This is an optimization exercise on Yosys and OpenROAD, whose aim is small area, not a production implementation. Only simulation tests tie the RTL to the original design; equivalence was not proved. Some runs may be left out. An edit can pass the tests and still lose a function that they never use. Power is estimated from default activity; no workload was simulated.

==> flow/design.v, too long to show whole: its modules and the start of the top module <==
// module Video_Engine: 22647 lines
// module rsb_pixel_top: 25 lines
module rsb_pixel_top (
    input             clock,
    input             reset,         
    input             pixel_ready,   
    input      [ 7:0] x_addr,
    input      [ 8:0] y_addr,
    input      [ 5:0] game_state,
    output reg [15:0] pixel_data
);
  // ...
==> flow/run.sh <==
#!/bin/bash
# synth_recipe.tcl (not shown) runs the flow's synth.tcl, then flattens the netlist and writes it again
# the make line also repeats each setting of config.mk as NAME=value (left out here)
make -C /OpenROAD-flow-scripts/flow DESIGN_CONFIG=/design/flow/config.mk WORK_HOME=/design/flow/orfs CLKGATE_MAP_FILE= SYNTH_SCRIPT=/design/flow/synth_recipe.tcl finish
==> flow/config.mk <==
export PLATFORM = sky130hd
export DESIGN_NAME = rsb_pixel_top
export DESIGN_NICKNAME = rsb_pixel_top
export VERILOG_FILES = /design/flow/design.v
export SDC_FILE = /design/flow/constraint.sdc
export NUM_CORES = 4
export LEC_CHECK = 0
export CAP_MARGIN = 20
export CORE_MARGIN = 2
export CORE_UTILIZATION = 40
export SLEW_MARGIN = 20
==> flow/constraint.sdc <==
create_clock -name core_clock -period 10.0 [get_ports {clock}]
set_input_delay 2.0000 -clock core_clock [delete_from_list [all_inputs] [get_ports {clock}]]
set_output_delay 2.0000 -clock core_clock [all_outputs]
set_load 0.01 [all_outputs]
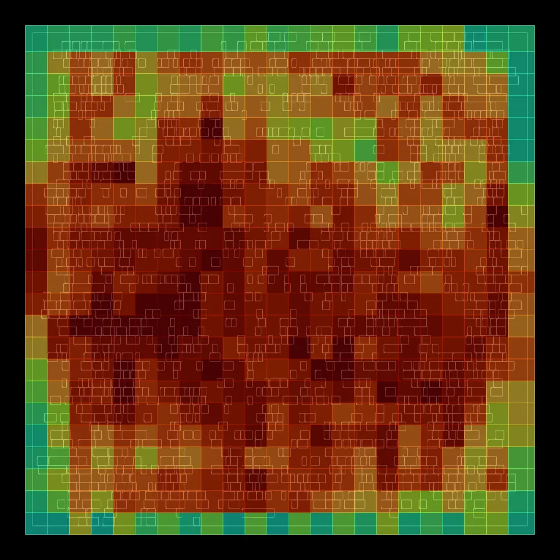
Run 1: routing congestion
routed length per instance: 40.7 µm
final core utilization: 41.5%
total global-route track usage: 52.9%
GRT Max-Usage Layer: met2
GR Util met3: 25.7%

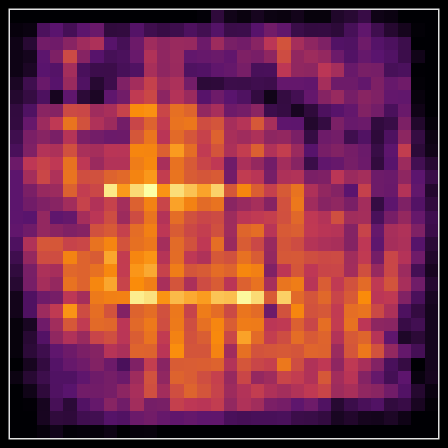
Run 1: wire density map
The die is cut into 32 by 32 equal tiles; black is low, pale yellow is high, scaled to the fullest tile. Values are wire area over tile area, all layers added.
- fullest tile: 1.4
- densest ninth of the die: centre
- mean over tiles: 0.54
DRT Wirelength: 71.2 mm
via count: 14,890

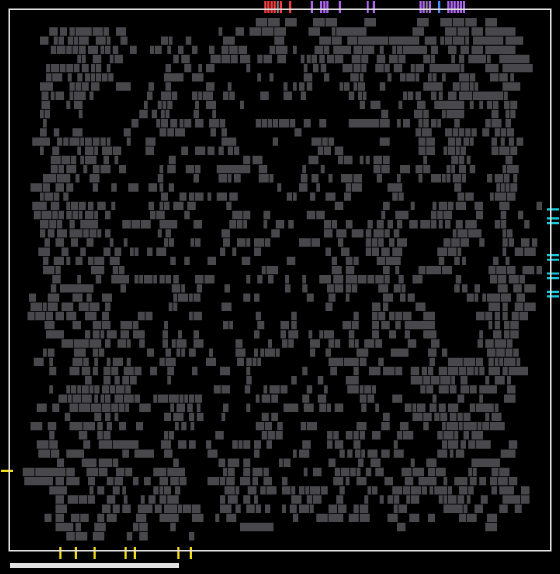
Run 1: I/O pins on the die edge
Bar = 50 µm. Pins as bars across the die edge, other pins in grey.
- blue: reset (pins 1; direction input; edge top)
- cyan: y_addr (pins 9; direction input; edge right)
- red: game_state (pins 6; direction input; edge top)
- yellow: x_addr (pins 8; direction input; edge 7 bottom, 1 left)
- purple: pixel_data (pins 16; direction output; edge top)
Die Y: 160 µm
Die Width: 160 µm

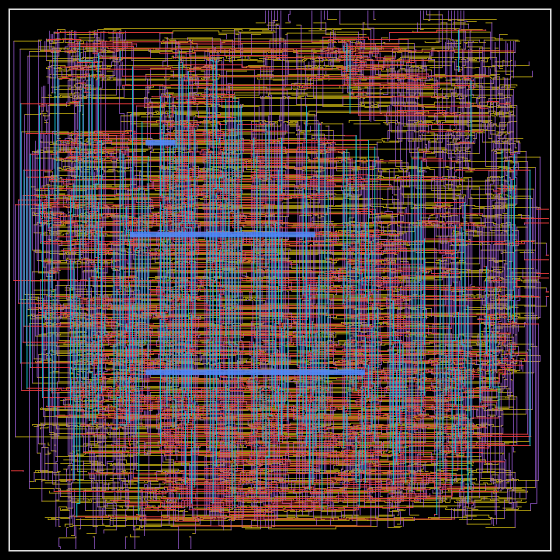
Run 1: routed metal, one colour a layer
- yellow: met1 (wire length 24.8 mm)
- purple: met2 (wire length 26.6 mm)
- cyan: met4 (wire length 7,480 µm)
- blue: met5 (wire length 124 µm)
- red: met3 (wire length 12,200 µm)

==> impl_metrics.env, run 1 <==
export IMPL_status="no timing/DRC/antenna violations"
export IMPL_switchingPower_mw=0.280
export IMPL_mostFrequentLayoutCell="nand2_1"
export IMPL_yosys_area_share_simple_pct=43.6
export IMPL_finalCriticalPeriod_ps=7160
export IMPL_setup_worst_path_class="in -> reg"
export IMPL_crit_top_cell="buf_4"
export IMPL_route_antenna_remaining_nets=0
export IMPL_dieArea_um2=25600
export IMPL_tns_ps=0
export IMPL_path_max_fanout=19
export IMPL_rsz0062_at_grt="no"
export IMPL_clkLatencyLatePin_ps=250
export IMPL_min_path_type="reg -> reg"
export IMPL_cp_top_family="simple AND/OR/NAND/NOR gates"
export IMPL_path_clk_slew_ps=40
export IMPL_seq_cell_share_pct=2.25
export IMPL_highest_layer="met5"
export IMPL_cp_arrival_ps=7280
export IMPL_clockNetworkAreaShare_pct=0.788
export IMPL_core_area_um2=24100
export IMPL_required_ps=10120
export IMPL_layout_common_cells="159 x nand2_1, 108 x a21oi_1, 100 x nor2_1, 95 x nand3_1, 70 x o21ai_0"
export IMPL_cp_depth=13
export IMPL_finalNonFillerCells=1748
export IMPL_largest_register_ffs=9
export IMPL_setup_slack_ps=2840
export IMPL_cts_tree="built"
export IMPL_placedCellCount=1742
export IMPL_crit_chain="clkdlybuf4s50_1 -> buf_4 -> nor4bb_4 -> buf_4 -> nand4_1 -> o21ai_2 -> nand2_1 -> o2111ai_1 -> nor2_2 -> o21ai_1 -> a21oi_1 -> or4_1 -> o221a_1"
export IMPL_clockPowerShare_pct=15.6
export IMPL_initial_core_util_pct=40.4
export IMPL_ys_seq_elements=9
export IMPL_postCtsSetupBuffers=0
export IMPL_synth_warnings=2
export IMPL_synth_nets=1512
export IMPL_fin_hold_ws_ps=575
export IMPL_grt_pass1_wl_mm=99.3
export IMPL_muxShareOfSynthArea_pct=0.514
export IMPL_cap_viol_max_count=0
export IMPL_fin_skew_ps=0
export IMPL_hold_path_depth=1
export IMPL_diodes=2
export IMPL_rrSetupSlack_ps=9080
export IMPL_cts_root_buf="clkbuf_16"
export IMPL_multi_input_area_share_pct=84.8
export IMPL_grtUsageMet2_pct=71.6
export IMPL_yosys_area_top_type_share_pct=6.13
export IMPL_netlist_instances=1486
export IMPL_seqPwrFrac_pct=10.1
export IMPL_worstRegToRegCells=3
export IMPL_power_group_top="combinational logic"
export IMPL_largest_cell_class="multi-input gates"
export IMPL_pre_cts_ws_ps=3020
export IMPL_worstMarginPinSlew_ps=1240
export IMPL_synth_top_flop_cell="dfrtp_1"
export IMPL_met2RoutedLength_mm=26.6
export IMPL_p_sw_share_pct=58.6
export IMPL_h_tree_depth=1
export IMPL_crit_path_end_kind="register"
export IMPL_finalPower_mw=0.477
export IMPL_ir_worst_vdd_mv=0.0799
export IMPL_seq_cell_count=9
export IMPL_buffers_excl_clock=91
export IMPL_drv_slew=0
export IMPL_synth_fa_ha_area_share_pct=0
export IMPL_gp_congestion=1.20
Run 1, placement by cell class:
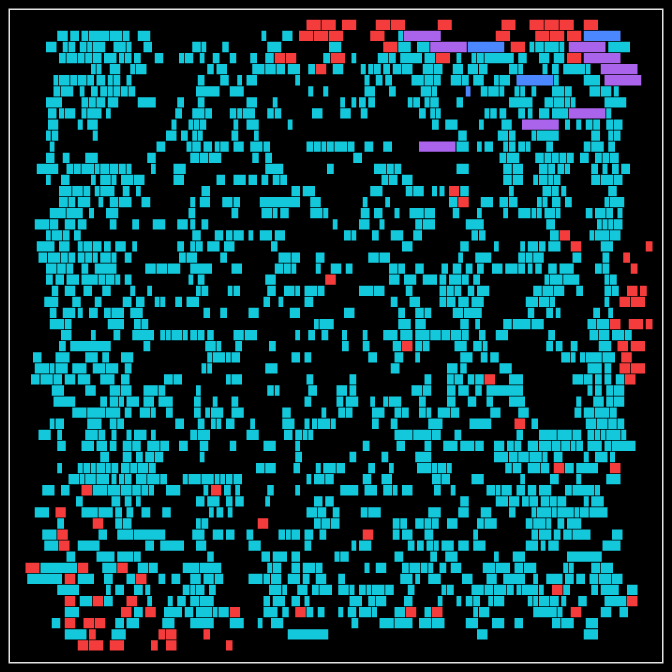

--- run 2: outline of the changes from run 1 ---
flow/design.v: 22672 -> 1499 lines; modules unchanged: 0
  Video_Engine: edited, 22647 -> 98 lines
  spr_rom: new, 351 lines
  ex_rom: new, 38 lines
  div10: new, 194 lines
  str_rom: new, 254 lines
  glyph_rom: new, 533 lines
  rsb_pixel_top: edited, 25 -> 31 lines
==> module div10 as of run 2 <==
module div10 (
  input  [6:0] xr,
  output [3:0] k,
  output [3:0] cx
);
  wire new_n16, new_n17, new_n18, new_n19, new_n20, new_n21, new_n22,
    new_n23, new_n24, new_n25, new_n26, new_n27, new_n28, new_n29, new_n30,
    new_n31, new_n32, new_n33, new_n34, new_n35, new_n36, new_n37, new_n38,
    new_n39, new_n40, new_n41, new_n42, new_n43, new_n44, new_n45, new_n46,
    new_n47, new_n48, new_n49, new_n50, new_n51, new_n52, new_n53, new_n54,
    new_n55, new_n56, new_n57, new_n58, new_n59, new_n60, new_n61, new_n63,
    new_n64, new_n65, new_n66, new_n67, new_n68, new_n69, new_n70, new_n71,
    new_n72, new_n73, new_n74, new_n75, new_n76, new_n77, new_n78, new_n79,
    new_n80, new_n81, new_n82, new_n83, new_n84, new_n85, new_n86, new_n87,
    new_n88, new_n89, new_n90, new_n91, new_n92, new_n93, new_n94, new_n95,
    new_n96, new_n97, new_n98, new_n99, new_n100, new_n101, new_n102,
    new_n103, new_n104, new_n105, new_n106, new_n107, new_n108, new_n109,
    new_n110, new_n111, new_n112, new_n113, new_n114, new_n115, new_n116,
    new_n117, new_n118, new_n119, new_n120, new_n121, new_n122, new_n123,
    new_n124, new_n125, new_n126, new_n127, new_n128, new_n129, new_n130,
    new_n131, new_n132, new_n133, new_n134, new_n135, new_n136, new_n137,
    new_n138, new_n139, new_n140, new_n141, new_n142, new_n143, new_n144,
    new_n145, new_n146, new_n147, new_n148, new_n149, new_n150, new_n151,
    new_n152, new_n153, new_n154, new_n155, new_n156, new_n157, new_n158,
    new_n159, new_n160, new_n161, new_n162, new_n163, new_n164, new_n165,
    new_n166, new_n168, new_n169, new_n170, new_n171, new_n172, new_n173,
    new_n174, new_n175;
  assign new_n16 = xr[6]  & xr[2];
  assign new_n17 = xr[1]  & new_n16;
  assign new_n18 = ~xr[4]  & new_n17;
  assign new_n19 = xr[4]  & ~xr[2];
  assign new_n20 = ~xr[5]  & ~new_n19;
  assign new_n21 = ~xr[6]  & ~xr[5];
  assign new_n22 = new_n19 & ~new_n21;
  assign new_n23 = ~new_n20 & ~new_n22;
  assign new_n24 = ~xr[3]  & ~new_n23;
  assign new_n25 = ~xr[4]  & xr[2];
  assign new_n26 = ~xr[1]  & ~new_n25;
  assign new_n27 = new_n20 & ~new_n26;
  assign new_n28 = xr[5]  & ~xr[2];
  assign new_n29 = xr[4]  & new_n28;
  assign new_n30 = xr[5]  & new_n19;
  assign new_n31 = xr[6]  & ~xr[4];
  assign new_n32 = ~new_n160 & ~new_n31;
  assign new_n33 = xr[3]  & new_n32;
  assign new_n34 = xr[3]  & ~new_n31;
  assign new_n35 = ~new_n160 & new_n34;
  assign new_n36 = ~new_n27 & new_n161;
  assign new_n37 = ~new_n24 & ~new_n36;
  assign new_n38 = ~xr[3]  & xr[1];
  assign new_n39 = xr[5]  & new_n38;
  assign new_n40 = ~new_n37 & ~new_n39;
  assign new_n41 = ~new_n18 & new_n40;
  assign new_n42 = ~new_n18 & ~new_n39;
  assign new_n43 = ~new_n37 & new_n42;
  assign new_n44 = ~xr[3]  & ~xr[2];
  assign new_n45 = xr[4]  & ~new_n44;
  assign new_n46 = new_n21 & new_n45;
  assign new_n47 = xr[4]  & new_n21;
  assign new_n48 = ~new_n44 & new_n47;
  assign new_n49 = xr[4]  & xr[2];
  assign new_n50 = xr[3]  & new_n49;
  assign new_n51 = ~xr[4]  & ~xr[3];
  assign new_n52 = xr[5]  & new_n51;
  assign new_n53 = ~new_n50 & ~new_n52;
  assign new_n54 = ~new_n163 & new_n53;
  assign new_n55 = ~new_n31 & new_n54;
  assign new_n56 = ~new_n31 & new_n53;
  assign new_n57 = ~new_n31 & ~new_n52;
  assign new_n58 = ~new_n50 & new_n57;
  assign new_n59 = ~new_n163 & new_n164;
  assign new_n60 = xr[5]  & ~new_n51;
  assign new_n61 = ~new_n31 & ~new_n60;
  assign k[3]  = xr[6]  & xr[4];
  assign new_n63 = xr[3]  & ~xr[1];
  assign new_n64 = new_n160 & ~new_n63;
  assign new_n65 = new_n19 & new_n38;
  assign new_n66 = ~xr[4]  & ~xr[2];
  assign new_n67 = new_n63 & new_n66;
  assign new_n68 = ~new_n65 & ~new_n67;
  assign new_n69 = ~xr[6]  & ~new_n68;
  assign new_n70 = ~new_n64 & ~new_n69;
  assign new_n71 = ~xr[3]  & ~xr[1];
  assign new_n72 = xr[6]  & new_n71;
  assign new_n73 = ~new_n39 & ~new_n72;
  assign new_n74 = ~xr[5]  & ~xr[4];
  assign new_n75 = ~new_n28 & ~new_n74;
  assign new_n76 = new_n63 & new_n75;
  assign new_n77 = new_n63 & ~new_n74;
  assign new_n78 = ~new_n28 & new_n77;
  assign new_n79 = xr[3]  & xr[1];
  assign new_n80 = ~new_n71 & ~new_n79;
  assign new_n81 = new_n20 & ~new_n80;
  assign new_n82 = ~new_n166 & ~new_n81;
  assign new_n83 = ~new_n18 & new_n82;
  assign new_n84 = new_n73 & new_n83;
  assign new_n85 = new_n70 & new_n84;
  assign new_n86 = ~new_n18 & ~new_n69;
  assign new_n87 = new_n73 & ~new_n166;
  assign new_n88 = ~new_n64 & ~new_n81;
  assign new_n89 = new_n87 & new_n88;
  assign new_n90 = new_n86 & new_n89;
  assign new_n91 = ~new_n64 & ~new_n166;
  assign new_n92 = new_n73 & new_n91;
  assign new_n93 = ~new_n18 & ~new_n81;
  assign new_n94 = ~new_n69 & new_n93;
  assign new_n95 = new_n92 & new_n94;
  assign new_n96 = ~new_n16 & ~new_n160;
  assign new_n97 = new_n63 & ~new_n96;
  assign new_n98 = new_n21 & new_n25;
  assign new_n99 = xr[1]  & new_n98;
  assign new_n100 = xr[1]  & new_n21;
  assign new_n101 = new_n25 & new_n100;
  assign new_n102 = ~xr[6]  & ~xr[1];
  assign new_n103 = ~new_n79 & ~new_n102;
  assign new_n104 = ~xr[5]  & new_n19;
  assign new_n105 = ~new_n103 & new_n104;
  assign new_n106 = ~new_n168 & ~new_n105;
  assign new_n107 = ~new_n97 & new_n106;
  assign new_n108 = ~xr[2]  & ~new_n79;
  assign new_n109 = ~xr[3]  & new_n102;
  assign new_n110 = xr[5]  & xr[3];
  assign new_n111 = new_n25 & ~new_n110;
  assign new_n112 = ~new_n109 & new_n111;
  assign new_n113 = ~xr[6]  & ~new_n25;
  assign new_n114 = ~new_n112 & ~new_n113;
  assign new_n115 = ~new_n108 & new_n114;
  assign new_n116 = xr[6]  & new_n79;
  assign new_n117 = ~new_n16 & ~new_n25;
  assign new_n118 = ~new_n116 & new_n117;
  assign new_n119 = ~new_n108 & ~new_n113;
  assign new_n120 = ~new_n112 & new_n169;
  assign new_n121 = new_n31 & new_n44;
  assign new_n122 = ~new_n49 & ~new_n66;
  assign new_n123 = ~new_n19 & ~new_n25;
  assign new_n124 = new_n39 & new_n171;
  assign new_n125 = ~new_n121 & ~new_n124;
  assign new_n126 = ~new_n170 & new_n125;
  assign new_n127 = new_n107 & new_n126;
  assign new_n128 = ~new_n170 & ~new_n124;
  assign new_n129 = ~new_n105 & ~new_n121;
  assign new_n130 = ~new_n168 & new_n129;
  assign new_n131 = ~new_n97 & new_n130;
  assign new_n132 = new_n128 & new_n131;
  assign new_n133 = ~new_n168 & ~new_n121;
  assign new_n134 = ~new_n105 & ~new_n124;
  assign new_n135 = new_n133 & new_n134;
  assign new_n136 = ~new_n97 & ~new_n170;
  assign new_n137 = new_n135 & new_n136;
  assign new_n138 = new_n21 & ~new_n68;
  assign new_n139 = ~new_n38 & new_n64;
  assign new_n140 = new_n160 & ~new_n80;
  assign new_n141 = ~new_n138 & ~new_n173;
  assign new_n142 = new_n49 & new_n63;
  assign new_n143 = ~xr[5]  & new_n142;
  assign new_n144 = ~xr[5]  & new_n63;
  assign new_n145 = new_n49 & new_n144;
  assign new_n146 = ~xr[5]  & new_n49;
  assign new_n147 = new_n63 & new_n146;
  assign new_n148 = ~new_n17 & ~k[3];
  assign new_n149 = xr[3]  & ~new_n148;
  assign new_n150 = new_n25 & ~new_n73;
  assign new_n151 = ~new_n149 & ~new_n150;
  assign new_n152 = ~new_n174 & new_n151;
  assign new_n153 = new_n141 & new_n152;
  assign new_n154 = ~new_n138 & ~new_n149;
  assign new_n155 = ~new_n173 & ~new_n174;
  assign new_n156 = ~new_n150 & new_n155;
  assign new_n157 = new_n154 & new_n156;
  assign new_n158 = ~new_n138 & new_n155;
  assign new_n159 = new_n151 & new_n158;
  assign new_n160 = new_n30 | new_n29;
  assign new_n161 = new_n35 | new_n33;
  assign new_n162 = new_n43 | new_n41;
  assign new_n163 = new_n48 | new_n46;
  assign new_n164 = new_n58 | new_n56;
  assign new_n165 = new_n59 | new_n55;
  assign new_n166 = new_n78 | new_n76;
  assign cx[1]  = new_n85 | new_n95 | new_n90;
  assign new_n168 = new_n101 | new_n99;
  assign new_n169 = new_n119 | ~new_n118;
  assign new_n170 = new_n120 | new_n115;
  assign new_n171 = new_n123 | ~new_n122;
  assign new_n172 = new_n127 | new_n137 | new_n132;
  assign new_n173 = new_n140 | new_n139;
  assign new_n174 = new_n143 | new_n147 | new_n145;
  assign new_n175 = new_n153 | new_n159 | new_n157;
  assign k[0]  = ~new_n162;
  assign k[1]  = ~new_n165;
  assign k[2]  = ~new_n61;
  assign cx[0]  = xr[0];
  assign cx[2]  = ~new_n172;
  assign cx[3]  = ~new_n175;
endmodule
==> module Video_Engine as of run 2 <==
module Video_Engine (
    input      [7:0] x,
    input      [8:0] y,
    input      [5:0] st,
    output reg [2:0] ci
);
    reg cA, cB, cG, kt, kb, w17, gtxt; reg [3:0] gsid;
    always @* begin
        cA = 1'b0; cB = 1'b0; cG = 1'b0; kt = 1'b0; kb = 1'b0; w17 = 1'b0; gtxt = 1'b0; gsid = 4'd6;
        case (st)
        6'd1: cA = 1'b1;
        6'd2, 6'd3: cB = 1'b1;
        6'd4, 6'd20: begin cG = 1'b1; gsid = 4'd5; gtxt = 1'b1; end
        6'd6, 6'd22: begin cG = 1'b1; gsid = 4'd0; gtxt = 1'b1; end
        6'd8, 6'd24: begin cG = 1'b1; gsid = 4'd1; gtxt = 1'b1; end
        6'd10, 6'd26: begin cG = 1'b1; gsid = 4'd2; gtxt = 1'b1; end
        6'd5, 6'd7, 6'd9, 6'd21, 6'd23, 6'd25: cG = 1'b1;
        6'd11, 6'd27: begin cG = 1'b1; kt = 1'b1; end
        6'd12, 6'd28: begin cG = 1'b1; kb = 1'b1; end
        6'd13, 6'd29: begin cG = 1'b1; kt = 1'b1; kb = 1'b1; end
        6'd14, 6'd30: begin cG = 1'b1; kt = 1'b1; gtxt = 1'b1; end
        6'd15, 6'd31: begin cG = 1'b1; kb = 1'b1; gtxt = 1'b1; end
        6'd16, 6'd32: begin cG = 1'b1; kt = 1'b1; kb = 1'b1; gtxt = 1'b1; end
        6'd17, 6'd33: begin cG = 1'b1; w17 = 1'b1; gsid = 4'd7; gtxt = 1'b1; end
        6'd18, 6'd34: begin cG = 1'b1; w17 = 1'b1; gsid = 4'd8; gtxt = 1'b1; end
        default: ;
        endcase
    end
    wire bgw = cB || cG;                 
    reg [7:0] gx0; reg [8:0] gy0; reg gmag;
    always @* begin
        gx0 = 8'd111; gy0 = 9'd50; gmag = 1'b0;
        if (cA) begin
            gy0 = 9'd200;
            if (x[7]) begin gx0 = 8'd141; gmag = 1'b1; end
            else gx0 = 8'd81;
        end
        else if (cB) begin
            gy0 = 9'd150;
            if (x < 8'd96) gx0 = 8'd46;
            else if (x < 8'd160) begin gx0 = 8'd126; gmag = 1'b1; end
            else begin gx0 = 8'd166; gmag = 1'b1; end
        end
        else if (y[8] || y[7]) gy0 = 9'd250;
        else gmag = 1'b1;
    end
    wire [7:0] gdx = x - gx0;
    wire [8:0] gdy = y - gy0;
    wire gin = (cA || cB || cG) && (gdx < 8'd26) && (gdy < 9'd34);
    wire [4:0] dx = gdx[4:0];
    wire [5:0] dy = gdy[5:0];
    wire [2:0] spr; wire exm;
    spr_rom SPR (.dy(dy), .dx(dx), .spr(spr));
    ex_rom  EXP (.dy(dy[3:0]), .dx(dx), .exm(exm));
    wire hat = (dy <= 6'd10);
    wire kil = cG && (gmag ? kt : kb);
    reg [7:0] tx0; reg [8:0] ty0; reg [3:0] sid;
    always @* begin
        tx0 = 8'd105; ty0 = 9'd150; sid = gsid;
        if (cA) begin
            if (y < 9'd148) begin ty0 = 9'd130; tx0 = 8'd100; sid = 4'd0; end
            else if (y < 9'd168) begin ty0 = 9'd150; tx0 = 8'd95; sid = 4'd1; end
            else begin ty0 = 9'd170; tx0 = 8'd105; sid = 4'd2; end
        end
        else if (cB) begin
            ty0 = 9'd120;
            if (x >= 8'd150) begin tx0 = 8'd150; sid = 4'd4; end
            else begin tx0 = 8'd53; sid = 4'd3; end
        end
        else if (w17) tx0 = 8'd80;
    end
    wire [7:0] xr = x - tx0;
    wire [8:0] yr = y - ty0;
    wire tv = (cA || cB || gtxt) && (xr < 8'd90) && (yr < 9'd16);
    wire [3:0] k, cx; wire [4:0] code; wire gp;
    div10     DIV (.xr(xr[6:0]), .k(k), .cx(cx));
    str_rom   STR (.sid(sid), .k(k), .code(code));
    glyph_rom GLY (.code(code), .cy(yr[3:0]), .cx(cx), .gp(gp));
    wire txt = tv && gp;
    wire boxv = st[0] ? (x == 8'd122 || x == 8'd196) : (x == 8'd42 || x == 8'd76);
    wire boxh = st[0] ? (x >= 8'd122 && x <= 8'd196) : (x >= 8'd42 && x <= 8'd76);
    wire box  = cB && ((boxv && y >= 9'd145 && y <= 9'd188) || (boxh && (y == 9'd145 || y == 9'd188)));
    always @* begin
        if (gin && kil && hat) ci = exm ? 3'd5 : {3{bgw}};
        else if (gin) begin
            case (spr)
            3'd1: ci = {3{~bgw}};
            3'd2: ci = gmag ? 3'd6 : 3'd2;
            3'd3: ci = 3'd3;
            3'd4: ci = 3'd4;
            3'd5: ci = 3'd1;
            default: ci = {3{bgw}};
            endcase
        end
        else if (txt || box) ci = {3{~bgw}};
        else ci = {3{bgw}};
    end
endmodule
==> module rsb_pixel_top as of run 2 <==
module rsb_pixel_top (
    input             clock,
    input             reset,         
    input             pixel_ready,   
    input      [ 7:0] x_addr,
    input      [ 8:0] y_addr,
    input      [ 5:0] game_state,
    output reg [15:0] pixel_data
);
    wire [2:0] ci;
    Video_Engine VIDEO_GENERATOR (.x(x_addr), .y(y_addr), .st(game_state), .ci(ci));
    reg [2:0] pix;
    always @ (posedge clock or posedge reset) begin
        if (reset)
            pix <= 3'd0;
        else if (pixel_ready)
            pix <= ci;
    end
    always @* begin
        case (pix)
        3'd0: pixel_data = 16'h0000;
        3'd1: pixel_data = 16'h001F;
        3'd2: pixel_data = 16'h07E0;
        3'd3: pixel_data = 16'hA516;
        3'd4: pixel_data = 16'hDA22;
        3'd5: pixel_data = 16'hF800;
        3'd6: pixel_data = 16'hF81F;
        default: pixel_data = 16'hFFFF;
        endcase
    end
endmodule
==> module ex_rom as of run 2 <==
module ex_rom (
  input  [3:0] dy,
  input  [4:0] dx,
  output exm
);
  wire new_n11, new_n12, new_n13, new_n14, new_n15, new_n16, new_n17,
    new_n18, new_n19, new_n20, new_n21, new_n22, new_n23, new_n24, new_n25,
    new_n26, new_n27, new_n28, new_n29, new_n30, new_n31, new_n32, new_n33,
    new_n34, new_n35, new_n36, new_n37;
  assign new_n11 = dy[1]  & dy[0];
  assign new_n12 = dy[2]  & ~new_n11;
  assign new_n13 = dx[1]  & ~new_n12;
  assign new_n14 = dx[2]  & new_n13;
  assign new_n15 = ~dx[2]  & ~dx[1];
  assign new_n16 = dx[3]  & new_n15;
  assign new_n17 = ~new_n14 & ~new_n16;
  assign new_n18 = dx[0]  & ~new_n17;
  assign new_n19 = ~dx[2]  & ~dx[0];
  assign new_n20 = ~new_n11 & ~new_n19;
  assign new_n21 = dx[3]  & ~new_n12;
  assign new_n22 = ~new_n20 & new_n21;
  assign new_n23 = ~new_n18 & ~new_n22;
  assign new_n24 = ~dx[4]  & ~new_n23;
  assign new_n25 = new_n13 & new_n19;
  assign new_n26 = dx[0]  & new_n12;
  assign new_n27 = ~dx[3]  & new_n15;
  assign new_n28 = ~new_n26 & new_n27;
  assign new_n29 = ~new_n25 & ~new_n28;
  assign new_n30 = dx[4]  & ~new_n29;
  assign new_n31 = dx[3]  & ~new_n15;
  assign new_n32 = dy[2]  & new_n31;
  assign new_n33 = dy[2]  & dx[3];
  assign new_n34 = ~new_n15 & new_n33;
  assign new_n35 = ~new_n30 & ~new_n37;
  assign new_n36 = ~new_n24 & new_n35;
  assign new_n37 = new_n34 | new_n32;
  assign exm = ~new_n36;
endmodule
==> flow/flow/run.sh (new file) <==
#!/bin/bash
# Layout flow: the standard synthesis, then an area-oriented re-mapping of the
# combinational logic (flip-flops kept as the standard synthesis made them), then the
# standard ORFS flow from floorplan to finish.
set -euo pipefail
WORK=$(pwd)
R=$WORK/orfs/results/$FLOW_PLATFORM/rsb_pixel_top/base
YOSYS=$(command -v yosys || echo "$FLOW_HOME/../tools/install/yosys/bin/yosys")

bash standard.sh synth > "$WORK/log_1_standard_synth.log" 2>&1

cp "$R/1_2_yosys.v" "$WORK/standard_synth.v"
SEQ=$(grep -oE '^ *sky130_fd_sc_hd__(df|edf|sdf|dl|sdl|lpflow_inputisolatch)[a-z0-9_]*' "$WORK/standard_synth.v" | sort -u | tr '\n' ' ')
sed -e "s#@IN@#$WORK/standard_synth.v#" -e "s#@OUT@#$WORK/remapped.v#" \
    -e "s#@ABC@#$WORK/flow/remap.abc#" -e "s#@TOP@#$FLOW_TOP#" \
    -e "s#@LIB@#$FLOW_HOME/platforms/sky130hd/lib/sky130_fd_sc_hd__tt_025C_1v80.lib#g" \
    -e "s#@DONTUSE@#$(cat flow/dont_use.txt | tr '\n' ' ')#" \
    -e "s#@SEQ@#$SEQ#" \
    flow/remap.ys.in > "$WORK/remap.ys"
"$YOSYS" -l "$WORK/log_2_remap.log" -s "$WORK/remap.ys" > /dev/null 2>&1

# the remapped netlist replaces the synthesis result; make rebuilds 1_synth.odb from it
cp "$WORK/remapped.v" "$R/1_2_yosys.v"
rm -f "$R/1_synth.odb" "$R/1_synth.sdc"
bash standard.sh > "$WORK/log_3_standard_layout.log" 2>&1
test -s "$FLOW_OUT/final.def"
==> flow/flow/dont_use.txt (new file) <==
-dont_use sky130_fd_sc_hd__lpflow_bleeder_1
-dont_use sky130_fd_sc_hd__lpflow_clkbufkapwr_1
-dont_use sky130_fd_sc_hd__lpflow_clkbufkapwr_16
-dont_use sky130_fd_sc_hd__lpflow_clkbufkapwr_2
-dont_use sky130_fd_sc_hd__lpflow_clkbufkapwr_4
-dont_use sky130_fd_sc_hd__lpflow_clkbufkapwr_8
-dont_use sky130_fd_sc_hd__lpflow_clkinvkapwr_1
-dont_use sky130_fd_sc_hd__lpflow_clkinvkapwr_16
-dont_use sky130_fd_sc_hd__lpflow_clkinvkapwr_2
-dont_use sky130_fd_sc_hd__lpflow_clkinvkapwr_4
-dont_use sky130_fd_sc_hd__lpflow_clkinvkapwr_8
-dont_use sky130_fd_sc_hd__lpflow_decapkapwr_12
-dont_use sky130_fd_sc_hd__lpflow_decapkapwr_3
-dont_use sky130_fd_sc_hd__lpflow_decapkapwr_4
-dont_use sky130_fd_sc_hd__lpflow_decapkapwr_6
-dont_use sky130_fd_sc_hd__lpflow_decapkapwr_8
-dont_use sky130_fd_sc_hd__lpflow_inputiso0n_1
-dont_use sky130_fd_sc_hd__lpflow_inputiso0p_1
-dont_use sky130_fd_sc_hd__lpflow_inputiso1n_1
-dont_use sky130_fd_sc_hd__lpflow_inputiso1p_1
-dont_use sky130_fd_sc_hd__lpflow_inputisolatch_1
-dont_use sky130_fd_sc_hd__lpflow_isobufsrc_1
-dont_use sky130_fd_sc_hd__lpflow_isobufsrc_16
-dont_use sky130_fd_sc_hd__lpflow_isobufsrc_2
-dont_use sky130_fd_sc_hd__lpflow_isobufsrc_4
-dont_use sky130_fd_sc_hd__lpflow_isobufsrc_8
-dont_use sky130_fd_sc_hd__lpflow_isobufsrckapwr_16
-dont_use sky130_fd_sc_hd__lpflow_lsbuf_lh_hl_isowell_tap_1
-dont_use sky130_fd_sc_hd__lpflow_lsbuf_lh_hl_isowell_tap_2
-dont_use sky130_fd_sc_hd__lpflow_lsbuf_lh_hl_isowell_tap_4
-dont_use sky130_fd_sc_hd__lpflow_lsbuf_lh_isowell_4
-dont_use sky130_fd_sc_hd__lpflow_lsbuf_lh_isowell_tap_1
-dont_use sky130_fd_sc_hd__lpflow_lsbuf_lh_isowell_tap_2
-dont_use sky130_fd_sc_hd__lpflow_lsbuf_lh_isowell_tap_4
-dont_use sky130_fd_sc_hd__probe_p_8
-dont_use sky130_fd_sc_hd__probec_p_8
==> flow/flow/remap.abc (new file) <==
strash
&get -n
&deepsyn -T 300 -S 1
&put
dch
map -a
topo
==> flow/flow/remap.ys.in (new file) <==
# Area-oriented re-mapping of the standard synthesis's combinational logic.
read_liberty -ignore_miss_func @LIB@
read_verilog @IN@
hierarchy -top @TOP@
# the flip-flops stay as they are: same cells, same instance names
blackbox @SEQ@
flatten
hierarchy -top @TOP@
opt_clean -purge
stat
abc -liberty @LIB@ @DONTUSE@ -script @ABC@
# cell port directions for the checks below
read_liberty -lib -overwrite @LIB@
opt_clean -purge
hilomap -singleton -hicell sky130_fd_sc_hd__conb_1 HI -locell sky130_fd_sc_hd__conb_1 LO
insbuf -buf sky130_fd_sc_hd__buf_4 A X
splitnets
rename -hide w:*
opt_clean -purge
check -assert
stat -liberty @LIB@
write_verilog -noattr -nohex -nodec @OUT@
==> flow/standard.sh (new file) <==
#!/bin/bash
# synth_recipe.tcl (not shown) runs the flow's synth.tcl, then flattens the netlist and writes it again
# the make line also repeats each setting of config.mk as NAME=value (left out here)
make -C /OpenROAD-flow-scripts/flow DESIGN_CONFIG=/design/flow/config.mk WORK_HOME=/design/flow/orfs CLKGATE_MAP_FILE= SYNTH_SCRIPT=/design/flow/synth_recipe.tcl "${@:-finish}"
removed: flow/run.sh
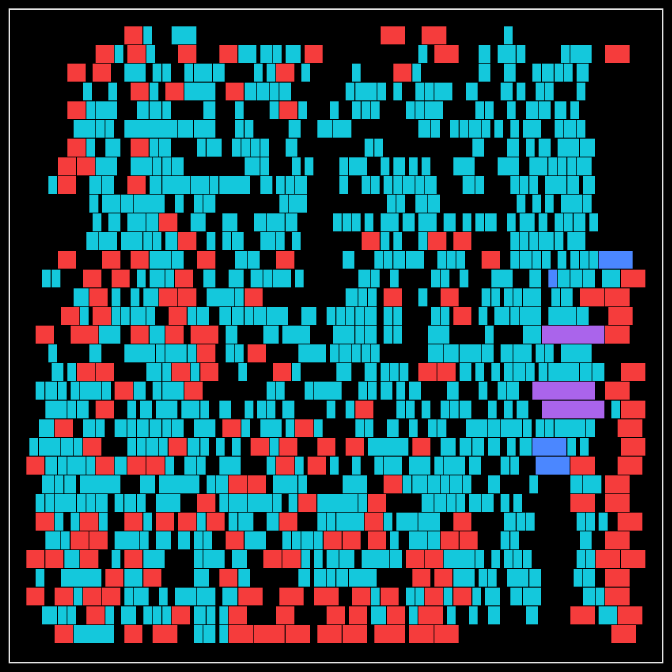
Run 2: placement by cell class
- purple: flip-flops (cells 3; share of their area 1.5%)
- cyan: all other logic (cells 660; share of their area 69%)
- red: other buffers and delay cells (cells 173; share of their area 29%)
- blue: clock drivers and dummy loads (cells 4; share of their area 0.92%)
number of cell rows: 33
Finished Cell Area: 5050 µm²

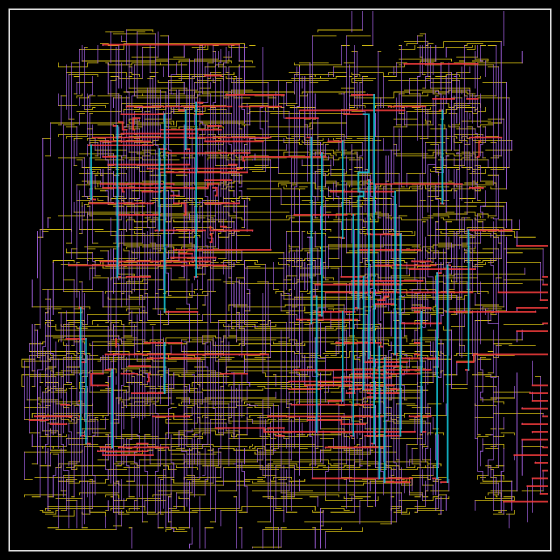
Run 2: routed metal, one colour a layer
- yellow: met1 (wire length 6,170 µm)
- purple: met2 (wire length 7,140 µm)
- cyan: met4 (wire length 738 µm)
- red: met3 (wire length 1,180 µm)
via count: 5,507
total global-route track usage: 32.9%
routed length per instance: 16.1 µm
DRT Wirelength: 15.2 mm

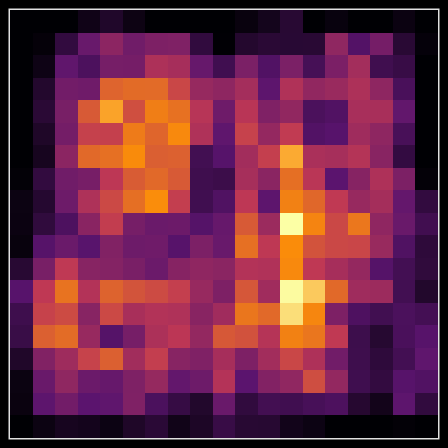
Run 2: wire density map
The die is cut into 19 by 19 equal tiles; black is low, pale yellow is high, scaled to the fullest tile. Values are wire area over tile area, all layers added.
- nearly empty tiles: 9.1%
- mean over tiles: 0.29
- tiles over half the peak: 22%
- densest ninth of the die: centre
- fullest tile: 0.88
- emptiest ninth of the die: upper right

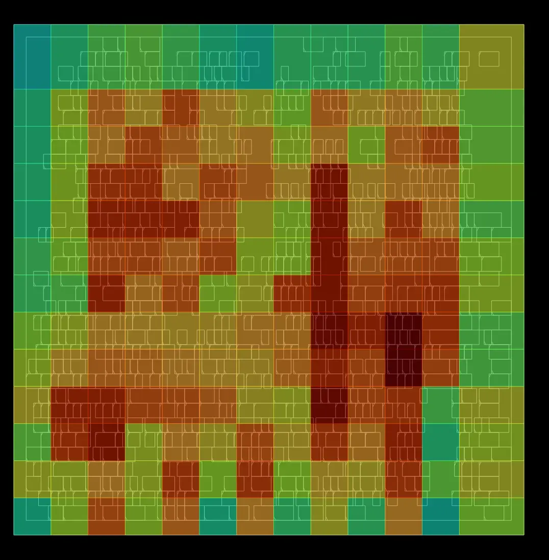
Run 2: routing congestion
met2 usage: 57.4%
final core utilization: 62.4%
grt met1 use: 41.7%

==> run 2 against run 1 <==
  * Still clean
  * Design area fell by 49%
  * Sequential power shrank 67%
  * Clock skew stayed put
  * Setup slack worse by 2500 ps
  * Register-to-register slack improved by 50 ps
  * Critical path depth grew 42
  * Non-clock buffer count is 82 higher
  * Critical endpoint is now pix[0]$_DFFE_PP0P_
  * Largest power group unchanged
==> impl_metrics.env, run 2 <==
export IMPL_path_max_fanout=5
export IMPL_fin_hold_ws_ps=563
export IMPL_clkLatencyLatePin_ps=220
export IMPL_largest_register_ffs=3
export IMPL_worstRegToRegCells=2
export IMPL_mostFrequentLayoutCell="nor2_1"
export IMPL_finalCriticalPeriod_ps=9630
export IMPL_min_path_type="reg -> reg"
export IMPL_initial_core_util_pct=40.8
export IMPL_grt_pass1_wl_mm=23.9
export IMPL_setup_slack_ps=372
export IMPL_drv_slew=0
export IMPL_pre_cts_ws_ps=-523
export IMPL_route_antenna_remaining_nets=0
export IMPL_die_x_um=94.8
export IMPL_seq_cell_count=3
export IMPL_clockPowerShare_pct=6.2
export IMPL_placedCellCount=925
export IMPL_seq_cell_power_mw=0.0158
export IMPL_path_clk_slew_ps=30
export IMPL_buffers_excl_clock=173
export IMPL_met2RoutedLength_mm=7.14
export IMPL_use_met3_pct=2.31
export IMPL_wl_met3_mm=1.18
export IMPL_drc=0
export IMPL_fin_skew_ps=0
export IMPL_netlist_instances=679
export IMPL_rrSetupSlack_ps=9130
export IMPL_highest_layer="met4"
export IMPL_seqPwrFrac_pct=2.6
export IMPL_crit_top_cell="nor2_2"
export IMPL_ioPinCount=42
export IMPL_h_tree_depth=1
export IMPL_crit_path_end_kind="register"
export IMPL_ir_worst_vdd_mv=0.0901
export IMPL_status="no timing/DRC/antenna violations"
export IMPL_cap_viol_max_count=0
export IMPL_finalPower_mw=0.600
export IMPL_setup_worst_path_class="in -> reg"
export IMPL_cts_root_buf="clkbuf_8"
export IMPL_cts_tree="built"
export IMPL_multi_input_area_um2=2930
export IMPL_worstMarginPinSlew_ps=903
export IMPL_core_area_um2=8090
export IMPL_p_sw_share_pct=52.4
export IMPL_power_group_top="combinational logic"
export IMPL_seq_cell_share_pct=1.49
export IMPL_tns_ps=0
export IMPL_cp_top_family="compound AO/OA/AOI/OAI gates"
export IMPL_synth_area_um2=3300
export IMPL_switchingPower_mw=0.314
export IMPL_layout_common_cells="134 x nor2_1, 130 x buf_4, 104 x nand2_1, 101 x clkinv_1, 53 x a21oi_1"
export IMPL_synth_warnings=2
export IMPL_clockNetworkAreaShare_pct=0.891
export IMPL_hold_path_depth=2
export IMPL_cp_depth=55
export IMPL_diodes=0
export IMPL_grt_busiest_layer="met2"
export IMPL_synth_nets=705
export IMPL_die_h_um=94.8
export IMPL_clk_path_buf_depth=2
export IMPL_multi_input_area_share_pct=58.0
export IMPL_finalNonFillerCells=945
export IMPL_gp_congestion=1.00
export IMPL_cp_arrival_ps=9760
export IMPL_largest_cell_class="multi-input gates"
export IMPL_dieArea_um2=8990
export IMPL_inverters_excl_clock=122
Run 2, I/O pins on the die edge:
Bar = 20 µm. Pins as bars across the die edge, other pins in grey.
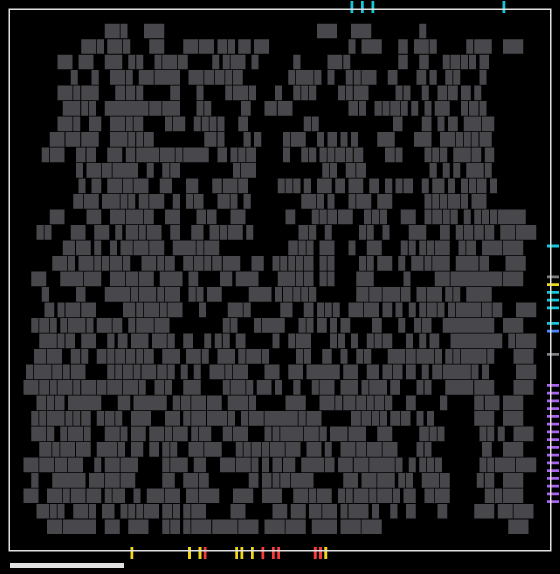

==> run 3: changes to the inputs <==
--- a/flow/config.mk
+++ b/flow/config.mk
@@ -8,4 +8,5 @@
 export CAP_MARGIN = 20
 export CORE_MARGIN = 2
 export CORE_UTILIZATION = 40
+export GPL_TIMING_DRIVEN = 0
 export SLEW_MARGIN = 20
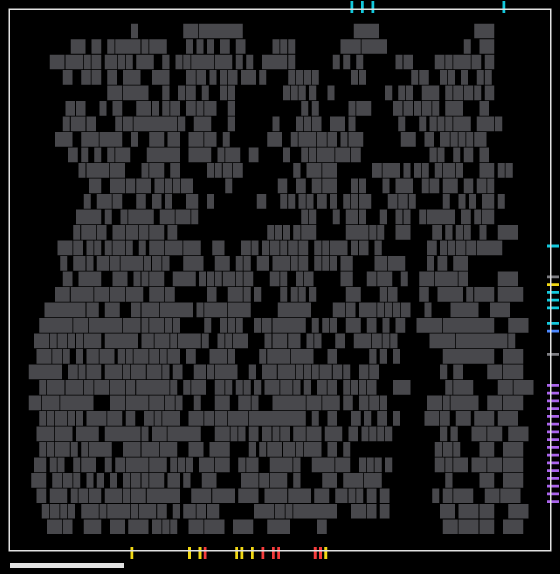
Run 3: I/O pins on the die edge
Bar = 20 µm. Pins as bars across the die edge, other pins in grey.
- cyan: y_addr (pins 9; direction input; edge 5 right, 4 top)
- red: game_state (pins 6; direction input; edge bottom)
- blue: reset (pins 1; direction input; edge right)
- purple: pixel_data (pins 16; direction output; edge right)
- yellow: x_addr (pins 8; direction input; edge 7 bottom, 1 right)
PortBufs: 41
Die Y: 94.8 µm
Die Width: 94.8 µm

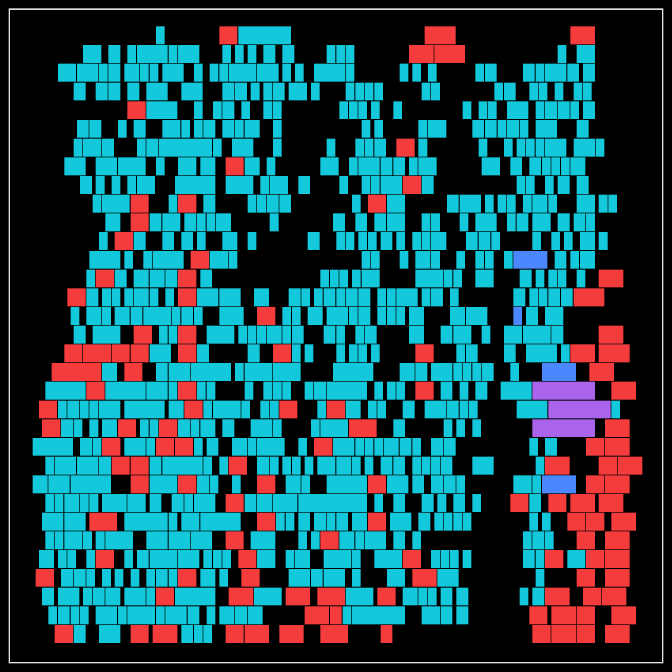
Run 3: placement by cell class
- cyan: all other logic (cells 660; share of their area 76%)
- blue: clock drivers and dummy loads (cells 4; share of their area 0.93%)
- purple: flip-flops (cells 3; share of their area 1.6%)
- red: other buffers and delay cells (cells 121; share of their area 21%)
final core utilization: 61.4%
sequential cell area share: 1.51%
Finished Cell Area: 4970 µm²
core area: 8090 µm²

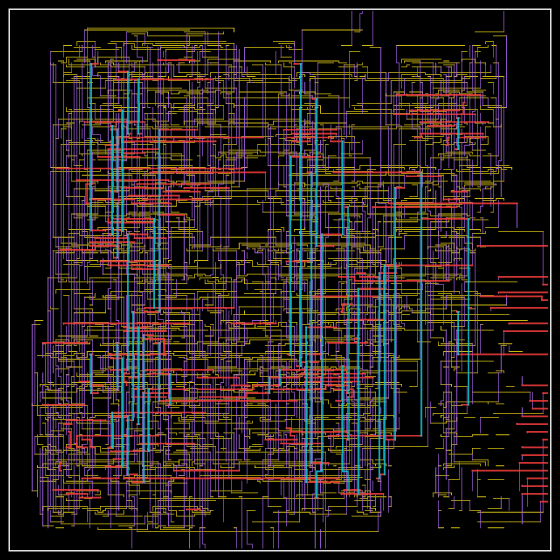
Run 3: routed metal, one colour a layer
- cyan: met4 (wire length 888 µm)
- red: met3 (wire length 1,280 µm)
- yellow: met1 (wire length 6,120 µm)
- purple: met2 (wire length 7,430 µm)
via count: 5,362
routed length per instance: 17.6 µm

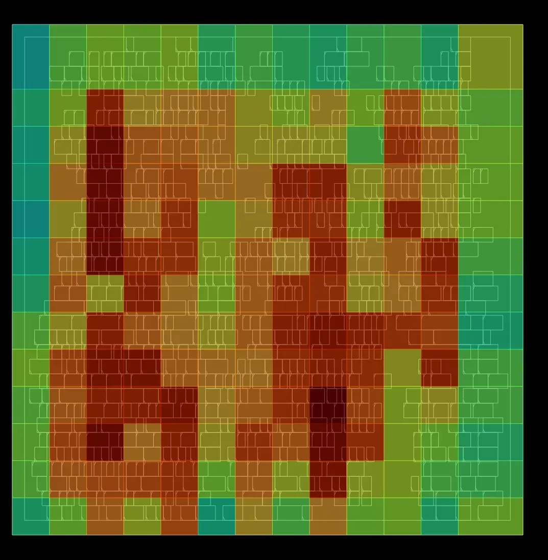
Run 3: routing congestion
GR Util met3: 1.68%
met2 usage: 57.9%

==> run 3 against run 2 <==
  * Still clean on timing, DRC and antenna
  * Cell count shrank 5.5%
  * Sequential power is essentially flat
  * Hold slack gained 7.3 ps
  * Utilization shrank 1.1 points
  * Global-route usage grew 0.088 points
  * Combinational power grew 1%
  * Design area shrank 1.7%
  * Register-to-register slack lost 30 ps
  * Die area is the same
  * First-iteration DRC count grew 26%
  * Critical path type unchanged
  * Largest cell class unchanged
==> impl_metrics.env, run 3 <==
export IMPL_met2RoutedLength_mm=7.43
export IMPL_seq_cell_count=3
export IMPL_path_buf_inv=18
export IMPL_postCtsSetupBuffers=33
export IMPL_max_stage_delay_ps=340
export IMPL_tns_ps=0
export IMPL_placedCellCount=825
export IMPL_rrSetupSlack_ps=9100
export IMPL_cp_arrival_ps=9910
export IMPL_cts_root_buf="clkbuf_8"
export IMPL_synth_nets=705
export IMPL_cts_hold_buf=0
export IMPL_buffers_excl_clock=121
export IMPL_cts_buffers_inserted=3
export IMPL_largest_cell_class="multi-input gates"
export IMPL_nFillCells=778
export IMPL_path_clk_slew_ps=30
export IMPL_diodes=0
export IMPL_cellPowerDensity_nw_per_um2=122
export IMPL_finalNonFillerCells=893
export IMPL_drtIter0Drc=486
export IMPL_synth_area_um2=3300
export IMPL_path_max_fanout=5
export IMPL_grt_busiest_layer="met2"
export IMPL_worstRegToRegCells=2
export IMPL_multi_input_area_um2=3170
export IMPL_fmaxAchievable_mhz=102
export IMPL_p_comb_share_pct=91.3
export IMPL_netlist_instances=679
export IMPL_setup_slack_ps=229
export IMPL_cts_tree="built"
export IMPL_p_comb_mw=0.554
export IMPL_rows=33
export IMPL_hold_path_depth=2
export IMPL_clockPowerShare_pct=6.1
export IMPL_switchingPower_mw=0.343
export IMPL_multi_input_area_share_pct=63.9
export IMPL_dieArea_um2=8990
export IMPL_seq_cell_power_mw=0.0158
export IMPL_multi_input_gates=538
export IMPL_layout_common_cells="123 x nor2_1, 100 x nand2_1, 91 x clkinv_1, 78 x buf_4, 49 x a21oi_1"
export IMPL_p_sw_share_pct=56.6
export IMPL_dp_hpwl_mm=11.0
export IMPL_clockNetworkAreaShare_pct=0.907
export IMPL_required_ps=10140
export IMPL_inverters_excl_clock=122
export IMPL_drc=0
export IMPL_clk_path_buf_depth=2
export IMPL_setup_worst_path_class="in -> reg"
export IMPL_area_growth_pct=50.6
export IMPL_dr_pass1_iters=5
export IMPL_regArea_um2=75.1
export IMPL_overflow=0
export IMPL_status="no timing/DRC/antenna violations"
export IMPL_ioPinCount=42
export IMPL_finalCriticalPeriod_ps=9770
export IMPL_fin_skew_ps=0
export IMPL_clkLatencyLatePin_ps=220
export IMPL_cp_depth=64
export IMPL_crit_path_end_kind="register"
export IMPL_fin_hold_ws_ps=571
export IMPL_avgSynthCellArea_um2=4.86
export IMPL_cts_resized_gates=105
export IMPL_setup_viol=0
export IMPL_highest_layer="met4"
export IMPL_synth_warnings=2
export IMPL_grt_pass1_vias=4773
export IMPL_largest_register_ffs=3
export IMPL_antenna_found_initial=0
export IMPL_drive_above_1_share_pct=27.7
export IMPL_cts_sinks=3
export IMPL_m1WireLength_mm=6.12
export IMPL_leakage_nw=2.00
export IMPL_intPower_mw=0.263
export IMPL_h_tree_depth=1
export IMPL_wl_met3_mm=1.28
export IMPL_maxSlewHeadroom_pct=52.0
export IMPL_cp_top_family="compound AO/OA/AOI/OAI gates"
export IMPL_n_clock_buffer=4
export IMPL_worstMarginPinSlew_ps=714
export IMPL_grt_pass1_wl_mm=23.7
export IMPL_grt_max_degree=13
export IMPL_crit_top_cell="buf_4"
export IMPL_drt_wl_total_mm=15.7
export IMPL_cap_viol_max_count=0
export IMPL_track_usage_pct=33.0
export IMPL_pre_cts_ws_ps=-3400
export IMPL_start_kind="input pin"
export IMPL_power_group_top="combinational logic"
export IMPL_slowest_stage="nor4_4"
export IMPL_route_antenna_remaining_nets=0
export IMPL_min_period_over_period_pct=97.7
export IMPL_detailed_place_area_um2=3860
export IMPL_layout_nonclk_buf_share_pct=20.8
export IMPL_gp_congestion=0.991
export IMPL_min_path_type="reg -> reg"
export IMPL_finalPower_mw=0.607
export IMPL_grt_use_met1_pct=41.4
export IMPL_initial_core_util_pct=40.8
export IMPL_mostFrequentLayoutCell="nor2_1"
export IMPL_routed_via_density=6.00
export IMPL_powerClk_mw=0.0371
export IMPL_ir_worst_vdd_mv=0.0944
export IMPL_n_tap_cell=105
export IMPL_finalHoldViolCount=0
export IMPL_seqPwrFrac_pct=2.6
export IMPL_drv_slew=0
export IMPL_num_nets_final=815
Run 3, wire density map:
The die is cut into 19 by 19 equal tiles; black is low, pale yellow is high, scaled to the fullest tile. Values are wire area over tile area, all layers added.
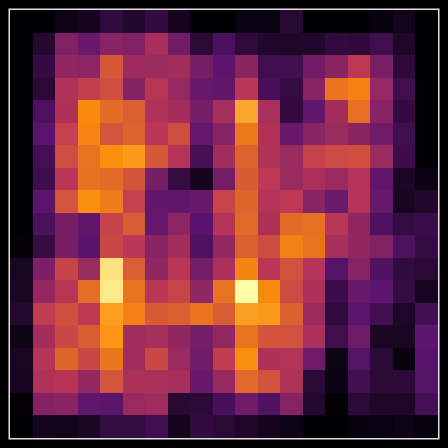

==> run 4: changes to the inputs <==
==> flow/flow/remap.abc (replaced) <==
strash
&get -n
&deepsyn -T 300 -S 1
&put
dch
map -D 5000
topo
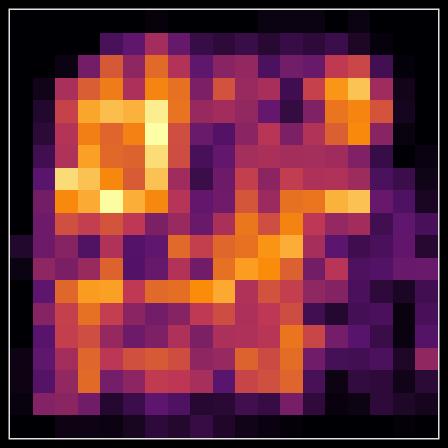
Run 4: wire density map
The die is cut into 19 by 19 equal tiles; black is low, pale yellow is high, scaled to the fullest tile. Values are wire area over tile area, all layers added.
- fullest tile: 0.79
- emptiest ninth of the die: lower right
- nearly empty tiles: 14%
- tiles over half the peak: 28%
- mean over tiles: 0.27
via count: 5,233
total global-route track usage: 31.5%

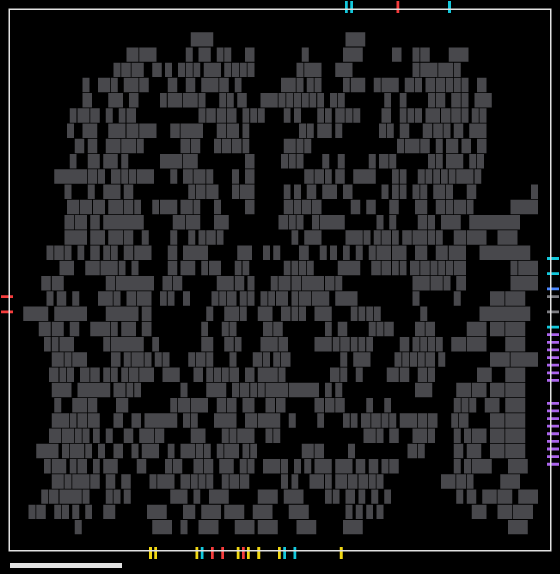
Run 4: I/O pins on the die edge
Bar = 20 µm. Pins as bars across the die edge, other pins in grey.
- cyan: y_addr (pins 9; direction input; edge 3 top, 3 right, 3 bottom)
- red: game_state (pins 6; direction input; edge 3 bottom, 2 left, 1 top)
- blue: reset (pins 1; direction input; edge right)
- yellow: x_addr (pins 8; direction input; edge bottom)
- purple: pixel_data (pins 16; direction output; edge right)
Die Width: 96.4 µm
Die Y: 96.4 µm

==> run 4 against run 3 <==
  * Combinational power shrank 14%
  * Global-route usage decreased by 1.6 points
  * Design area down 13%
  * Sequential power up 4%
  * Hold slack improved by 73 ps
  * Clock-buffer cell count is the same
  * Cell count decreased by 4.9%
  * Critical endpoint unchanged
  * Highest routed layer unchanged
==> impl_metrics.env, run 4 <==
export IMPL_status="no timing/DRC/antenna violations"
export IMPL_crit_top_cell="nand2_1"
export IMPL_routed_via_density=6.16
export IMPL_cp_top_family="simple AND/OR/NAND/NOR gates"
export IMPL_setup_worst_path_class="in -> reg"
export IMPL_grt_max_degree=15
export IMPL_finalNonFillerCells=849
export IMPL_intPower_mw=0.216
export IMPL_route_antenna_remaining_nets=0
export IMPL_m1WireLength_mm=5.81
export IMPL_portBuffers=41
export IMPL_netlist_instances=686
export IMPL_wl_met3_mm=1.24
export IMPL_path_clk_slew_ps=30
export IMPL_clk_path_buf_depth=2
export IMPL_pre_cts_ws_ps=-2100
export IMPL_dr_pass1_iters=5
export IMPL_slowest_stage="clkdlybuf4s50_1"
export IMPL_cp_depth=47
export IMPL_postCtsSetupBuffers=5
export IMPL_synth_nets=712
export IMPL_drv_slew=0
export IMPL_avgSynthCellArea_um2=4.97
export IMPL_worstMarginPinSlew_ps=992
export IMPL_seq_cell_power_mw=0.0164
export IMPL_hold_path_depth=2
export IMPL_nFillCells=893
export IMPL_h_tree_depth=1
export IMPL_drive_above_1_share_pct=12.6
export IMPL_cts_tree="built"
export IMPL_required_ps=10130
export IMPL_ioPinCount=42
export IMPL_seq_cell_share_pct=1.74
export IMPL_crit_path_end_kind="register"
export IMPL_tns_ps=0
export IMPL_p_comb_share_pct=90.0
export IMPL_fmaxAchievable_mhz=105
export IMPL_cts_sinks=3
export IMPL_drc=0
export IMPL_stdcell_area_um2=4320
export IMPL_overflow=0
export IMPL_initial_core_util_pct=41.3
export IMPL_maxSlewHeadroom_pct=33.2
export IMPL_gp_congestion=1.01
export IMPL_n_tap_cell=105
export IMPL_met2RoutedLength_mm=7.03
export IMPL_buffers_excl_clock=69
export IMPL_n_clock_buffer=4
export IMPL_cap_viol_max_count=0
export IMPL_fin_hold_ws_ps=644
export IMPL_seqPwrFrac_pct=3.1
export IMPL_layout_nonclk_buf_share_pct=14.3
export IMPL_grt_pass1_vias=4778
export IMPL_cts_root_buf="clkbuf_8"
export IMPL_cellPowerDensity_nw_per_um2=122
export IMPL_largest_register_ffs=3
export IMPL_synth_area_um2=3410
export IMPL_drtIter0Drc=482
export IMPL_p_comb_mw=0.474
export IMPL_leakage_nw=1.65
export IMPL_rows=33
export IMPL_p_sw_share_pct=59.0
export IMPL_multi_input_gates=561
export IMPL_max_stage_delay_ps=530
export IMPL_regArea_um2=75.1
export IMPL_multi_input_area_share_pct=70.4
export IMPL_ir_worst_vdd_mv=0.0823
export IMPL_layout_common_cells="122 x nor2_1, 117 x nand2_1, 99 x clkinv_1, 53 x a21oi_1, 47 x o21ai_0"
export IMPL_power_group_top="combinational logic"
export IMPL_dieArea_um2=9290
export IMPL_finalHoldViolCount=0
export IMPL_diodes=0
export IMPL_dp_hpwl_mm=11.4
export IMPL_setup_viol=0
export IMPL_min_period_over_period_pct=95.1
export IMPL_switchingPower_mw=0.311
export IMPL_area_growth_pct=26.7
export IMPL_num_nets_final=771
export IMPL_setup_slack_ps=489
export IMPL_inverters_excl_clock=107
export IMPL_finalCriticalPeriod_ps=9510
export IMPL_highest_layer="met4"
export IMPL_synth_warnings=2
export IMPL_cts_buffers_inserted=3
export IMPL_clockNetworkAreaShare_pct=1.04
export IMPL_finalPower_mw=0.526
export IMPL_path_max_fanout=14
export IMPL_min_path_type="reg -> reg"
export IMPL_seq_cell_count=3
export IMPL_clockPowerShare_pct=6.9
export IMPL_worstRegToRegCells=2
export IMPL_detailed_place_area_um2=3950
export IMPL_core_area_um2=8260
export IMPL_fin_skew_ps=0
export IMPL_cts_resized_gates=37
export IMPL_mostFrequentLayoutCell="nor2_1"
export IMPL_cp_arrival_ps=9640
export IMPL_rrSetupSlack_ps=9140
export IMPL_start_kind="input pin"
export IMPL_placedCellCount=832
export IMPL_clkLatencyLatePin_ps=220
export IMPL_multi_input_area_um2=3040
export IMPL_antenna_found_initial=0
export IMPL_powerClk_mw=0.0361
export IMPL_largest_cell_class="multi-input gates"
export IMPL_path_buf_inv=5
export IMPL_grt_busiest_layer="met2"
export IMPL_cts_hold_buf=0
export IMPL_grt_pass1_wl_mm=23.3
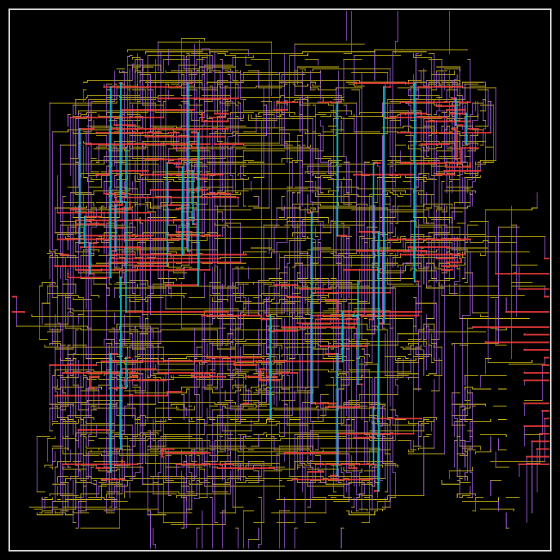
Run 4: routed metal, one colour a layer
- red: met3 (wire length 1,240 µm)
- purple: met2 (wire length 7,030 µm)
- cyan: met4 (wire length 580 µm)
- yellow: met1 (wire length 5,810 µm)
routed length per instance: 17.3 µm
DRT Wirelength: 14.7 mm

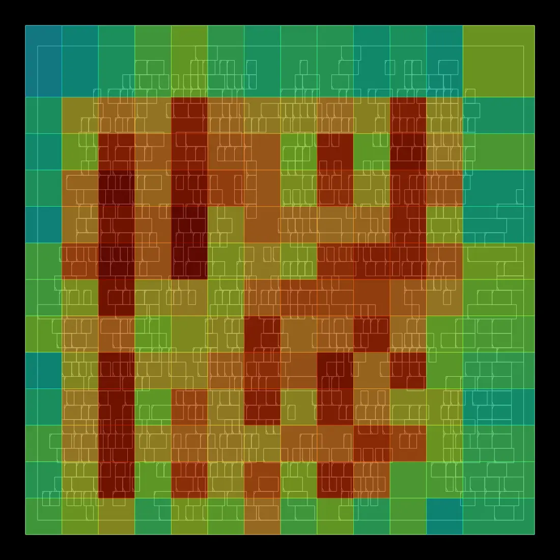
Run 4: routing congestion
GR Util met3: 1.33%
final core utilization: 52.4%
grt met1 use: 39.5%
met2 usage: 56.1%

==> run 5: changes to the inputs <==
==> flow/flow/remap.abc (replaced) <==
strash
&get -n
&deepsyn -T 300 -S 1
&put
dch
map -a
topo
--- a/flow/config.mk
+++ b/flow/config.mk
@@ -7,6 +7,6 @@
 export LEC_CHECK = 0
 export CAP_MARGIN = 20
 export CORE_MARGIN = 2
-export CORE_UTILIZATION = 40
+export CORE_UTILIZATION = 60
 export GPL_TIMING_DRIVEN = 0
 export SLEW_MARGIN = 20
==> run 5 against run 4 <==
  * The flow now stops in 5_1_grt
  * Synthesized cell count shrank 1.0%
  * Synthesized area shrank 3.3%
==> impl_metrics.env, run 5 <==
export IMPL_grtUsageMet2_pct=97.5
export IMPL_h_tree_depth=1
export IMPL_synth_warnings=2
export IMPL_detailed_place_area_um2=3810
export IMPL_synth_nets=705
export IMPL_avgSynthCellArea_um2=4.86
export IMPL_grt_use_met1_pct=72.4
export IMPL_grt_pass1_wl_mm=35.7
export IMPL_die_x_um=78.1
export IMPL_rows=26
export IMPL_cts_resized_gates=107
export IMPL_grt_busiest_layer="met2"
export IMPL_overflow=86
export IMPL_clk_path_buf_depth=2
export IMPL_initial_core_util_pct=63.4
export IMPL_die_h_um=78.1
export IMPL_portBuffers=41
export IMPL_error="[ERROR GRT-0116] Global routing finished with congestion. Check the congestion regions in the DRC Viewer."
export IMPL_stop_stage="5_1_grt"
export IMPL_gp_congestion=1.09
export IMPL_netlist_instances=679
export IMPL_status="stopped before the end"
export IMPL_cts_buffers_inserted=3
export IMPL_pre_cts_ws_ps=-3110
export IMPL_track_usage_pct=73.0
export IMPL_cts_hold_buf=0
export IMPL_synth_area_um2=3300
export IMPL_placedCellCount=790
export IMPL_cts_root_buf="clkbuf_8"
export IMPL_use_met3_pct=49.3
export IMPL_grt_pass1_vias=6949
export IMPL_grt_max_degree=13
export IMPL_ioPinCount=42
export IMPL_postCtsSetupBuffers=80
export IMPL_dp_hpwl_mm=10.1
==> run 6: changes to the inputs <==
--- a/flow/flow/run.sh
+++ b/flow/flow/run.sh
@@ -22,5 +22,5 @@
 # the remapped netlist replaces the synthesis result; make rebuilds 1_synth.odb from it
 cp "$WORK/remapped.v" "$R/1_2_yosys.v"
 rm -f "$R/1_synth.odb" "$R/1_synth.sdc"
-bash standard.sh > "$WORK/log_3_standard_layout.log" 2>&1
+bash standard.sh BUFFER_PORTS_ARGS="-buffer_cell sky130_fd_sc_hd__buf_1" finish > "$WORK/log_3_standard_layout.log" 2>&1
 test -s "$FLOW_OUT/final.def"
==> flow/flow/remap.abc (replaced) <==
strash
&get -n
&deepsyn -T 300 -S 1
&put
dch
map -D 5000
topo
--- a/flow/config.mk
+++ b/flow/config.mk
@@ -7,6 +7,6 @@
 export LEC_CHECK = 0
 export CAP_MARGIN = 20
 export CORE_MARGIN = 2
-export CORE_UTILIZATION = 60
+export CORE_UTILIZATION = 40
 export GPL_TIMING_DRIVEN = 0
 export SLEW_MARGIN = 20
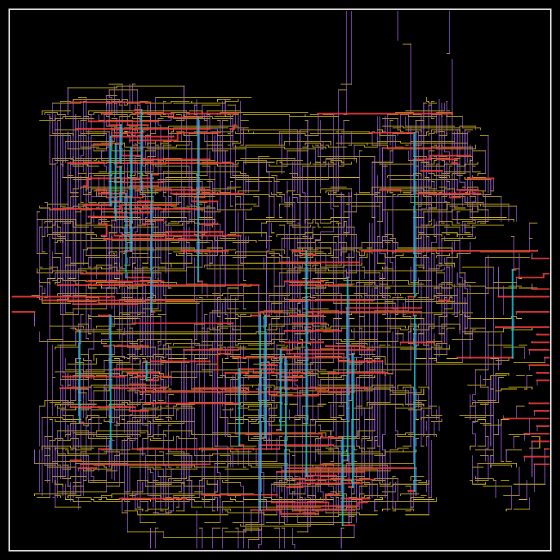
Run 6: routed metal, one colour a layer
- yellow: met1 (wire length 5,600 µm)
- red: met3 (wire length 1,390 µm)
- cyan: met4 (wire length 478 µm)
- purple: met2 (wire length 6,310 µm)
via count: 5,185
routed length per instance: 16.3 µm
DRT Wirelength: 13.8 mm
total global-route track usage: 29.2%

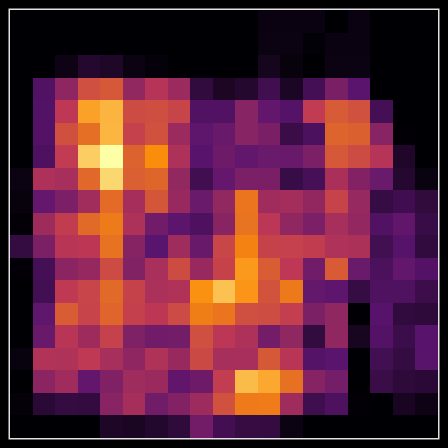
Run 6: wire density map
The die is cut into 19 by 19 equal tiles; black is low, pale yellow is high, scaled to the fullest tile. Values are wire area over tile area, all layers added.
- mean over tiles: 0.25
- tiles over half the peak: 22%
- fullest tile: 0.86

==> run 6 against run 5 <==
  * Now clean on timing, DRC and antenna
  * Synthesized area rose by 3.5%
  * Synthesized cell count up 1.0%
==> impl_metrics.env, run 6 <==
export IMPL_layout_common_cells="125 x nor2_1, 121 x nand2_1, 101 x clkinv_1, 54 x a21oi_1, 49 x o21ai_0"
export IMPL_route_antenna_remaining_nets=0
export IMPL_highest_layer="met4"
export IMPL_inverters_excl_clock=107
export IMPL_gp_congestion=1.03
export IMPL_grt_busiest_layer="met2"
export IMPL_avgSynthCellArea_um2=4.97
export IMPL_die_x_um=96.4
export IMPL_n_tap_cell=105
export IMPL_cts_root_buf="clkbuf_8"
export IMPL_finalNonFillerCells=848
export IMPL_worstMarginPinSlew_ps=1010
export IMPL_path_max_fanout=14
export IMPL_netlist_instances=686
export IMPL_power_group_top="combinational logic"
export IMPL_routed_via_density=6.11
export IMPL_pre_cts_ws_ps=-1970
export IMPL_cts_tree="built"
export IMPL_n_clock_buffer=4
export IMPL_cts_buffers_inserted=3
export IMPL_dieArea_um2=9290
export IMPL_dr_pass1_iters=5
export IMPL_multi_input_area_um2=2960
export IMPL_synth_area_um2=3410
export IMPL_crit_top_cell="nand2_1"
export IMPL_grt_max_degree=15
export IMPL_clockNetworkAreaShare_pct=1.13
export IMPL_hold_path_depth=2
export IMPL_mostFrequentLayoutCell="nor2_1"
export IMPL_ioPinCount=42
export IMPL_grt_pass1_wl_mm=21.7
export IMPL_cts_hold_buf=0
export IMPL_cp_depth=51
export IMPL_cp_top_family="simple AND/OR/NAND/NOR gates"
export IMPL_portBuffers=41
export IMPL_clkLatencyLatePin_ps=220
export IMPL_largest_register_ffs=3
export IMPL_overflow=0
export IMPL_worstRegToRegCells=2
export IMPL_start_kind="input pin"
export IMPL_area_growth_pct=17.0
export IMPL_fin_skew_ps=0
export IMPL_initial_core_util_pct=41.3
export IMPL_finalHoldViolCount=0
export IMPL_largest_cell_class="multi-input gates"
export IMPL_detailed_place_area_um2=3700
export IMPL_synth_warnings=2
export IMPL_die_h_um=96.4
export IMPL_path_buf_inv=5
export IMPL_setup_viol=0
export IMPL_wl_met3_mm=1.39
export IMPL_status="no timing/DRC/antenna violations"
export IMPL_fin_hold_ws_ps=670
export IMPL_drv_slew=0
export IMPL_grt_pass1_vias=4459
export IMPL_required_ps=10130
export IMPL_setup_slack_ps=574
export IMPL_h_tree_depth=1
export IMPL_maxSlewHeadroom_pct=32.4
export IMPL_clk_path_buf_depth=2
export IMPL_buffers_excl_clock=69
export IMPL_placedCellCount=832
export IMPL_synth_nets=712
export IMPL_drive_above_1_share_pct=11.0
export IMPL_met2RoutedLength_mm=6.31
export IMPL_dp_hpwl_mm=11.0
export IMPL_multi_input_area_share_pct=74.2
export IMPL_rows=33
export IMPL_grtUsageMet2_pct=49.7
export IMPL_postCtsSetupBuffers=5
export IMPL_cts_resized_gates=21
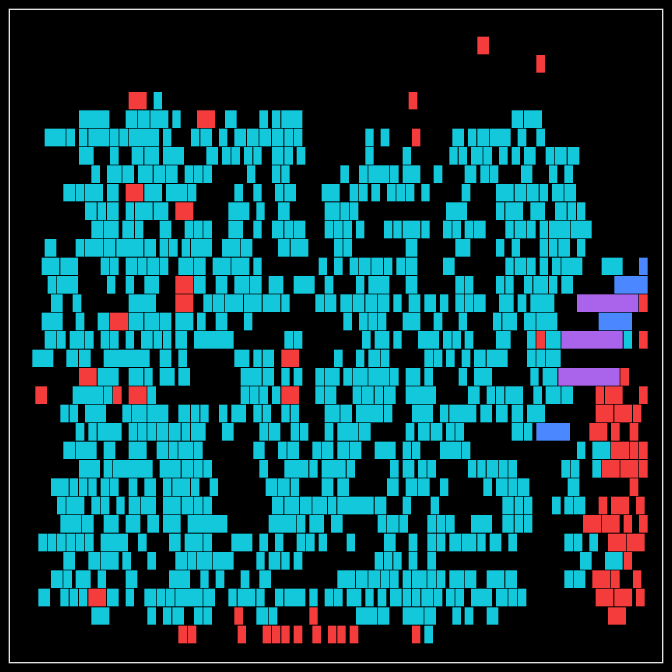
Run 6: placement by cell class
- blue: clock drivers and dummy loads (cells 4; share of their area 1.2%)
- purple: flip-flops (cells 3; share of their area 1.9%)
- cyan: all other logic (cells 667; share of their area 87%)
- red: other buffers and delay cells (cells 69; share of their area 9.5%)
sequential cell area share: 1.88%
core area: 8260 µm²
final core utilization: 48.3%
Finished Cell Area: 3990 µm²

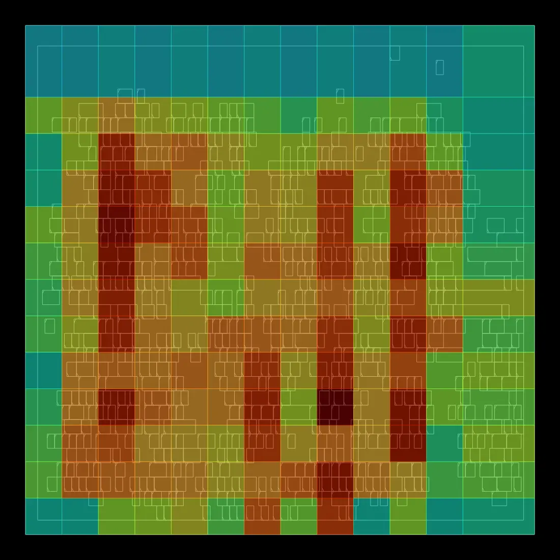
Run 6: routing congestion
grt met1 use: 39.7%
GR Util met3: 0.783%

Run 6, I/O pins on the die edge:
Bar = 20 µm. Pins as bars across the die edge, other pins in grey.
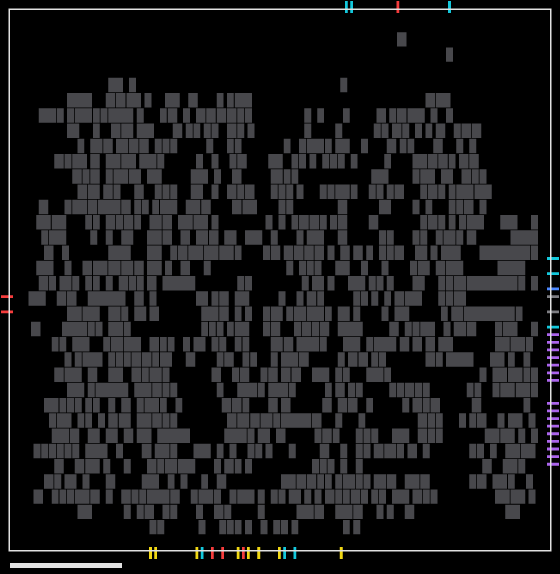

==> run 7: changes to the inputs <==
==> flow/run.sh (new file) <==
#!/bin/bash
# synth_recipe.tcl (not shown) runs the flow's synth.tcl, then flattens the netlist and writes it again
# the make line also repeats each setting of config.mk as NAME=value (left out here)
make -C /OpenROAD-flow-scripts/flow DESIGN_CONFIG=/design/flow/config.mk WORK_HOME=/design/flow/orfs CLKGATE_MAP_FILE= SYNTH_SCRIPT=/design/flow/synth_recipe.tcl finish
--- a/flow/config.mk
+++ b/flow/config.mk
@@ -8,5 +8,4 @@
 export CAP_MARGIN = 20
 export CORE_MARGIN = 2
 export CORE_UTILIZATION = 40
-export GPL_TIMING_DRIVEN = 0
 export SLEW_MARGIN = 20
removed: flow/flow/run.sh
removed: flow/flow/dont_use.txt
removed: flow/flow/remap.abc
removed: flow/flow/remap.ys.in
removed: flow/standard.sh
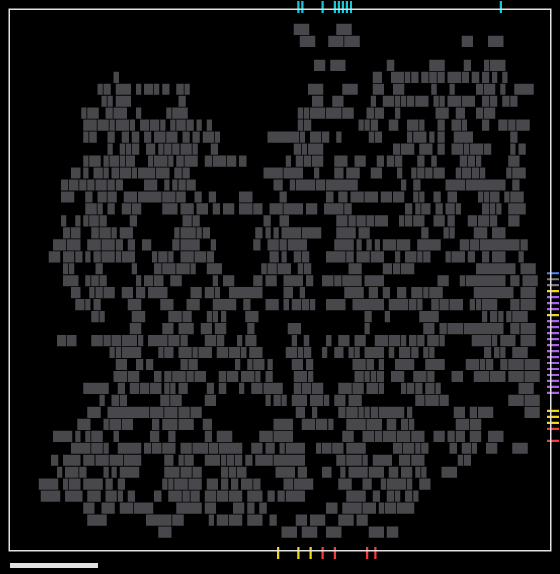
Run 7: I/O pins on the die edge
Bar = 20 µm. Pins as bars across the die edge, other pins in grey.
- cyan: y_addr (pins 9; direction input; edge top)
- yellow: x_addr (pins 8; direction input; edge 5 right, 3 bottom)
- purple: pixel_data (pins 16; direction output; edge right)
- blue: reset (pins 1; direction input; edge right)
- red: game_state (pins 6; direction input; edge 4 bottom, 2 right)
Die Width: 123 µm
Die Y: 123 µm

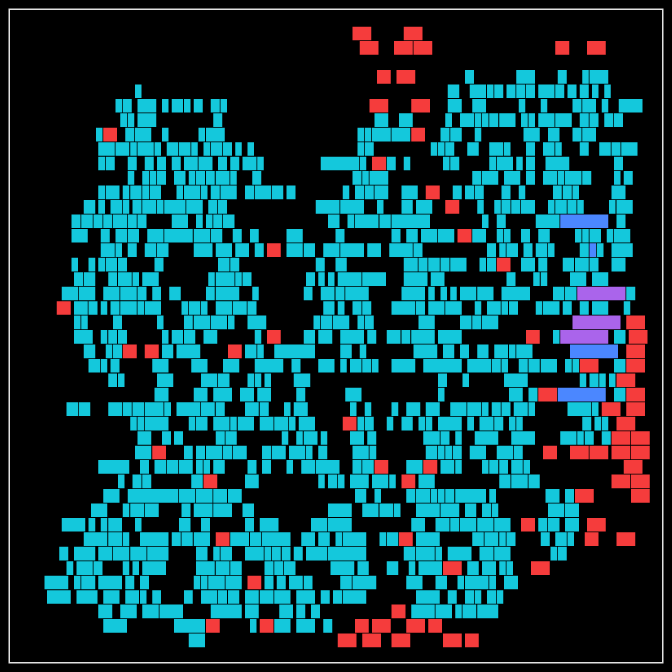
Run 7: placement by cell class
- red: other buffers and delay cells (cells 75; share of their area 11%)
- cyan: all other logic (cells 806; share of their area 87%)
- blue: clock drivers and dummy loads (cells 4; share of their area 1.3%)
- purple: flip-flops (cells 3; share of their area 1.2%)
Finished Cell Area: 6310 µm²
final core utilization: 45.7%
core area: 13,800 µm²

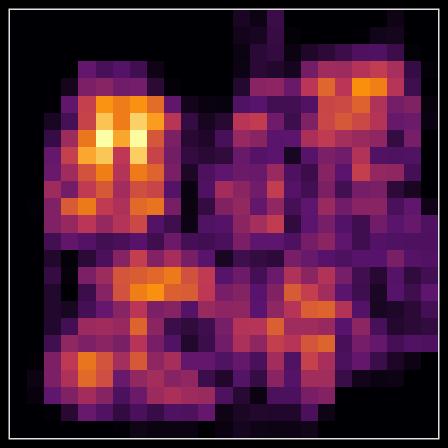
Run 7: wire density map
The die is cut into 25 by 25 equal tiles; black is low, pale yellow is high, scaled to the fullest tile. Values are wire area over tile area, all layers added.
- mean over tiles: 0.21
- nearly empty tiles: 24%
- emptiest ninth of the die: top centre
- fullest tile: 0.89
- tiles over half the peak: 13%
DRT Wirelength: 19.5 mm
via count: 7,066
routed length per instance: 18.3 µm
total global-route track usage: 24.9%

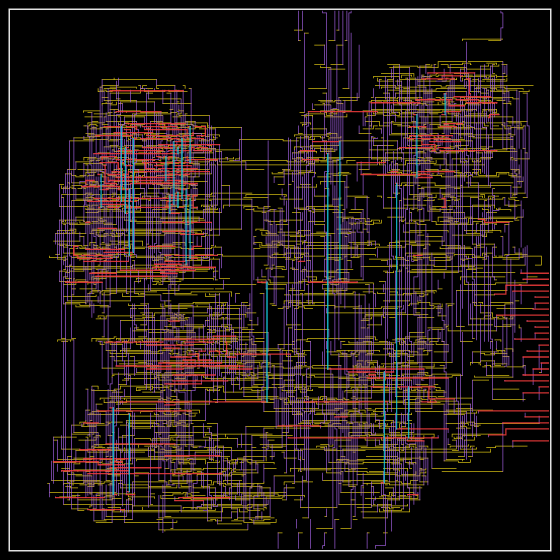
Run 7: routed metal, one colour a layer
- red: met3 (wire length 1,540 µm)
- purple: met2 (wire length 9,100 µm)
- yellow: met1 (wire length 8,470 µm)
- cyan: met4 (wire length 418 µm)

==> run 7 against run 6 <==
  * Maximum frequency down 0.73%
  * Global-route usage is 4.3 points lower
  * Synthesized area up 65%
  * Highest routed layer unchanged
==> impl_metrics.env, run 7 <==
export IMPL_intPower_mw=0.290
export IMPL_avgSynthCellArea_um2=6.45
export IMPL_dp_hpwl_mm=14.7
export IMPL_setup_viol=0
export IMPL_synth_area_um2=5640
export IMPL_area_growth_pct=11.9
export IMPL_multi_input_area_share_pct=81.4
export IMPL_netlist_instances=874
export IMPL_grt_use_met1_pct=33.4
export IMPL_h_tree_depth=1
export IMPL_inverters_excl_clock=34
export IMPL_postCtsSetupBuffers=0
export IMPL_highest_layer="met4"
export IMPL_seq_cell_share_pct=1.19
export IMPL_dieArea_um2=15100
export IMPL_met2RoutedLength_mm=9.10
export IMPL_multi_input_area_um2=5140
export IMPL_wl_met3_mm=1.54
export IMPL_worstRegToRegCells=2
export IMPL_clockNetworkAreaShare_pct=1.25
export IMPL_synth_nets=952
export IMPL_crit_top_cell="ha_1"
export IMPL_hold_path_depth=2
export IMPL_status="no timing/DRC/antenna violations"
export IMPL_num_nets_final=967
export IMPL_n_clock_buffer=4
export IMPL_grt_max_degree=27
export IMPL_maxSlewHeadroom_pct=37.9
export IMPL_grtUsageMet2_pct=42.5
export IMPL_clkLatencyLatePin_ps=230
export IMPL_worstMarginPinSlew_ps=928
export IMPL_cts_buffers_inserted=3
export IMPL_start_kind="input pin"
export IMPL_grt_pass1_vias=6244
export IMPL_rows=43
export IMPL_use_met3_pct=2.04
export IMPL_drive_above_1_share_pct=7.66
export IMPL_finalHoldViolCount=0
export IMPL_setup_slack_ps=505
export IMPL_synthArstFlopShare_pct=100
export IMPL_fin_skew_ps=0
export IMPL_cp_top_family="compound AO/OA/AOI/OAI gates"
export IMPL_cts_hold_buf=0
export IMPL_synth_warnings=2
export IMPL_grt_busiest_layer="met2"
export IMPL_clk_path_buf_depth=2
export IMPL_layout_common_cells="91 x nand2_1, 86 x nor2_1, 60 x o21ai_0, 59 x a21oi_1, 48 x ha_1"
export IMPL_cts_root_buf="clkbuf_16"
export IMPL_grt_pass1_wl_mm=31.2
export IMPL_gp_congestion=0.959
export IMPL_detailed_place_area_um2=6230
export IMPL_n_tap_cell=180
export IMPL_cp_arrival_ps=9630
export IMPL_placedCellCount=1064
export IMPL_largest_cell_class="multi-input gates"
export IMPL_m1WireLength_mm=8.47
export IMPL_drv_slew=0
export IMPL_seq_area_frac_synth_pct=1.33
export IMPL_required_ps=10140
export IMPL_fin_hold_ws_ps=697
export IMPL_pre_cts_ws_ps=463
export IMPL_cts_resized_gates=0
export IMPL_power_group_top="combinational logic"
export IMPL_routed_via_density=6.62
export IMPL_synthTopCellsByArea="ha_1 11%, nand2_1 6.1%, nor2_1 5.7%"
export IMPL_ioPinCount=42
export IMPL_portBuffers=41
Run 7, routing congestion:
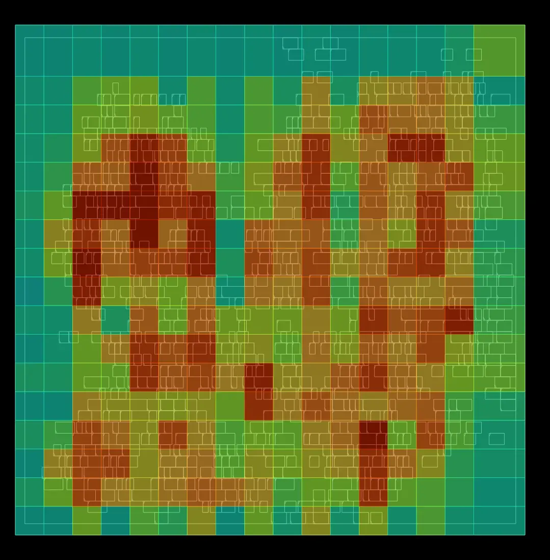

--- run 8: outline of the changes from run 7 ---
flow/design.v: 1499 -> 1263 lines; modules unchanged: 2
  Video_Engine: edited, 98 -> 98 lines
  spr_rom: edited, 351 -> 246 lines
  ex_rom: edited, 38 -> 24 lines
  str_rom: edited, 254 -> 187 lines
  glyph_rom: edited, 533 -> 483 lines
==> module ex_rom as of run 8 <==
module ex_rom (
  input  [3:0] dy,
  input  [3:0] f,
  output exm
);
  wire new_n10, new_n11, new_n12, new_n13, new_n14, new_n15, new_n16,
    new_n17, new_n18, new_n19, new_n20, new_n21, new_n22, new_n24, new_n25;
  assign new_n10 = ~dy[2]  & f[1];
  assign new_n11 = f[2]  & ~new_n10;
  assign new_n12 = dy[1]  & f[1];
  assign new_n13 = dy[0]  & new_n12;
  assign new_n14 = dy[1]  & dy[0];
  assign new_n15 = f[1]  & new_n14;
  assign new_n16 = ~f[2]  & new_n10;
  assign new_n17 = ~new_n24 & ~new_n16;
  assign new_n18 = ~new_n11 & new_n17;
  assign new_n19 = f[2]  & new_n10;
  assign new_n20 = ~f[2]  & ~new_n10;
  assign new_n21 = ~new_n19 & ~new_n20;
  assign new_n22 = ~new_n24 & ~new_n21;
  assign exm = f[3]  & ~new_n25;
  assign new_n24 = new_n15 | new_n13;
  assign new_n25 = new_n22 | new_n18;
endmodule
==> module str_rom as of run 8 <==
module str_rom (
  input  [3:0] sid,
  input  [3:0] k,
  output [4:0] code
);
  wire new_n14, new_n15, new_n16, new_n17, new_n18, new_n19, new_n20,
    new_n21, new_n22, new_n23, new_n24, new_n25, new_n26, new_n27, new_n28,
    new_n29, new_n30, new_n31, new_n32, new_n33, new_n34, new_n35, new_n36,
    new_n37, new_n38, new_n39, new_n40, new_n41, new_n42, new_n43, new_n44,
    new_n45, new_n46, new_n47, new_n48, new_n49, new_n50, new_n51, new_n52,
    new_n53, new_n54, new_n55, new_n56, new_n57, new_n58, new_n59, new_n60,
    new_n61, new_n62, new_n63, new_n64, new_n65, new_n66, new_n67, new_n68,
    new_n69, new_n70, new_n71, new_n72, new_n73, new_n74, new_n75, new_n76,
    new_n77, new_n78, new_n79, new_n80, new_n81, new_n82, new_n83, new_n84,
    new_n85, new_n86, new_n87, new_n88, new_n89, new_n90, new_n91, new_n92,
    new_n93, new_n94, new_n95, new_n96, new_n97, new_n98, new_n99,
    new_n100, new_n101, new_n102, new_n103, new_n104, new_n105, new_n106,
    new_n107, new_n108, new_n109, new_n110, new_n111, new_n112, new_n113,
    new_n114, new_n115, new_n116, new_n117, new_n118, new_n119, new_n120,
    new_n121, new_n122, new_n123, new_n124, new_n125, new_n126, new_n127,
    new_n128, new_n129, new_n130, new_n131, new_n132, new_n133, new_n134,
    new_n135, new_n136, new_n137, new_n138, new_n139, new_n140, new_n141,
    new_n142, new_n143, new_n144, new_n145, new_n146, new_n147, new_n148,
    new_n149, new_n150, new_n151, new_n152, new_n153, new_n154, new_n155,
    new_n156, new_n157, new_n158, new_n159, new_n160, new_n161, new_n162,
    new_n163, new_n164, new_n165, new_n166, new_n167, new_n169;
  assign new_n14 = sid[1]  & k[0];
  assign new_n15 = ~sid[2]  & new_n14;
  assign new_n16 = ~k[2]  & ~new_n15;
  assign new_n17 = k[1]  & ~new_n16;
  assign new_n18 = ~sid[2]  & ~sid[1];
  assign new_n19 = ~sid[1]  & ~k[0];
  assign new_n20 = ~sid[0]  & ~new_n19;
  assign new_n21 = k[2]  & new_n20;
  assign new_n22 = ~new_n18 & new_n21;
  assign new_n23 = k[2]  & ~new_n18;
  assign new_n24 = ~new_n19 & new_n23;
  assign new_n25 = ~sid[0]  & new_n24;
  assign new_n26 = ~sid[0]  & k[2];
  assign new_n27 = ~new_n18 & ~new_n19;
  assign new_n28 = new_n26 & new_n27;
  assign new_n29 = ~k[3]  & ~new_n158;
  assign new_n30 = k[1]  & ~k[0];
  assign new_n31 = ~k[1]  & k[0];
  assign new_n32 = ~new_n30 & ~new_n31;
  assign new_n33 = sid[0]  & k[0];
  assign new_n34 = sid[2]  & sid[1];
  assign new_n35 = ~new_n33 & new_n34;
  assign new_n36 = ~new_n32 & new_n35;
  assign new_n37 = ~k[2]  & ~k[1];
  assign new_n38 = ~sid[1]  & new_n37;
  assign new_n39 = sid[0]  & ~k[0];
  assign new_n40 = ~new_n38 & new_n39;
  assign new_n41 = ~new_n36 & ~new_n40;
  assign new_n42 = ~new_n32 & new_n34;
  assign new_n43 = sid[0]  & ~new_n38;
  assign new_n44 = ~new_n42 & ~new_n43;
  assign new_n45 = ~new_n33 & ~new_n44;
  assign new_n46 = sid[3]  & sid[1];
  assign new_n47 = sid[3]  & sid[0];
  assign new_n48 = ~new_n46 & ~new_n47;
  assign new_n49 = ~sid[2]  & ~sid[0];
  assign new_n50 = ~k[0]  & new_n49;
  assign new_n51 = ~k[1]  & new_n50;
  assign new_n52 = new_n48 & ~new_n51;
  assign new_n53 = ~new_n159 & new_n52;
  assign new_n54 = new_n29 & new_n53;
  assign new_n55 = ~new_n17 & new_n54;
  assign new_n56 = new_n29 & new_n52;
  assign new_n57 = ~new_n17 & ~new_n159;
  assign new_n58 = new_n56 & new_n57;
  assign new_n59 = ~new_n17 & new_n56;
  assign new_n60 = ~new_n159 & new_n59;
  assign new_n61 = ~sid[3]  & new_n34;
  assign new_n62 = ~sid[0]  & ~k[2];
  assign new_n63 = k[1]  & new_n62;
  assign new_n64 = new_n61 & new_n63;
  assign new_n65 = k[0]  & new_n64;
  assign new_n66 = sid[2]  & new_n19;
  assign new_n67 = ~sid[3]  & new_n39;
  assign new_n68 = ~new_n66 & ~new_n67;
  assign new_n69 = ~k[1]  & ~new_n68;
  assign new_n70 = k[1]  & k[0];
  assign new_n71 = ~sid[0]  & new_n70;
  assign new_n72 = new_n18 & new_n71;
  assign new_n73 = ~sid[1]  & new_n70;
  assign new_n74 = new_n49 & new_n73;
  assign new_n75 = ~new_n69 & ~new_n161;
  assign new_n76 = k[2]  & ~new_n75;
  assign new_n77 = ~new_n65 & ~new_n76;
  assign new_n78 = new_n38 & new_n50;
  assign new_n79 = ~k[3]  & new_n37;
  assign new_n80 = ~sid[3]  & new_n14;
  assign new_n81 = new_n79 & ~new_n80;
  assign new_n82 = ~new_n61 & new_n81;
  assign new_n83 = ~new_n61 & ~new_n80;
  assign new_n84 = new_n79 & new_n83;
  assign new_n85 = ~new_n78 & ~new_n162;
  assign new_n86 = new_n77 & new_n85;
  assign new_n87 = ~new_n65 & ~new_n162;
  assign new_n88 = ~new_n78 & new_n87;
  assign new_n89 = ~new_n76 & new_n88;
  assign new_n90 = new_n18 & new_n26;
  assign new_n91 = new_n70 & new_n90;
  assign new_n92 = ~new_n78 & ~new_n91;
  assign new_n93 = ~new_n65 & new_n92;
  assign new_n94 = k[2]  & ~k[1];
  assign new_n95 = ~new_n68 & new_n94;
  assign new_n96 = ~new_n162 & ~new_n95;
  assign new_n97 = new_n93 & new_n96;
  assign new_n98 = ~new_n14 & new_n49;
  assign new_n99 = new_n79 & new_n98;
  assign new_n100 = new_n19 & new_n79;
  assign new_n101 = k[2]  & new_n31;
  assign new_n102 = sid[0]  & new_n101;
  assign new_n103 = k[2]  & new_n33;
  assign new_n104 = ~k[1]  & new_n103;
  assign new_n105 = new_n33 & new_n94;
  assign new_n106 = ~new_n100 & ~new_n164;
  assign new_n107 = ~sid[3]  & ~new_n106;
  assign new_n108 = ~new_n64 & ~new_n107;
  assign new_n109 = ~new_n99 & new_n108;
  assign new_n110 = ~new_n64 & ~new_n99;
  assign new_n111 = ~new_n107 & new_n110;
  assign new_n112 = new_n31 & new_n48;
  assign new_n113 = sid[3]  & new_n19;
  assign new_n114 = k[3]  & ~new_n113;
  assign new_n115 = ~new_n112 & ~new_n114;
  assign new_n116 = k[2]  & ~new_n70;
  assign new_n117 = k[1]  & new_n46;
  assign new_n118 = sid[0]  & ~new_n31;
  assign new_n119 = ~new_n117 & ~new_n118;
  assign new_n120 = ~new_n116 & new_n119;
  assign new_n121 = ~new_n116 & ~new_n118;
  assign new_n122 = ~new_n117 & new_n121;
  assign new_n123 = ~sid[2]  & ~k[1];
  assign new_n124 = ~k[2]  & ~new_n123;
  assign new_n125 = sid[1]  & new_n124;
  assign new_n126 = sid[1]  & ~k[2];
  assign new_n127 = ~new_n123 & new_n126;
  assign new_n128 = ~new_n18 & ~new_n167;
  assign new_n129 = new_n166 & ~new_n128;
  assign new_n130 = new_n115 & new_n129;
  assign new_n131 = ~new_n112 & ~new_n128;
  assign new_n132 = ~new_n114 & new_n166;
  assign new_n133 = new_n131 & new_n132;
  assign new_n134 = ~new_n114 & ~new_n128;
  assign new_n135 = ~new_n112 & new_n134;
  assign new_n136 = new_n166 & new_n135;
  assign new_n137 = new_n14 & new_n123;
  assign new_n138 = new_n29 & ~new_n137;
  assign new_n139 = ~new_n30 & ~new_n47;
  assign new_n140 = k[2]  & ~new_n139;
  assign new_n141 = ~k[2]  & new_n66;
  assign new_n142 = ~sid[3]  & ~new_n37;
  assign new_n143 = new_n39 & ~new_n142;
  assign new_n144 = ~new_n33 & ~new_n46;
  assign new_n145 = ~new_n31 & ~new_n144;
  assign new_n146 = ~new_n143 & ~new_n145;
  assign new_n147 = ~new_n141 & new_n146;
  assign new_n148 = ~new_n140 & new_n147;
  assign new_n149 = new_n138 & new_n148;
  assign new_n150 = ~new_n137 & ~new_n140;
  assign new_n151 = new_n29 & new_n147;
  assign new_n152 = new_n150 & new_n151;
  assign new_n153 = ~new_n140 & ~new_n143;
  assign new_n154 = ~new_n141 & new_n153;
  assign new_n155 = ~new_n137 & ~new_n145;
  assign new_n156 = new_n29 & new_n155;
  assign new_n157 = new_n154 & new_n156;
  assign new_n158 = new_n22 | new_n28 | new_n25;
  assign new_n159 = new_n45 | ~new_n41;
  assign new_n160 = new_n55 | new_n60 | new_n58;
  assign new_n161 = new_n74 | new_n72;
  assign new_n162 = new_n84 | new_n82;
  assign new_n163 = new_n86 | new_n97 | new_n89;
  assign new_n164 = new_n102 | new_n105 | new_n104;
  assign new_n165 = new_n111 | new_n109;
  assign new_n166 = new_n122 | new_n120;
  assign new_n167 = new_n127 | new_n125;
  assign code[3]  = new_n130 | new_n136 | new_n133;
  assign new_n169 = new_n149 | new_n157 | new_n152;
  assign code[0]  = ~new_n160;
  assign code[1]  = ~new_n163;
  assign code[2]  = ~new_n165;
  assign code[4]  = ~new_n169;
endmodule
==> flow/flow/run.sh (new file) <==
#!/bin/bash
# Layout flow: the standard synthesis, then an area-oriented re-mapping of the
# combinational logic (flip-flops kept as the standard synthesis made them), then the
# standard ORFS flow from floorplan to finish.
set -euo pipefail
WORK=$(pwd)
R=$WORK/orfs/results/$FLOW_PLATFORM/rsb_pixel_top/base
YOSYS=$(command -v yosys || echo "$FLOW_HOME/../tools/install/yosys/bin/yosys")

bash standard.sh synth > "$WORK/log_1_standard_synth.log" 2>&1

cp "$R/1_2_yosys.v" "$WORK/standard_synth.v"
SEQ=$(grep -oE '^ *sky130_fd_sc_hd__(df|edf|sdf|dl|sdl|lpflow_inputisolatch)[a-z0-9_]*' "$WORK/standard_synth.v" | sort -u | tr '\n' ' ')
sed -e "s#@IN@#$WORK/standard_synth.v#" -e "s#@OUT@#$WORK/remapped.v#" \
    -e "s#@ABC@#$WORK/flow/remap.abc#" -e "s#@TOP@#$FLOW_TOP#" \
    -e "s#@LIB@#$FLOW_HOME/platforms/sky130hd/lib/sky130_fd_sc_hd__tt_025C_1v80.lib#g" \
    -e "s#@DONTUSE@#$(cat flow/dont_use.txt | tr '\n' ' ')#" \
    -e "s#@SEQ@#$SEQ#" \
    flow/remap.ys.in > "$WORK/remap.ys"
"$YOSYS" -l "$WORK/log_2_remap.log" -s "$WORK/remap.ys" > /dev/null 2>&1

# the remapped netlist replaces the synthesis result; make rebuilds 1_synth.odb from it
cp "$WORK/remapped.v" "$R/1_2_yosys.v"
rm -f "$R/1_synth.odb" "$R/1_synth.sdc"
bash standard.sh BUFFER_PORTS_ARGS="-buffer_cell sky130_fd_sc_hd__buf_1" finish > "$WORK/log_3_standard_layout.log" 2>&1
test -s "$FLOW_OUT/final.def"
==> flow/flow/dont_use.txt (new file) <==
-dont_use sky130_fd_sc_hd__lpflow_bleeder_1
-dont_use sky130_fd_sc_hd__lpflow_clkbufkapwr_1
-dont_use sky130_fd_sc_hd__lpflow_clkbufkapwr_16
-dont_use sky130_fd_sc_hd__lpflow_clkbufkapwr_2
-dont_use sky130_fd_sc_hd__lpflow_clkbufkapwr_4
-dont_use sky130_fd_sc_hd__lpflow_clkbufkapwr_8
-dont_use sky130_fd_sc_hd__lpflow_clkinvkapwr_1
-dont_use sky130_fd_sc_hd__lpflow_clkinvkapwr_16
-dont_use sky130_fd_sc_hd__lpflow_clkinvkapwr_2
-dont_use sky130_fd_sc_hd__lpflow_clkinvkapwr_4
-dont_use sky130_fd_sc_hd__lpflow_clkinvkapwr_8
-dont_use sky130_fd_sc_hd__lpflow_decapkapwr_12
-dont_use sky130_fd_sc_hd__lpflow_decapkapwr_3
-dont_use sky130_fd_sc_hd__lpflow_decapkapwr_4
-dont_use sky130_fd_sc_hd__lpflow_decapkapwr_6
-dont_use sky130_fd_sc_hd__lpflow_decapkapwr_8
-dont_use sky130_fd_sc_hd__lpflow_inputiso0n_1
-dont_use sky130_fd_sc_hd__lpflow_inputiso0p_1
-dont_use sky130_fd_sc_hd__lpflow_inputiso1n_1
-dont_use sky130_fd_sc_hd__lpflow_inputiso1p_1
-dont_use sky130_fd_sc_hd__lpflow_inputisolatch_1
-dont_use sky130_fd_sc_hd__lpflow_isobufsrc_1
-dont_use sky130_fd_sc_hd__lpflow_isobufsrc_16
-dont_use sky130_fd_sc_hd__lpflow_isobufsrc_2
-dont_use sky130_fd_sc_hd__lpflow_isobufsrc_4
-dont_use sky130_fd_sc_hd__lpflow_isobufsrc_8
-dont_use sky130_fd_sc_hd__lpflow_isobufsrckapwr_16
-dont_use sky130_fd_sc_hd__lpflow_lsbuf_lh_hl_isowell_tap_1
-dont_use sky130_fd_sc_hd__lpflow_lsbuf_lh_hl_isowell_tap_2
-dont_use sky130_fd_sc_hd__lpflow_lsbuf_lh_hl_isowell_tap_4
-dont_use sky130_fd_sc_hd__lpflow_lsbuf_lh_isowell_4
-dont_use sky130_fd_sc_hd__lpflow_lsbuf_lh_isowell_tap_1
-dont_use sky130_fd_sc_hd__lpflow_lsbuf_lh_isowell_tap_2
-dont_use sky130_fd_sc_hd__lpflow_lsbuf_lh_isowell_tap_4
-dont_use sky130_fd_sc_hd__probe_p_8
-dont_use sky130_fd_sc_hd__probec_p_8
==> flow/flow/remap.abc (new file) <==
strash
&get -n
&deepsyn -T 600 -S 1
&put
dch
map -D 4000
topo
==> flow/flow/remap.ys.in (new file) <==
# Area-oriented re-mapping of the standard synthesis's combinational logic.
read_liberty -ignore_miss_func @LIB@
read_verilog @IN@
hierarchy -top @TOP@
# the flip-flops stay as they are: same cells, same instance names
blackbox @SEQ@
flatten
hierarchy -top @TOP@
opt_clean -purge
stat
abc -liberty @LIB@ @DONTUSE@ -script @ABC@
# cell port directions for the checks below
read_liberty -lib -overwrite @LIB@
opt_clean -purge
hilomap -singleton -hicell sky130_fd_sc_hd__conb_1 HI -locell sky130_fd_sc_hd__conb_1 LO
insbuf -buf sky130_fd_sc_hd__buf_4 A X
splitnets
rename -hide w:*
opt_clean -purge
check -assert
stat -liberty @LIB@
write_verilog -noattr -nohex -nodec @OUT@
==> flow/standard.sh (new file) <==
#!/bin/bash
# synth_recipe.tcl (not shown) runs the flow's synth.tcl, then flattens the netlist and writes it again
# the make line also repeats each setting of config.mk as NAME=value (left out here)
make -C /OpenROAD-flow-scripts/flow DESIGN_CONFIG=/design/flow/config.mk WORK_HOME=/design/flow/orfs CLKGATE_MAP_FILE= SYNTH_SCRIPT=/design/flow/synth_recipe.tcl "${@:-finish}"
--- a/flow/config.mk
+++ b/flow/config.mk
@@ -9,3 +9,4 @@
 export CORE_MARGIN = 2
 export CORE_UTILIZATION = 40
+export GPL_TIMING_DRIVEN = 0
 export SLEW_MARGIN = 20
removed: flow/run.sh
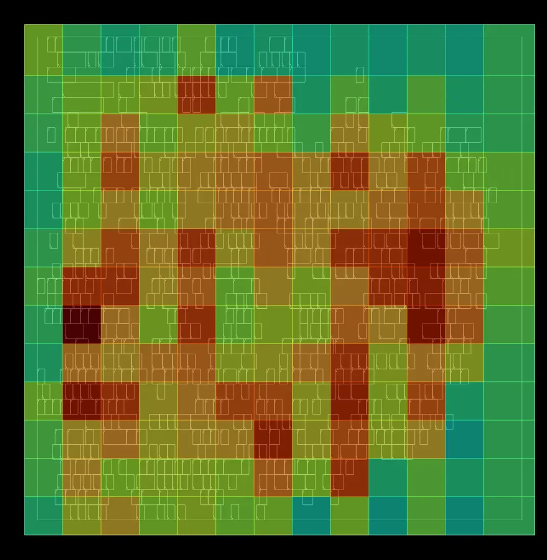
Run 8: routing congestion
final core utilization: 45.2%
GR Util met3: 1.56%
grt met1 use: 35.8%
met2 usage: 45.0%
total global-route track usage: 26.7%

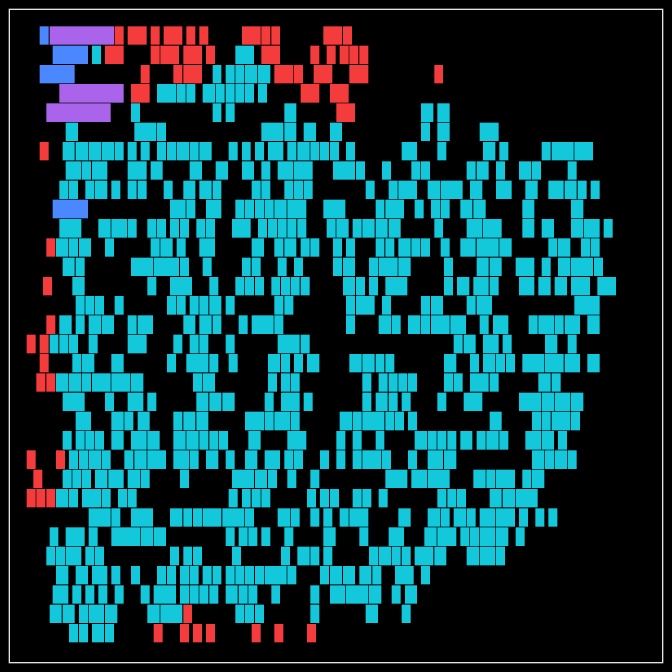
Run 8: placement by cell class
- cyan: all other logic (cells 614; share of their area 88%)
- purple: flip-flops (cells 3; share of their area 2.3%)
- red: other buffers and delay cells (cells 57; share of their area 8.3%)
- blue: clock drivers and dummy loads (cells 4; share of their area 1.4%)
Finished Cell Area: 3440 µm²
sequential cell area share: 2.18%
number of cell rows: 32
core area: 7610 µm²

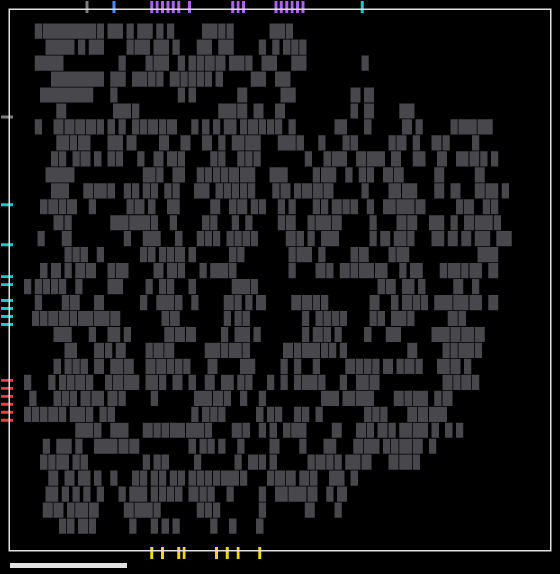
Run 8: I/O pins on the die edge
Bar = 20 µm. Pins as bars across the die edge, other pins in grey.
- cyan: y_addr (pins 9; direction input; edge 8 left, 1 top)
- blue: reset (pins 1; direction input; edge top)
- yellow: x_addr (pins 8; direction input; edge bottom)
- red: game_state (pins 6; direction input; edge left)
- purple: pixel_data (pins 16; direction output; edge top)
Die Width: 92.0 µm
Die Y: 92.0 µm

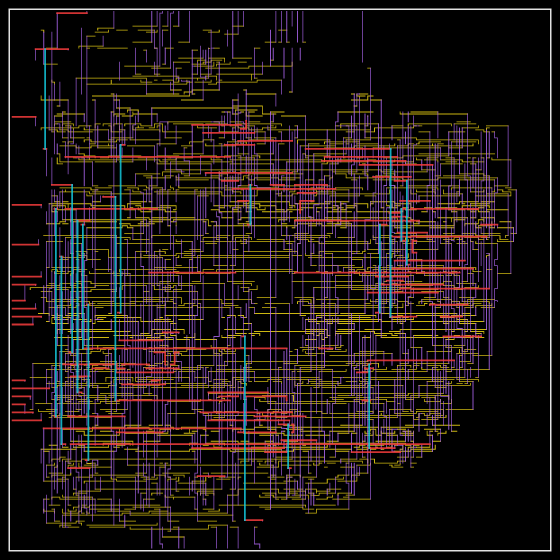
Run 8: routed metal, one colour a layer
- cyan: met4 (wire length 376 µm)
- red: met3 (wire length 851 µm)
- yellow: met1 (wire length 5,080 µm)
- purple: met2 (wire length 5,330 µm)
routed length per instance: 14.9 µm
via count: 4,590
DRT Wirelength: 11.6 mm

==> run 8 against run 7 <==
  * Combinational power shrank 34%
  * Synthesized cell count decreased by 28%
  * First-iteration DRC count down 56%
  * Largest power group unchanged
  * Sequential power decreased by 4%
  * Power decreased by 34%
  * Critical path depth grew 9
  * Still clean
  * Clock-buffer cell count is the same
  * Largest cell class unchanged
  * Register-to-register slack got worse by 20 ps
  * Via count down 35%
==> impl_metrics.env, run 8 <==
export IMPL_dp_hpwl_mm=9.72
export IMPL_gp_congestion=0.943
export IMPL_multi_input_area_share_pct=73.6
export IMPL_avgSynthCellArea_um2=4.89
export IMPL_cts_buffers_inserted=3
export IMPL_netlist_instances=633
export IMPL_cp_arrival_ps=9320
export IMPL_synth_warnings=2
export IMPL_worstMarginPinSlew_ps=1020
export IMPL_hold_path_depth=2
export IMPL_ioPinCount=42
export IMPL_fin_skew_ps=0
export IMPL_setup_slack_ps=762
export IMPL_grt_pass1_wl_mm=18.6
export IMPL_seqPwrFrac_pct=3.6
export IMPL_clockNetworkAreaShare_pct=1.31
export IMPL_seq_cell_count=3
export IMPL_largest_cell_class="multi-input gates"
export IMPL_placedCellCount=776
export IMPL_postCtsSetupBuffers=0
export IMPL_pre_cts_ws_ps=180
export IMPL_cap_viol_max_count=0
export IMPL_portBuffers=41
export IMPL_cellPowerDensity_nw_per_um2=132
export IMPL_cts_root_buf="clkbuf_8"
export IMPL_n_clock_buffer=4
export IMPL_detailed_place_area_um2=3380
export IMPL_highest_layer="met4"
export IMPL_inverters_excl_clock=103
export IMPL_multi_input_area_um2=2530
export IMPL_synth_nets=659
export IMPL_power_group_top="combinational logic"
export IMPL_max_stage_delay_ps=330
export IMPL_slowest_stage="nand3_1"
export IMPL_intPower_mw=0.166
export IMPL_wl_met3_um=850
export IMPL_n_tap_cell=102
export IMPL_synth_area_um2=3100
export IMPL_layout_common_cells="138 x nand2_1, 104 x nor2_1, 103 x clkinv_1, 54 x a21oi_1, 52 x o21ai_0"
export IMPL_layout_nonclk_buf_share_pct=7.96
export IMPL_cts_resized_gates=0
export IMPL_met2RoutedLength_mm=5.33
export IMPL_worstRegToRegCells=2
export IMPL_maxSlewHeadroom_pct=31.3
export IMPL_num_nets_final=705
export IMPL_drive_above_1_share_pct=4.57
export IMPL_required_ps=10080
export IMPL_area_growth_pct=11.1
export IMPL_crit_top_cell="nand2_1"
export IMPL_fmaxAchievable_mhz=108
export IMPL_cp_top_family="simple AND/OR/NAND/NOR gates"
export IMPL_rrSetupSlack_ps=9120
export IMPL_routed_via_density=5.88
export IMPL_status="no timing/DRC/antenna violations"
export IMPL_grt_max_degree=14
export IMPL_nFillCells=906
export IMPL_finalHoldViolCount=0
export IMPL_initial_core_util_pct=40.7
export IMPL_overflow=0
export IMPL_m1WireLength_mm=5.08
export IMPL_cts_hold_buf=0
export IMPL_drv_slew=0
export IMPL_setup_viol=0
export IMPL_grt_pass1_vias=4026
export IMPL_fin_hold_ws_ps=652
export IMPL_start_kind="input pin"
export IMPL_grt_busiest_layer="met2"
export IMPL_h_tree_depth=1
export IMPL_clk_path_buf_depth=2
Run 8, wire density map:
The die is cut into 18 by 18 equal tiles; black is low, pale yellow is high, scaled to the fullest tile. Values are wire area over tile area, all layers added.
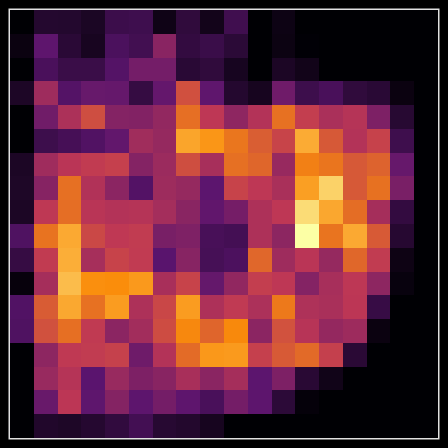

==> run 9: changes to the inputs <==
==> flow/flow/remap.abc (replaced) <==
strash
&get -n
&deepsyn -T 600 -S 1
&put
dch
map -D 6000
topo
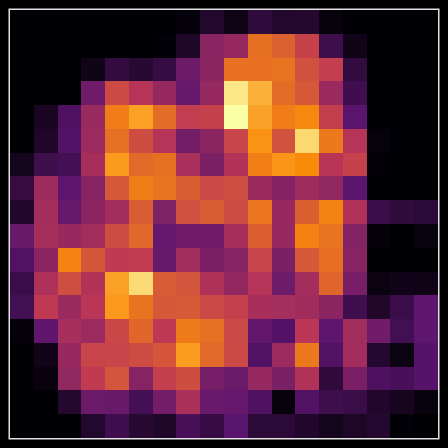
Run 9: wire density map
The die is cut into 18 by 18 equal tiles; black is low, pale yellow is high, scaled to the fullest tile. Values are wire area over tile area, all layers added.
- emptiest ninth of the die: upper left
- nearly empty tiles: 20%
- fullest tile: 0.67
- mean over tiles: 0.22
- tiles over half the peak: 28%
total global-route track usage: 27.1%
via count: 4,255

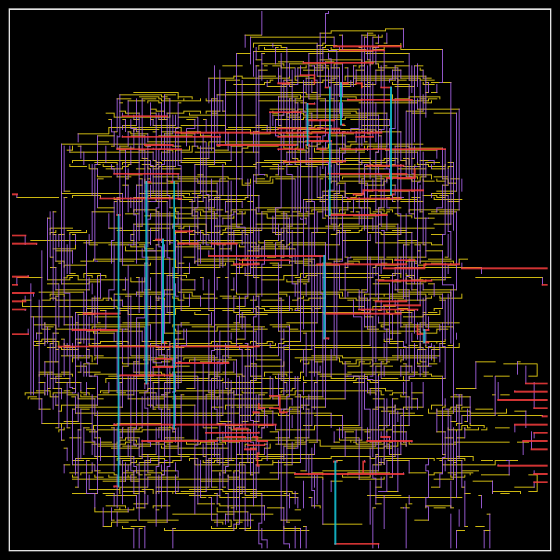
Run 9: routed metal, one colour a layer
- yellow: met1 (wire length 4,790 µm)
- cyan: met4 (wire length 218 µm)
- red: met3 (wire length 672 µm)
- purple: met2 (wire length 4,990 µm)
routed length per instance: 14.1 µm
DRT Wirelength: 10.7 mm

==> run 9 against run 8 <==
  * Wire length shrank 8.3%
  * Sequential share of layout area shrank 0.072 points
  * Die area shrank 5.8%
  * Sequential power is essentially flat
  * Via count shrank 7.3%
  * Register-to-register slack lost 150 ps
  * Critical path depth grew 9
  * Hold slack lost 22 ps
  * Design area grew 3.4%
  * Combinational power grew 2%
  * Clock skew is the same
  * Utilization grew 4.6 points
  * Largest power group unchanged
==> impl_metrics.env, run 9 <==
export IMPL_finalCriticalPeriod_ps=9370
export IMPL_switchingPower_mw=0.280
export IMPL_drive_above_1_share_pct=14.1
export IMPL_regArea_um2=75.1
export IMPL_max_stage_delay_ps=410
export IMPL_cts_tree="built"
export IMPL_worstMarginPinSlew_ps=691
export IMPL_n_clock_buffer=4
export IMPL_powerClk_mw=0.0350
export IMPL_crit_top_cell="nand2_1"
export IMPL_clk_path_buf_depth=2
export IMPL_avgSynthCellArea_um2=4.87
export IMPL_maxSlewHeadroom_pct=53.8
export IMPL_setup_slack_ps=630
export IMPL_m1WireLength_mm=4.79
export IMPL_nFillCells=800
export IMPL_buffers_excl_clock=73
export IMPL_h_tree_depth=1
export IMPL_seq_cell_count=3
export IMPL_largest_register_ffs=3
export IMPL_gp_congestion=1.01
export IMPL_route_antenna_remaining_nets=0
export IMPL_hold_path_depth=2
export IMPL_multi_input_gates=461
export IMPL_pre_cts_ws_ps=-2150
export IMPL_multi_input_area_um2=2460
export IMPL_num_nets_final=686
export IMPL_highest_layer="met4"
export IMPL_grt_max_degree=18
export IMPL_intPower_mw=0.180
export IMPL_drtIter0Drc=412
export IMPL_routed_via_density=5.61
export IMPL_cp_arrival_ps=9480
export IMPL_n_tap_cell=99
export IMPL_clockPowerShare_pct=7.6
export IMPL_grt_pass1_vias=3742
export IMPL_ioPinCount=42
export IMPL_overflow=0
export IMPL_inverters_excl_clock=118
export IMPL_ir_worst_vdd_mv=0.0496
export IMPL_portBuffers=41
export IMPL_leakage_nw=1.34
export IMPL_p_comb_mw=0.409
export IMPL_power_group_top="combinational logic"
export IMPL_postCtsSetupBuffers=7
export IMPL_netlist_instances=598
export IMPL_finalPower_mw=0.460
export IMPL_cts_root_buf="clkbuf_8"
export IMPL_layout_nonclk_buf_share_pct=11.2
export IMPL_synth_warnings=2
export IMPL_tns_ps=0
export IMPL_setup_viol=0
export IMPL_rrSetupSlack_ps=8970
export IMPL_slowest_stage="o32ai_1"
export IMPL_seqPwrFrac_pct=3.5
export IMPL_start_kind="input pin"
export IMPL_p_comb_share_pct=88.9
export IMPL_drv_slew=0
export IMPL_status="no timing/DRC/antenna violations"
export IMPL_finalHoldViolCount=0
export IMPL_layout_common_cells="124 x nor2_1, 107 x clkinv_1, 101 x nand2_1, 38 x a21oi_1, 37 x o21ai_0"
export IMPL_die_h_um=89.3
export IMPL_cts_hold_buf=0
export IMPL_cap_viol_max_count=0
export IMPL_antenna_found_initial=0
export IMPL_cts_resized_gates=20
export IMPL_cp_top_family="simple AND/OR/NAND/NOR gates"
export IMPL_placedCellCount=738
export IMPL_multi_input_area_share_pct=69.1
export IMPL_setup_worst_path_class="in -> reg"
export IMPL_path_buf_inv=5
export IMPL_path_clk_slew_ps=30
export IMPL_cellPowerDensity_nw_per_um2=129
export IMPL_clockNetworkAreaShare_pct=1.27
export IMPL_mostFrequentLayoutCell="nor2_1"
export IMPL_min_path_type="reg -> reg"
export IMPL_worstRegToRegCells=2
export IMPL_dp_hpwl_mm=8.66
export IMPL_dr_pass1_iters=8
export IMPL_die_x_um=89.3
export IMPL_cts_buffers_inserted=3
export IMPL_finalNonFillerCells=758
export IMPL_area_growth_pct=22.3
export IMPL_p_sw_share_pct=60.9
export IMPL_fmaxAchievable_mhz=107
export IMPL_grt_pass1_wl_mm=17.4
export IMPL_largest_cell_class="multi-input gates"
export IMPL_cp_depth=48
export IMPL_fin_skew_ps=0
export IMPL_fin_hold_ws_ps=630
export IMPL_synth_area_um2=2910
export IMPL_synth_nets=624
export IMPL_cts_sinks=3
export IMPL_path_max_fanout=8
export IMPL_initial_core_util_pct=40.8
export IMPL_wl_met3_um=671
export IMPL_crit_path_end_kind="register"
export IMPL_seq_cell_power_mw=0.0161
export IMPL_min_period_over_period_pct=93.7
export IMPL_required_ps=10110
export IMPL_grt_busiest_layer="met2"
export IMPL_met2RoutedLength_mm=4.99
export IMPL_dieArea_um2=7980
export IMPL_drc=0
export IMPL_diodes=0
export IMPL_clkLatencyLatePin_ps=210
export IMPL_detailed_place_area_um2=3190
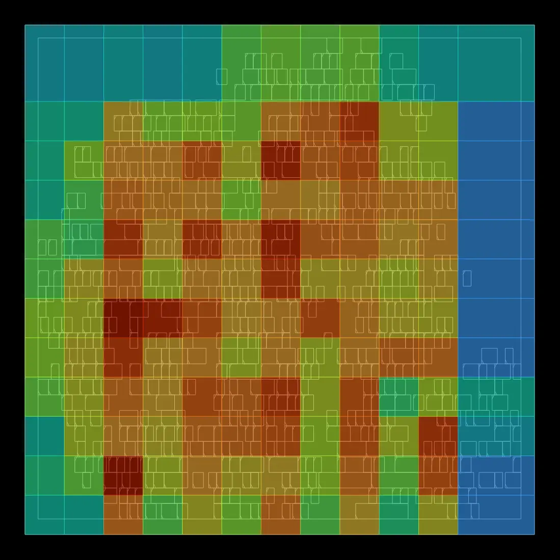
Run 9: routing congestion
grt met1 use: 37.2%
final core utilization: 49.9%
GR Util met3: 1.75%
met2 usage: 46.2%

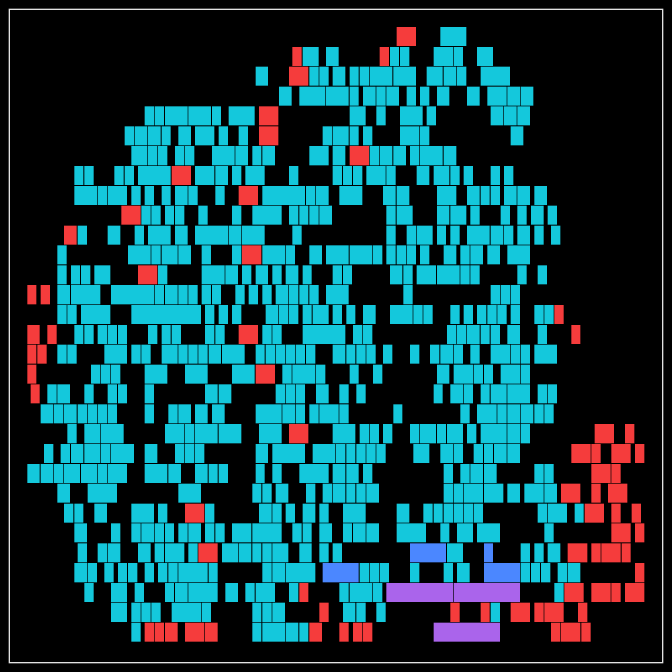
Run 9: placement by cell class
- blue: clock drivers and dummy loads (cells 4; share of their area 1.3%)
- purple: flip-flops (cells 3; share of their area 2.2%)
- cyan: all other logic (cells 579; share of their area 85%)
- red: other buffers and delay cells (cells 73; share of their area 12%)
Finished Cell Area: 3560 µm²
number of cell rows: 31
sequential cell area share: 2.11%
core area: 7140 µm²

Run 9, I/O pins on the die edge:
Bar = 20 µm. Pins as bars across the die edge, other pins in grey.
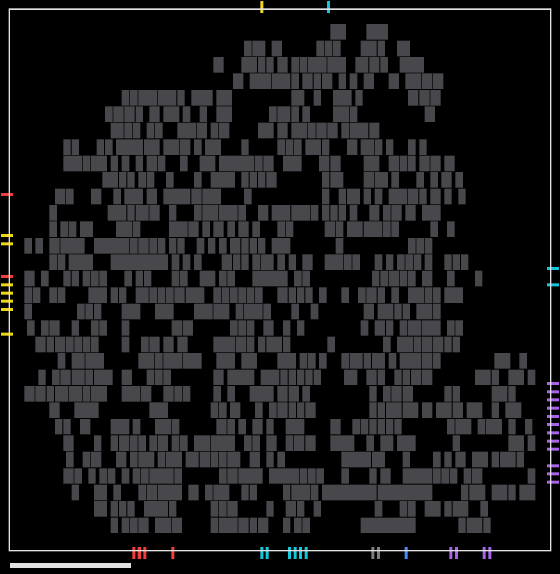

==> run 10: changes to the inputs <==
==> flow/flow/remap.abc (replaced) <==
strash
&get -n
&deepsyn -T 600 -S 1
&put
dch
map -D 3000
topo
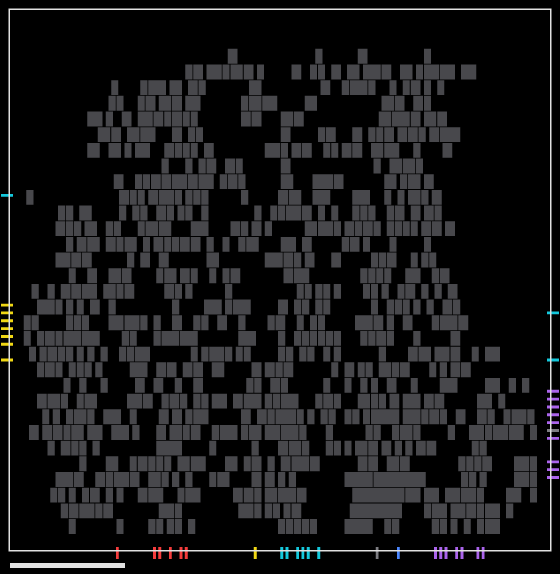
Run 10: I/O pins on the die edge
Bar = 20 µm. Pins as bars across the die edge, other pins in grey.
- cyan: y_addr (pins 9; direction input; edge 6 bottom, 2 right, 1 left)
- red: game_state (pins 6; direction input; edge bottom)
- yellow: x_addr (pins 8; direction input; edge 7 left, 1 bottom)
- purple: pixel_data (pins 16; direction output; edge 9 right, 7 bottom)
- blue: reset (pins 1; direction input; edge bottom)
- all pins by edge: 22 bottom, 12 right, 8 left
Die Width: 93.7 µm
Die Y: 93.7 µm

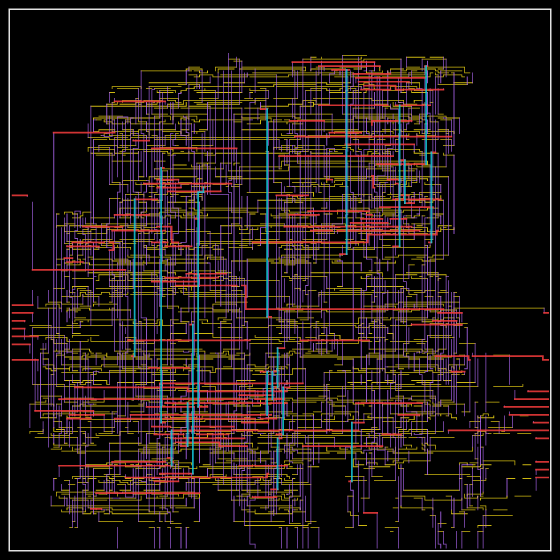
Run 10: routed metal, one colour a layer
- red: met3 (wire length 1,130 µm)
- cyan: met4 (wire length 329 µm)
- purple: met2 (wire length 5,410 µm)
- yellow: met1 (wire length 5,310 µm)
total global-route track usage: 28.1%
DRT Wirelength: 12.2 mm
via count: 4,835

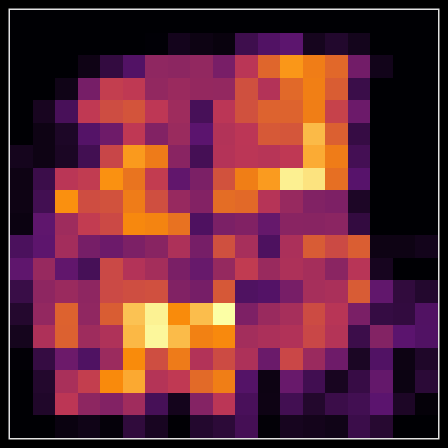
Run 10: wire density map
The die is cut into 19 by 19 equal tiles; black is low, pale yellow is high, scaled to the fullest tile. Values are wire area over tile area, all layers added.
- emptiest ninth of the die: upper left
- fullest tile: 0.76
- tiles over half the peak: 24%
routed length per instance: 15.4 µm

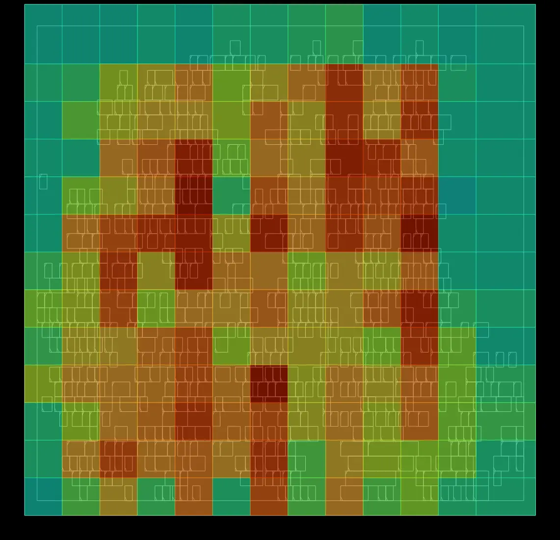
Run 10: routing congestion
GR Util met3: 2.89%
final core utilization: 45.7%
grt met1 use: 39.3%

==> run 10 against run 9 <==
  * Setup slack improved by 290 ps
  * Sequential share of layout area is essentially flat
  * Global-route usage increased by 1.0 points
  * Power decreased by 4.4%
  * Wire length grew 14%
  * Still clean
==> impl_metrics.env, run 10 <==
export IMPL_ir_worst_vdd_mv=0.0430
export IMPL_drv_slew=0
export IMPL_clkLatencyLatePin_ps=220
export IMPL_dp_hpwl_mm=10.1
export IMPL_cts_buffers_inserted=3
export IMPL_mostFrequentLayoutCell="nand2_1"
export IMPL_cellPowerDensity_nw_per_um2=124
export IMPL_setup_viol=0
export IMPL_required_ps=10090
export IMPL_grt_busiest_layer="met2"
export IMPL_path_buf_inv=2
export IMPL_switchingPower_mw=0.278
export IMPL_dr_pass1_iters=5
export IMPL_fin_hold_ws_ps=647
export IMPL_cts_tree="built"
export IMPL_portBuffers=41
export IMPL_multi_input_area_um2=2670
export IMPL_placedCellCount=785
export IMPL_overflow=0
export IMPL_initial_core_util_pct=41.4
export IMPL_netlist_instances=642
export IMPL_fmaxAchievable_mhz=110
export IMPL_layout_common_cells="145 x nand2_1, 96 x clkinv_1, 78 x nor2_1, 55 x o21ai_0, 53 x a21oi_1"
export IMPL_inverters_excl_clock=96
export IMPL_finalCriticalPeriod_ps=9080
export IMPL_routed_via_density=6.13
export IMPL_stdcell_area_um2=3550
export IMPL_power_group_top="combinational logic"
export IMPL_drtIter0Drc=473
export IMPL_min_period_over_period_pct=90.8
export IMPL_core_area_um2=7770
export IMPL_regArea_um2=75.1
export IMPL_worstMarginPinSlew_ps=1050
export IMPL_diodes=0
export IMPL_gp_congestion=1.01
export IMPL_leakage_nw=1.39
export IMPL_multi_input_area_share_pct=75.2
export IMPL_cts_hold_buf=0
export IMPL_synth_area_um2=3220
export IMPL_fin_skew_ps=0
export IMPL_synth_warnings=2
export IMPL_clockNetworkAreaShare_pct=1.27
export IMPL_buffers_excl_clock=57
export IMPL_start_kind="input pin"
export IMPL_powerClk_mw=0.0351
export IMPL_grt_max_degree=17
export IMPL_crit_top_cell="nand2_1"
export IMPL_setup_worst_path_class="in -> reg"
export IMPL_drive_above_1_share_pct=4.22
export IMPL_multi_input_gates=527
export IMPL_n_tap_cell=102
export IMPL_status="no timing/DRC/antenna violations"
export IMPL_p_comb_mw=0.389
export IMPL_route_antenna_remaining_nets=0
export IMPL_ioPinCount=42
export IMPL_m1WireLength_mm=5.31
export IMPL_cp_depth=29
export IMPL_grt_pass1_wl_mm=20.4
export IMPL_p_sw_share_pct=63.2
export IMPL_cp_top_family="compound AO/OA/AOI/OAI gates"
export IMPL_slowest_stage="nor3_1"
export IMPL_seqPwrFrac_pct=3.6

[separate check: timing with driven ports]
Ports are ideal in the flow. The routed layouts listed here were re-timed in OpenROAD.
Step 1: set_driving_cell puts a clkbuf_16 on clock and a buf_2 on each other input, an assumption about the parent block.
Step 2 adds t to the input delays and takes it off the output delays; t is the mean of the earliest and latest rising clock arrival at the registers after step 1. Input paths then give back, and output paths get back, about the clock's delay inside the block.
Three values: ideal, step 1, step 2; two values: the first two.
| run | shift t [ns] | setup slack, ns | worst setup path after step 2 |
|---|---|---|---|
| run 1 | 0.265 | 2.837 / 2.835 / 2.571 | input to register |
| run 2 | 0.242 | 0.372 / 0.368 / 0.126 | input to register |
| run 3 | 0.243 | 0.229 / 0.226 / -0.017 | input to register |
| run 4 | 0.233 | 0.489 / 0.479 / 0.246 | input to register |
| run 6 | 0.233 | 0.574 / 0.556 / 0.323 | input to register |
| run 7 | 0.252 | 0.505 / 0.507 / 0.255 | input to register |
| run 8 | 0.232 | 0.762 / 0.760 / 0.529 | input to register |
| run 9 | 0.233 | 0.630 / 0.627 / 0.394 | input to register |
| run 10 | 0.233 | 0.922 / 0.921 / 0.688 | input to register |
With both steps, setup timing fails in run 3, where it was met with ideal ports. For run 1, which loses most, drivers alone change the setup slack by -0.002 ns; drivers and shift together by -0.266 ns.
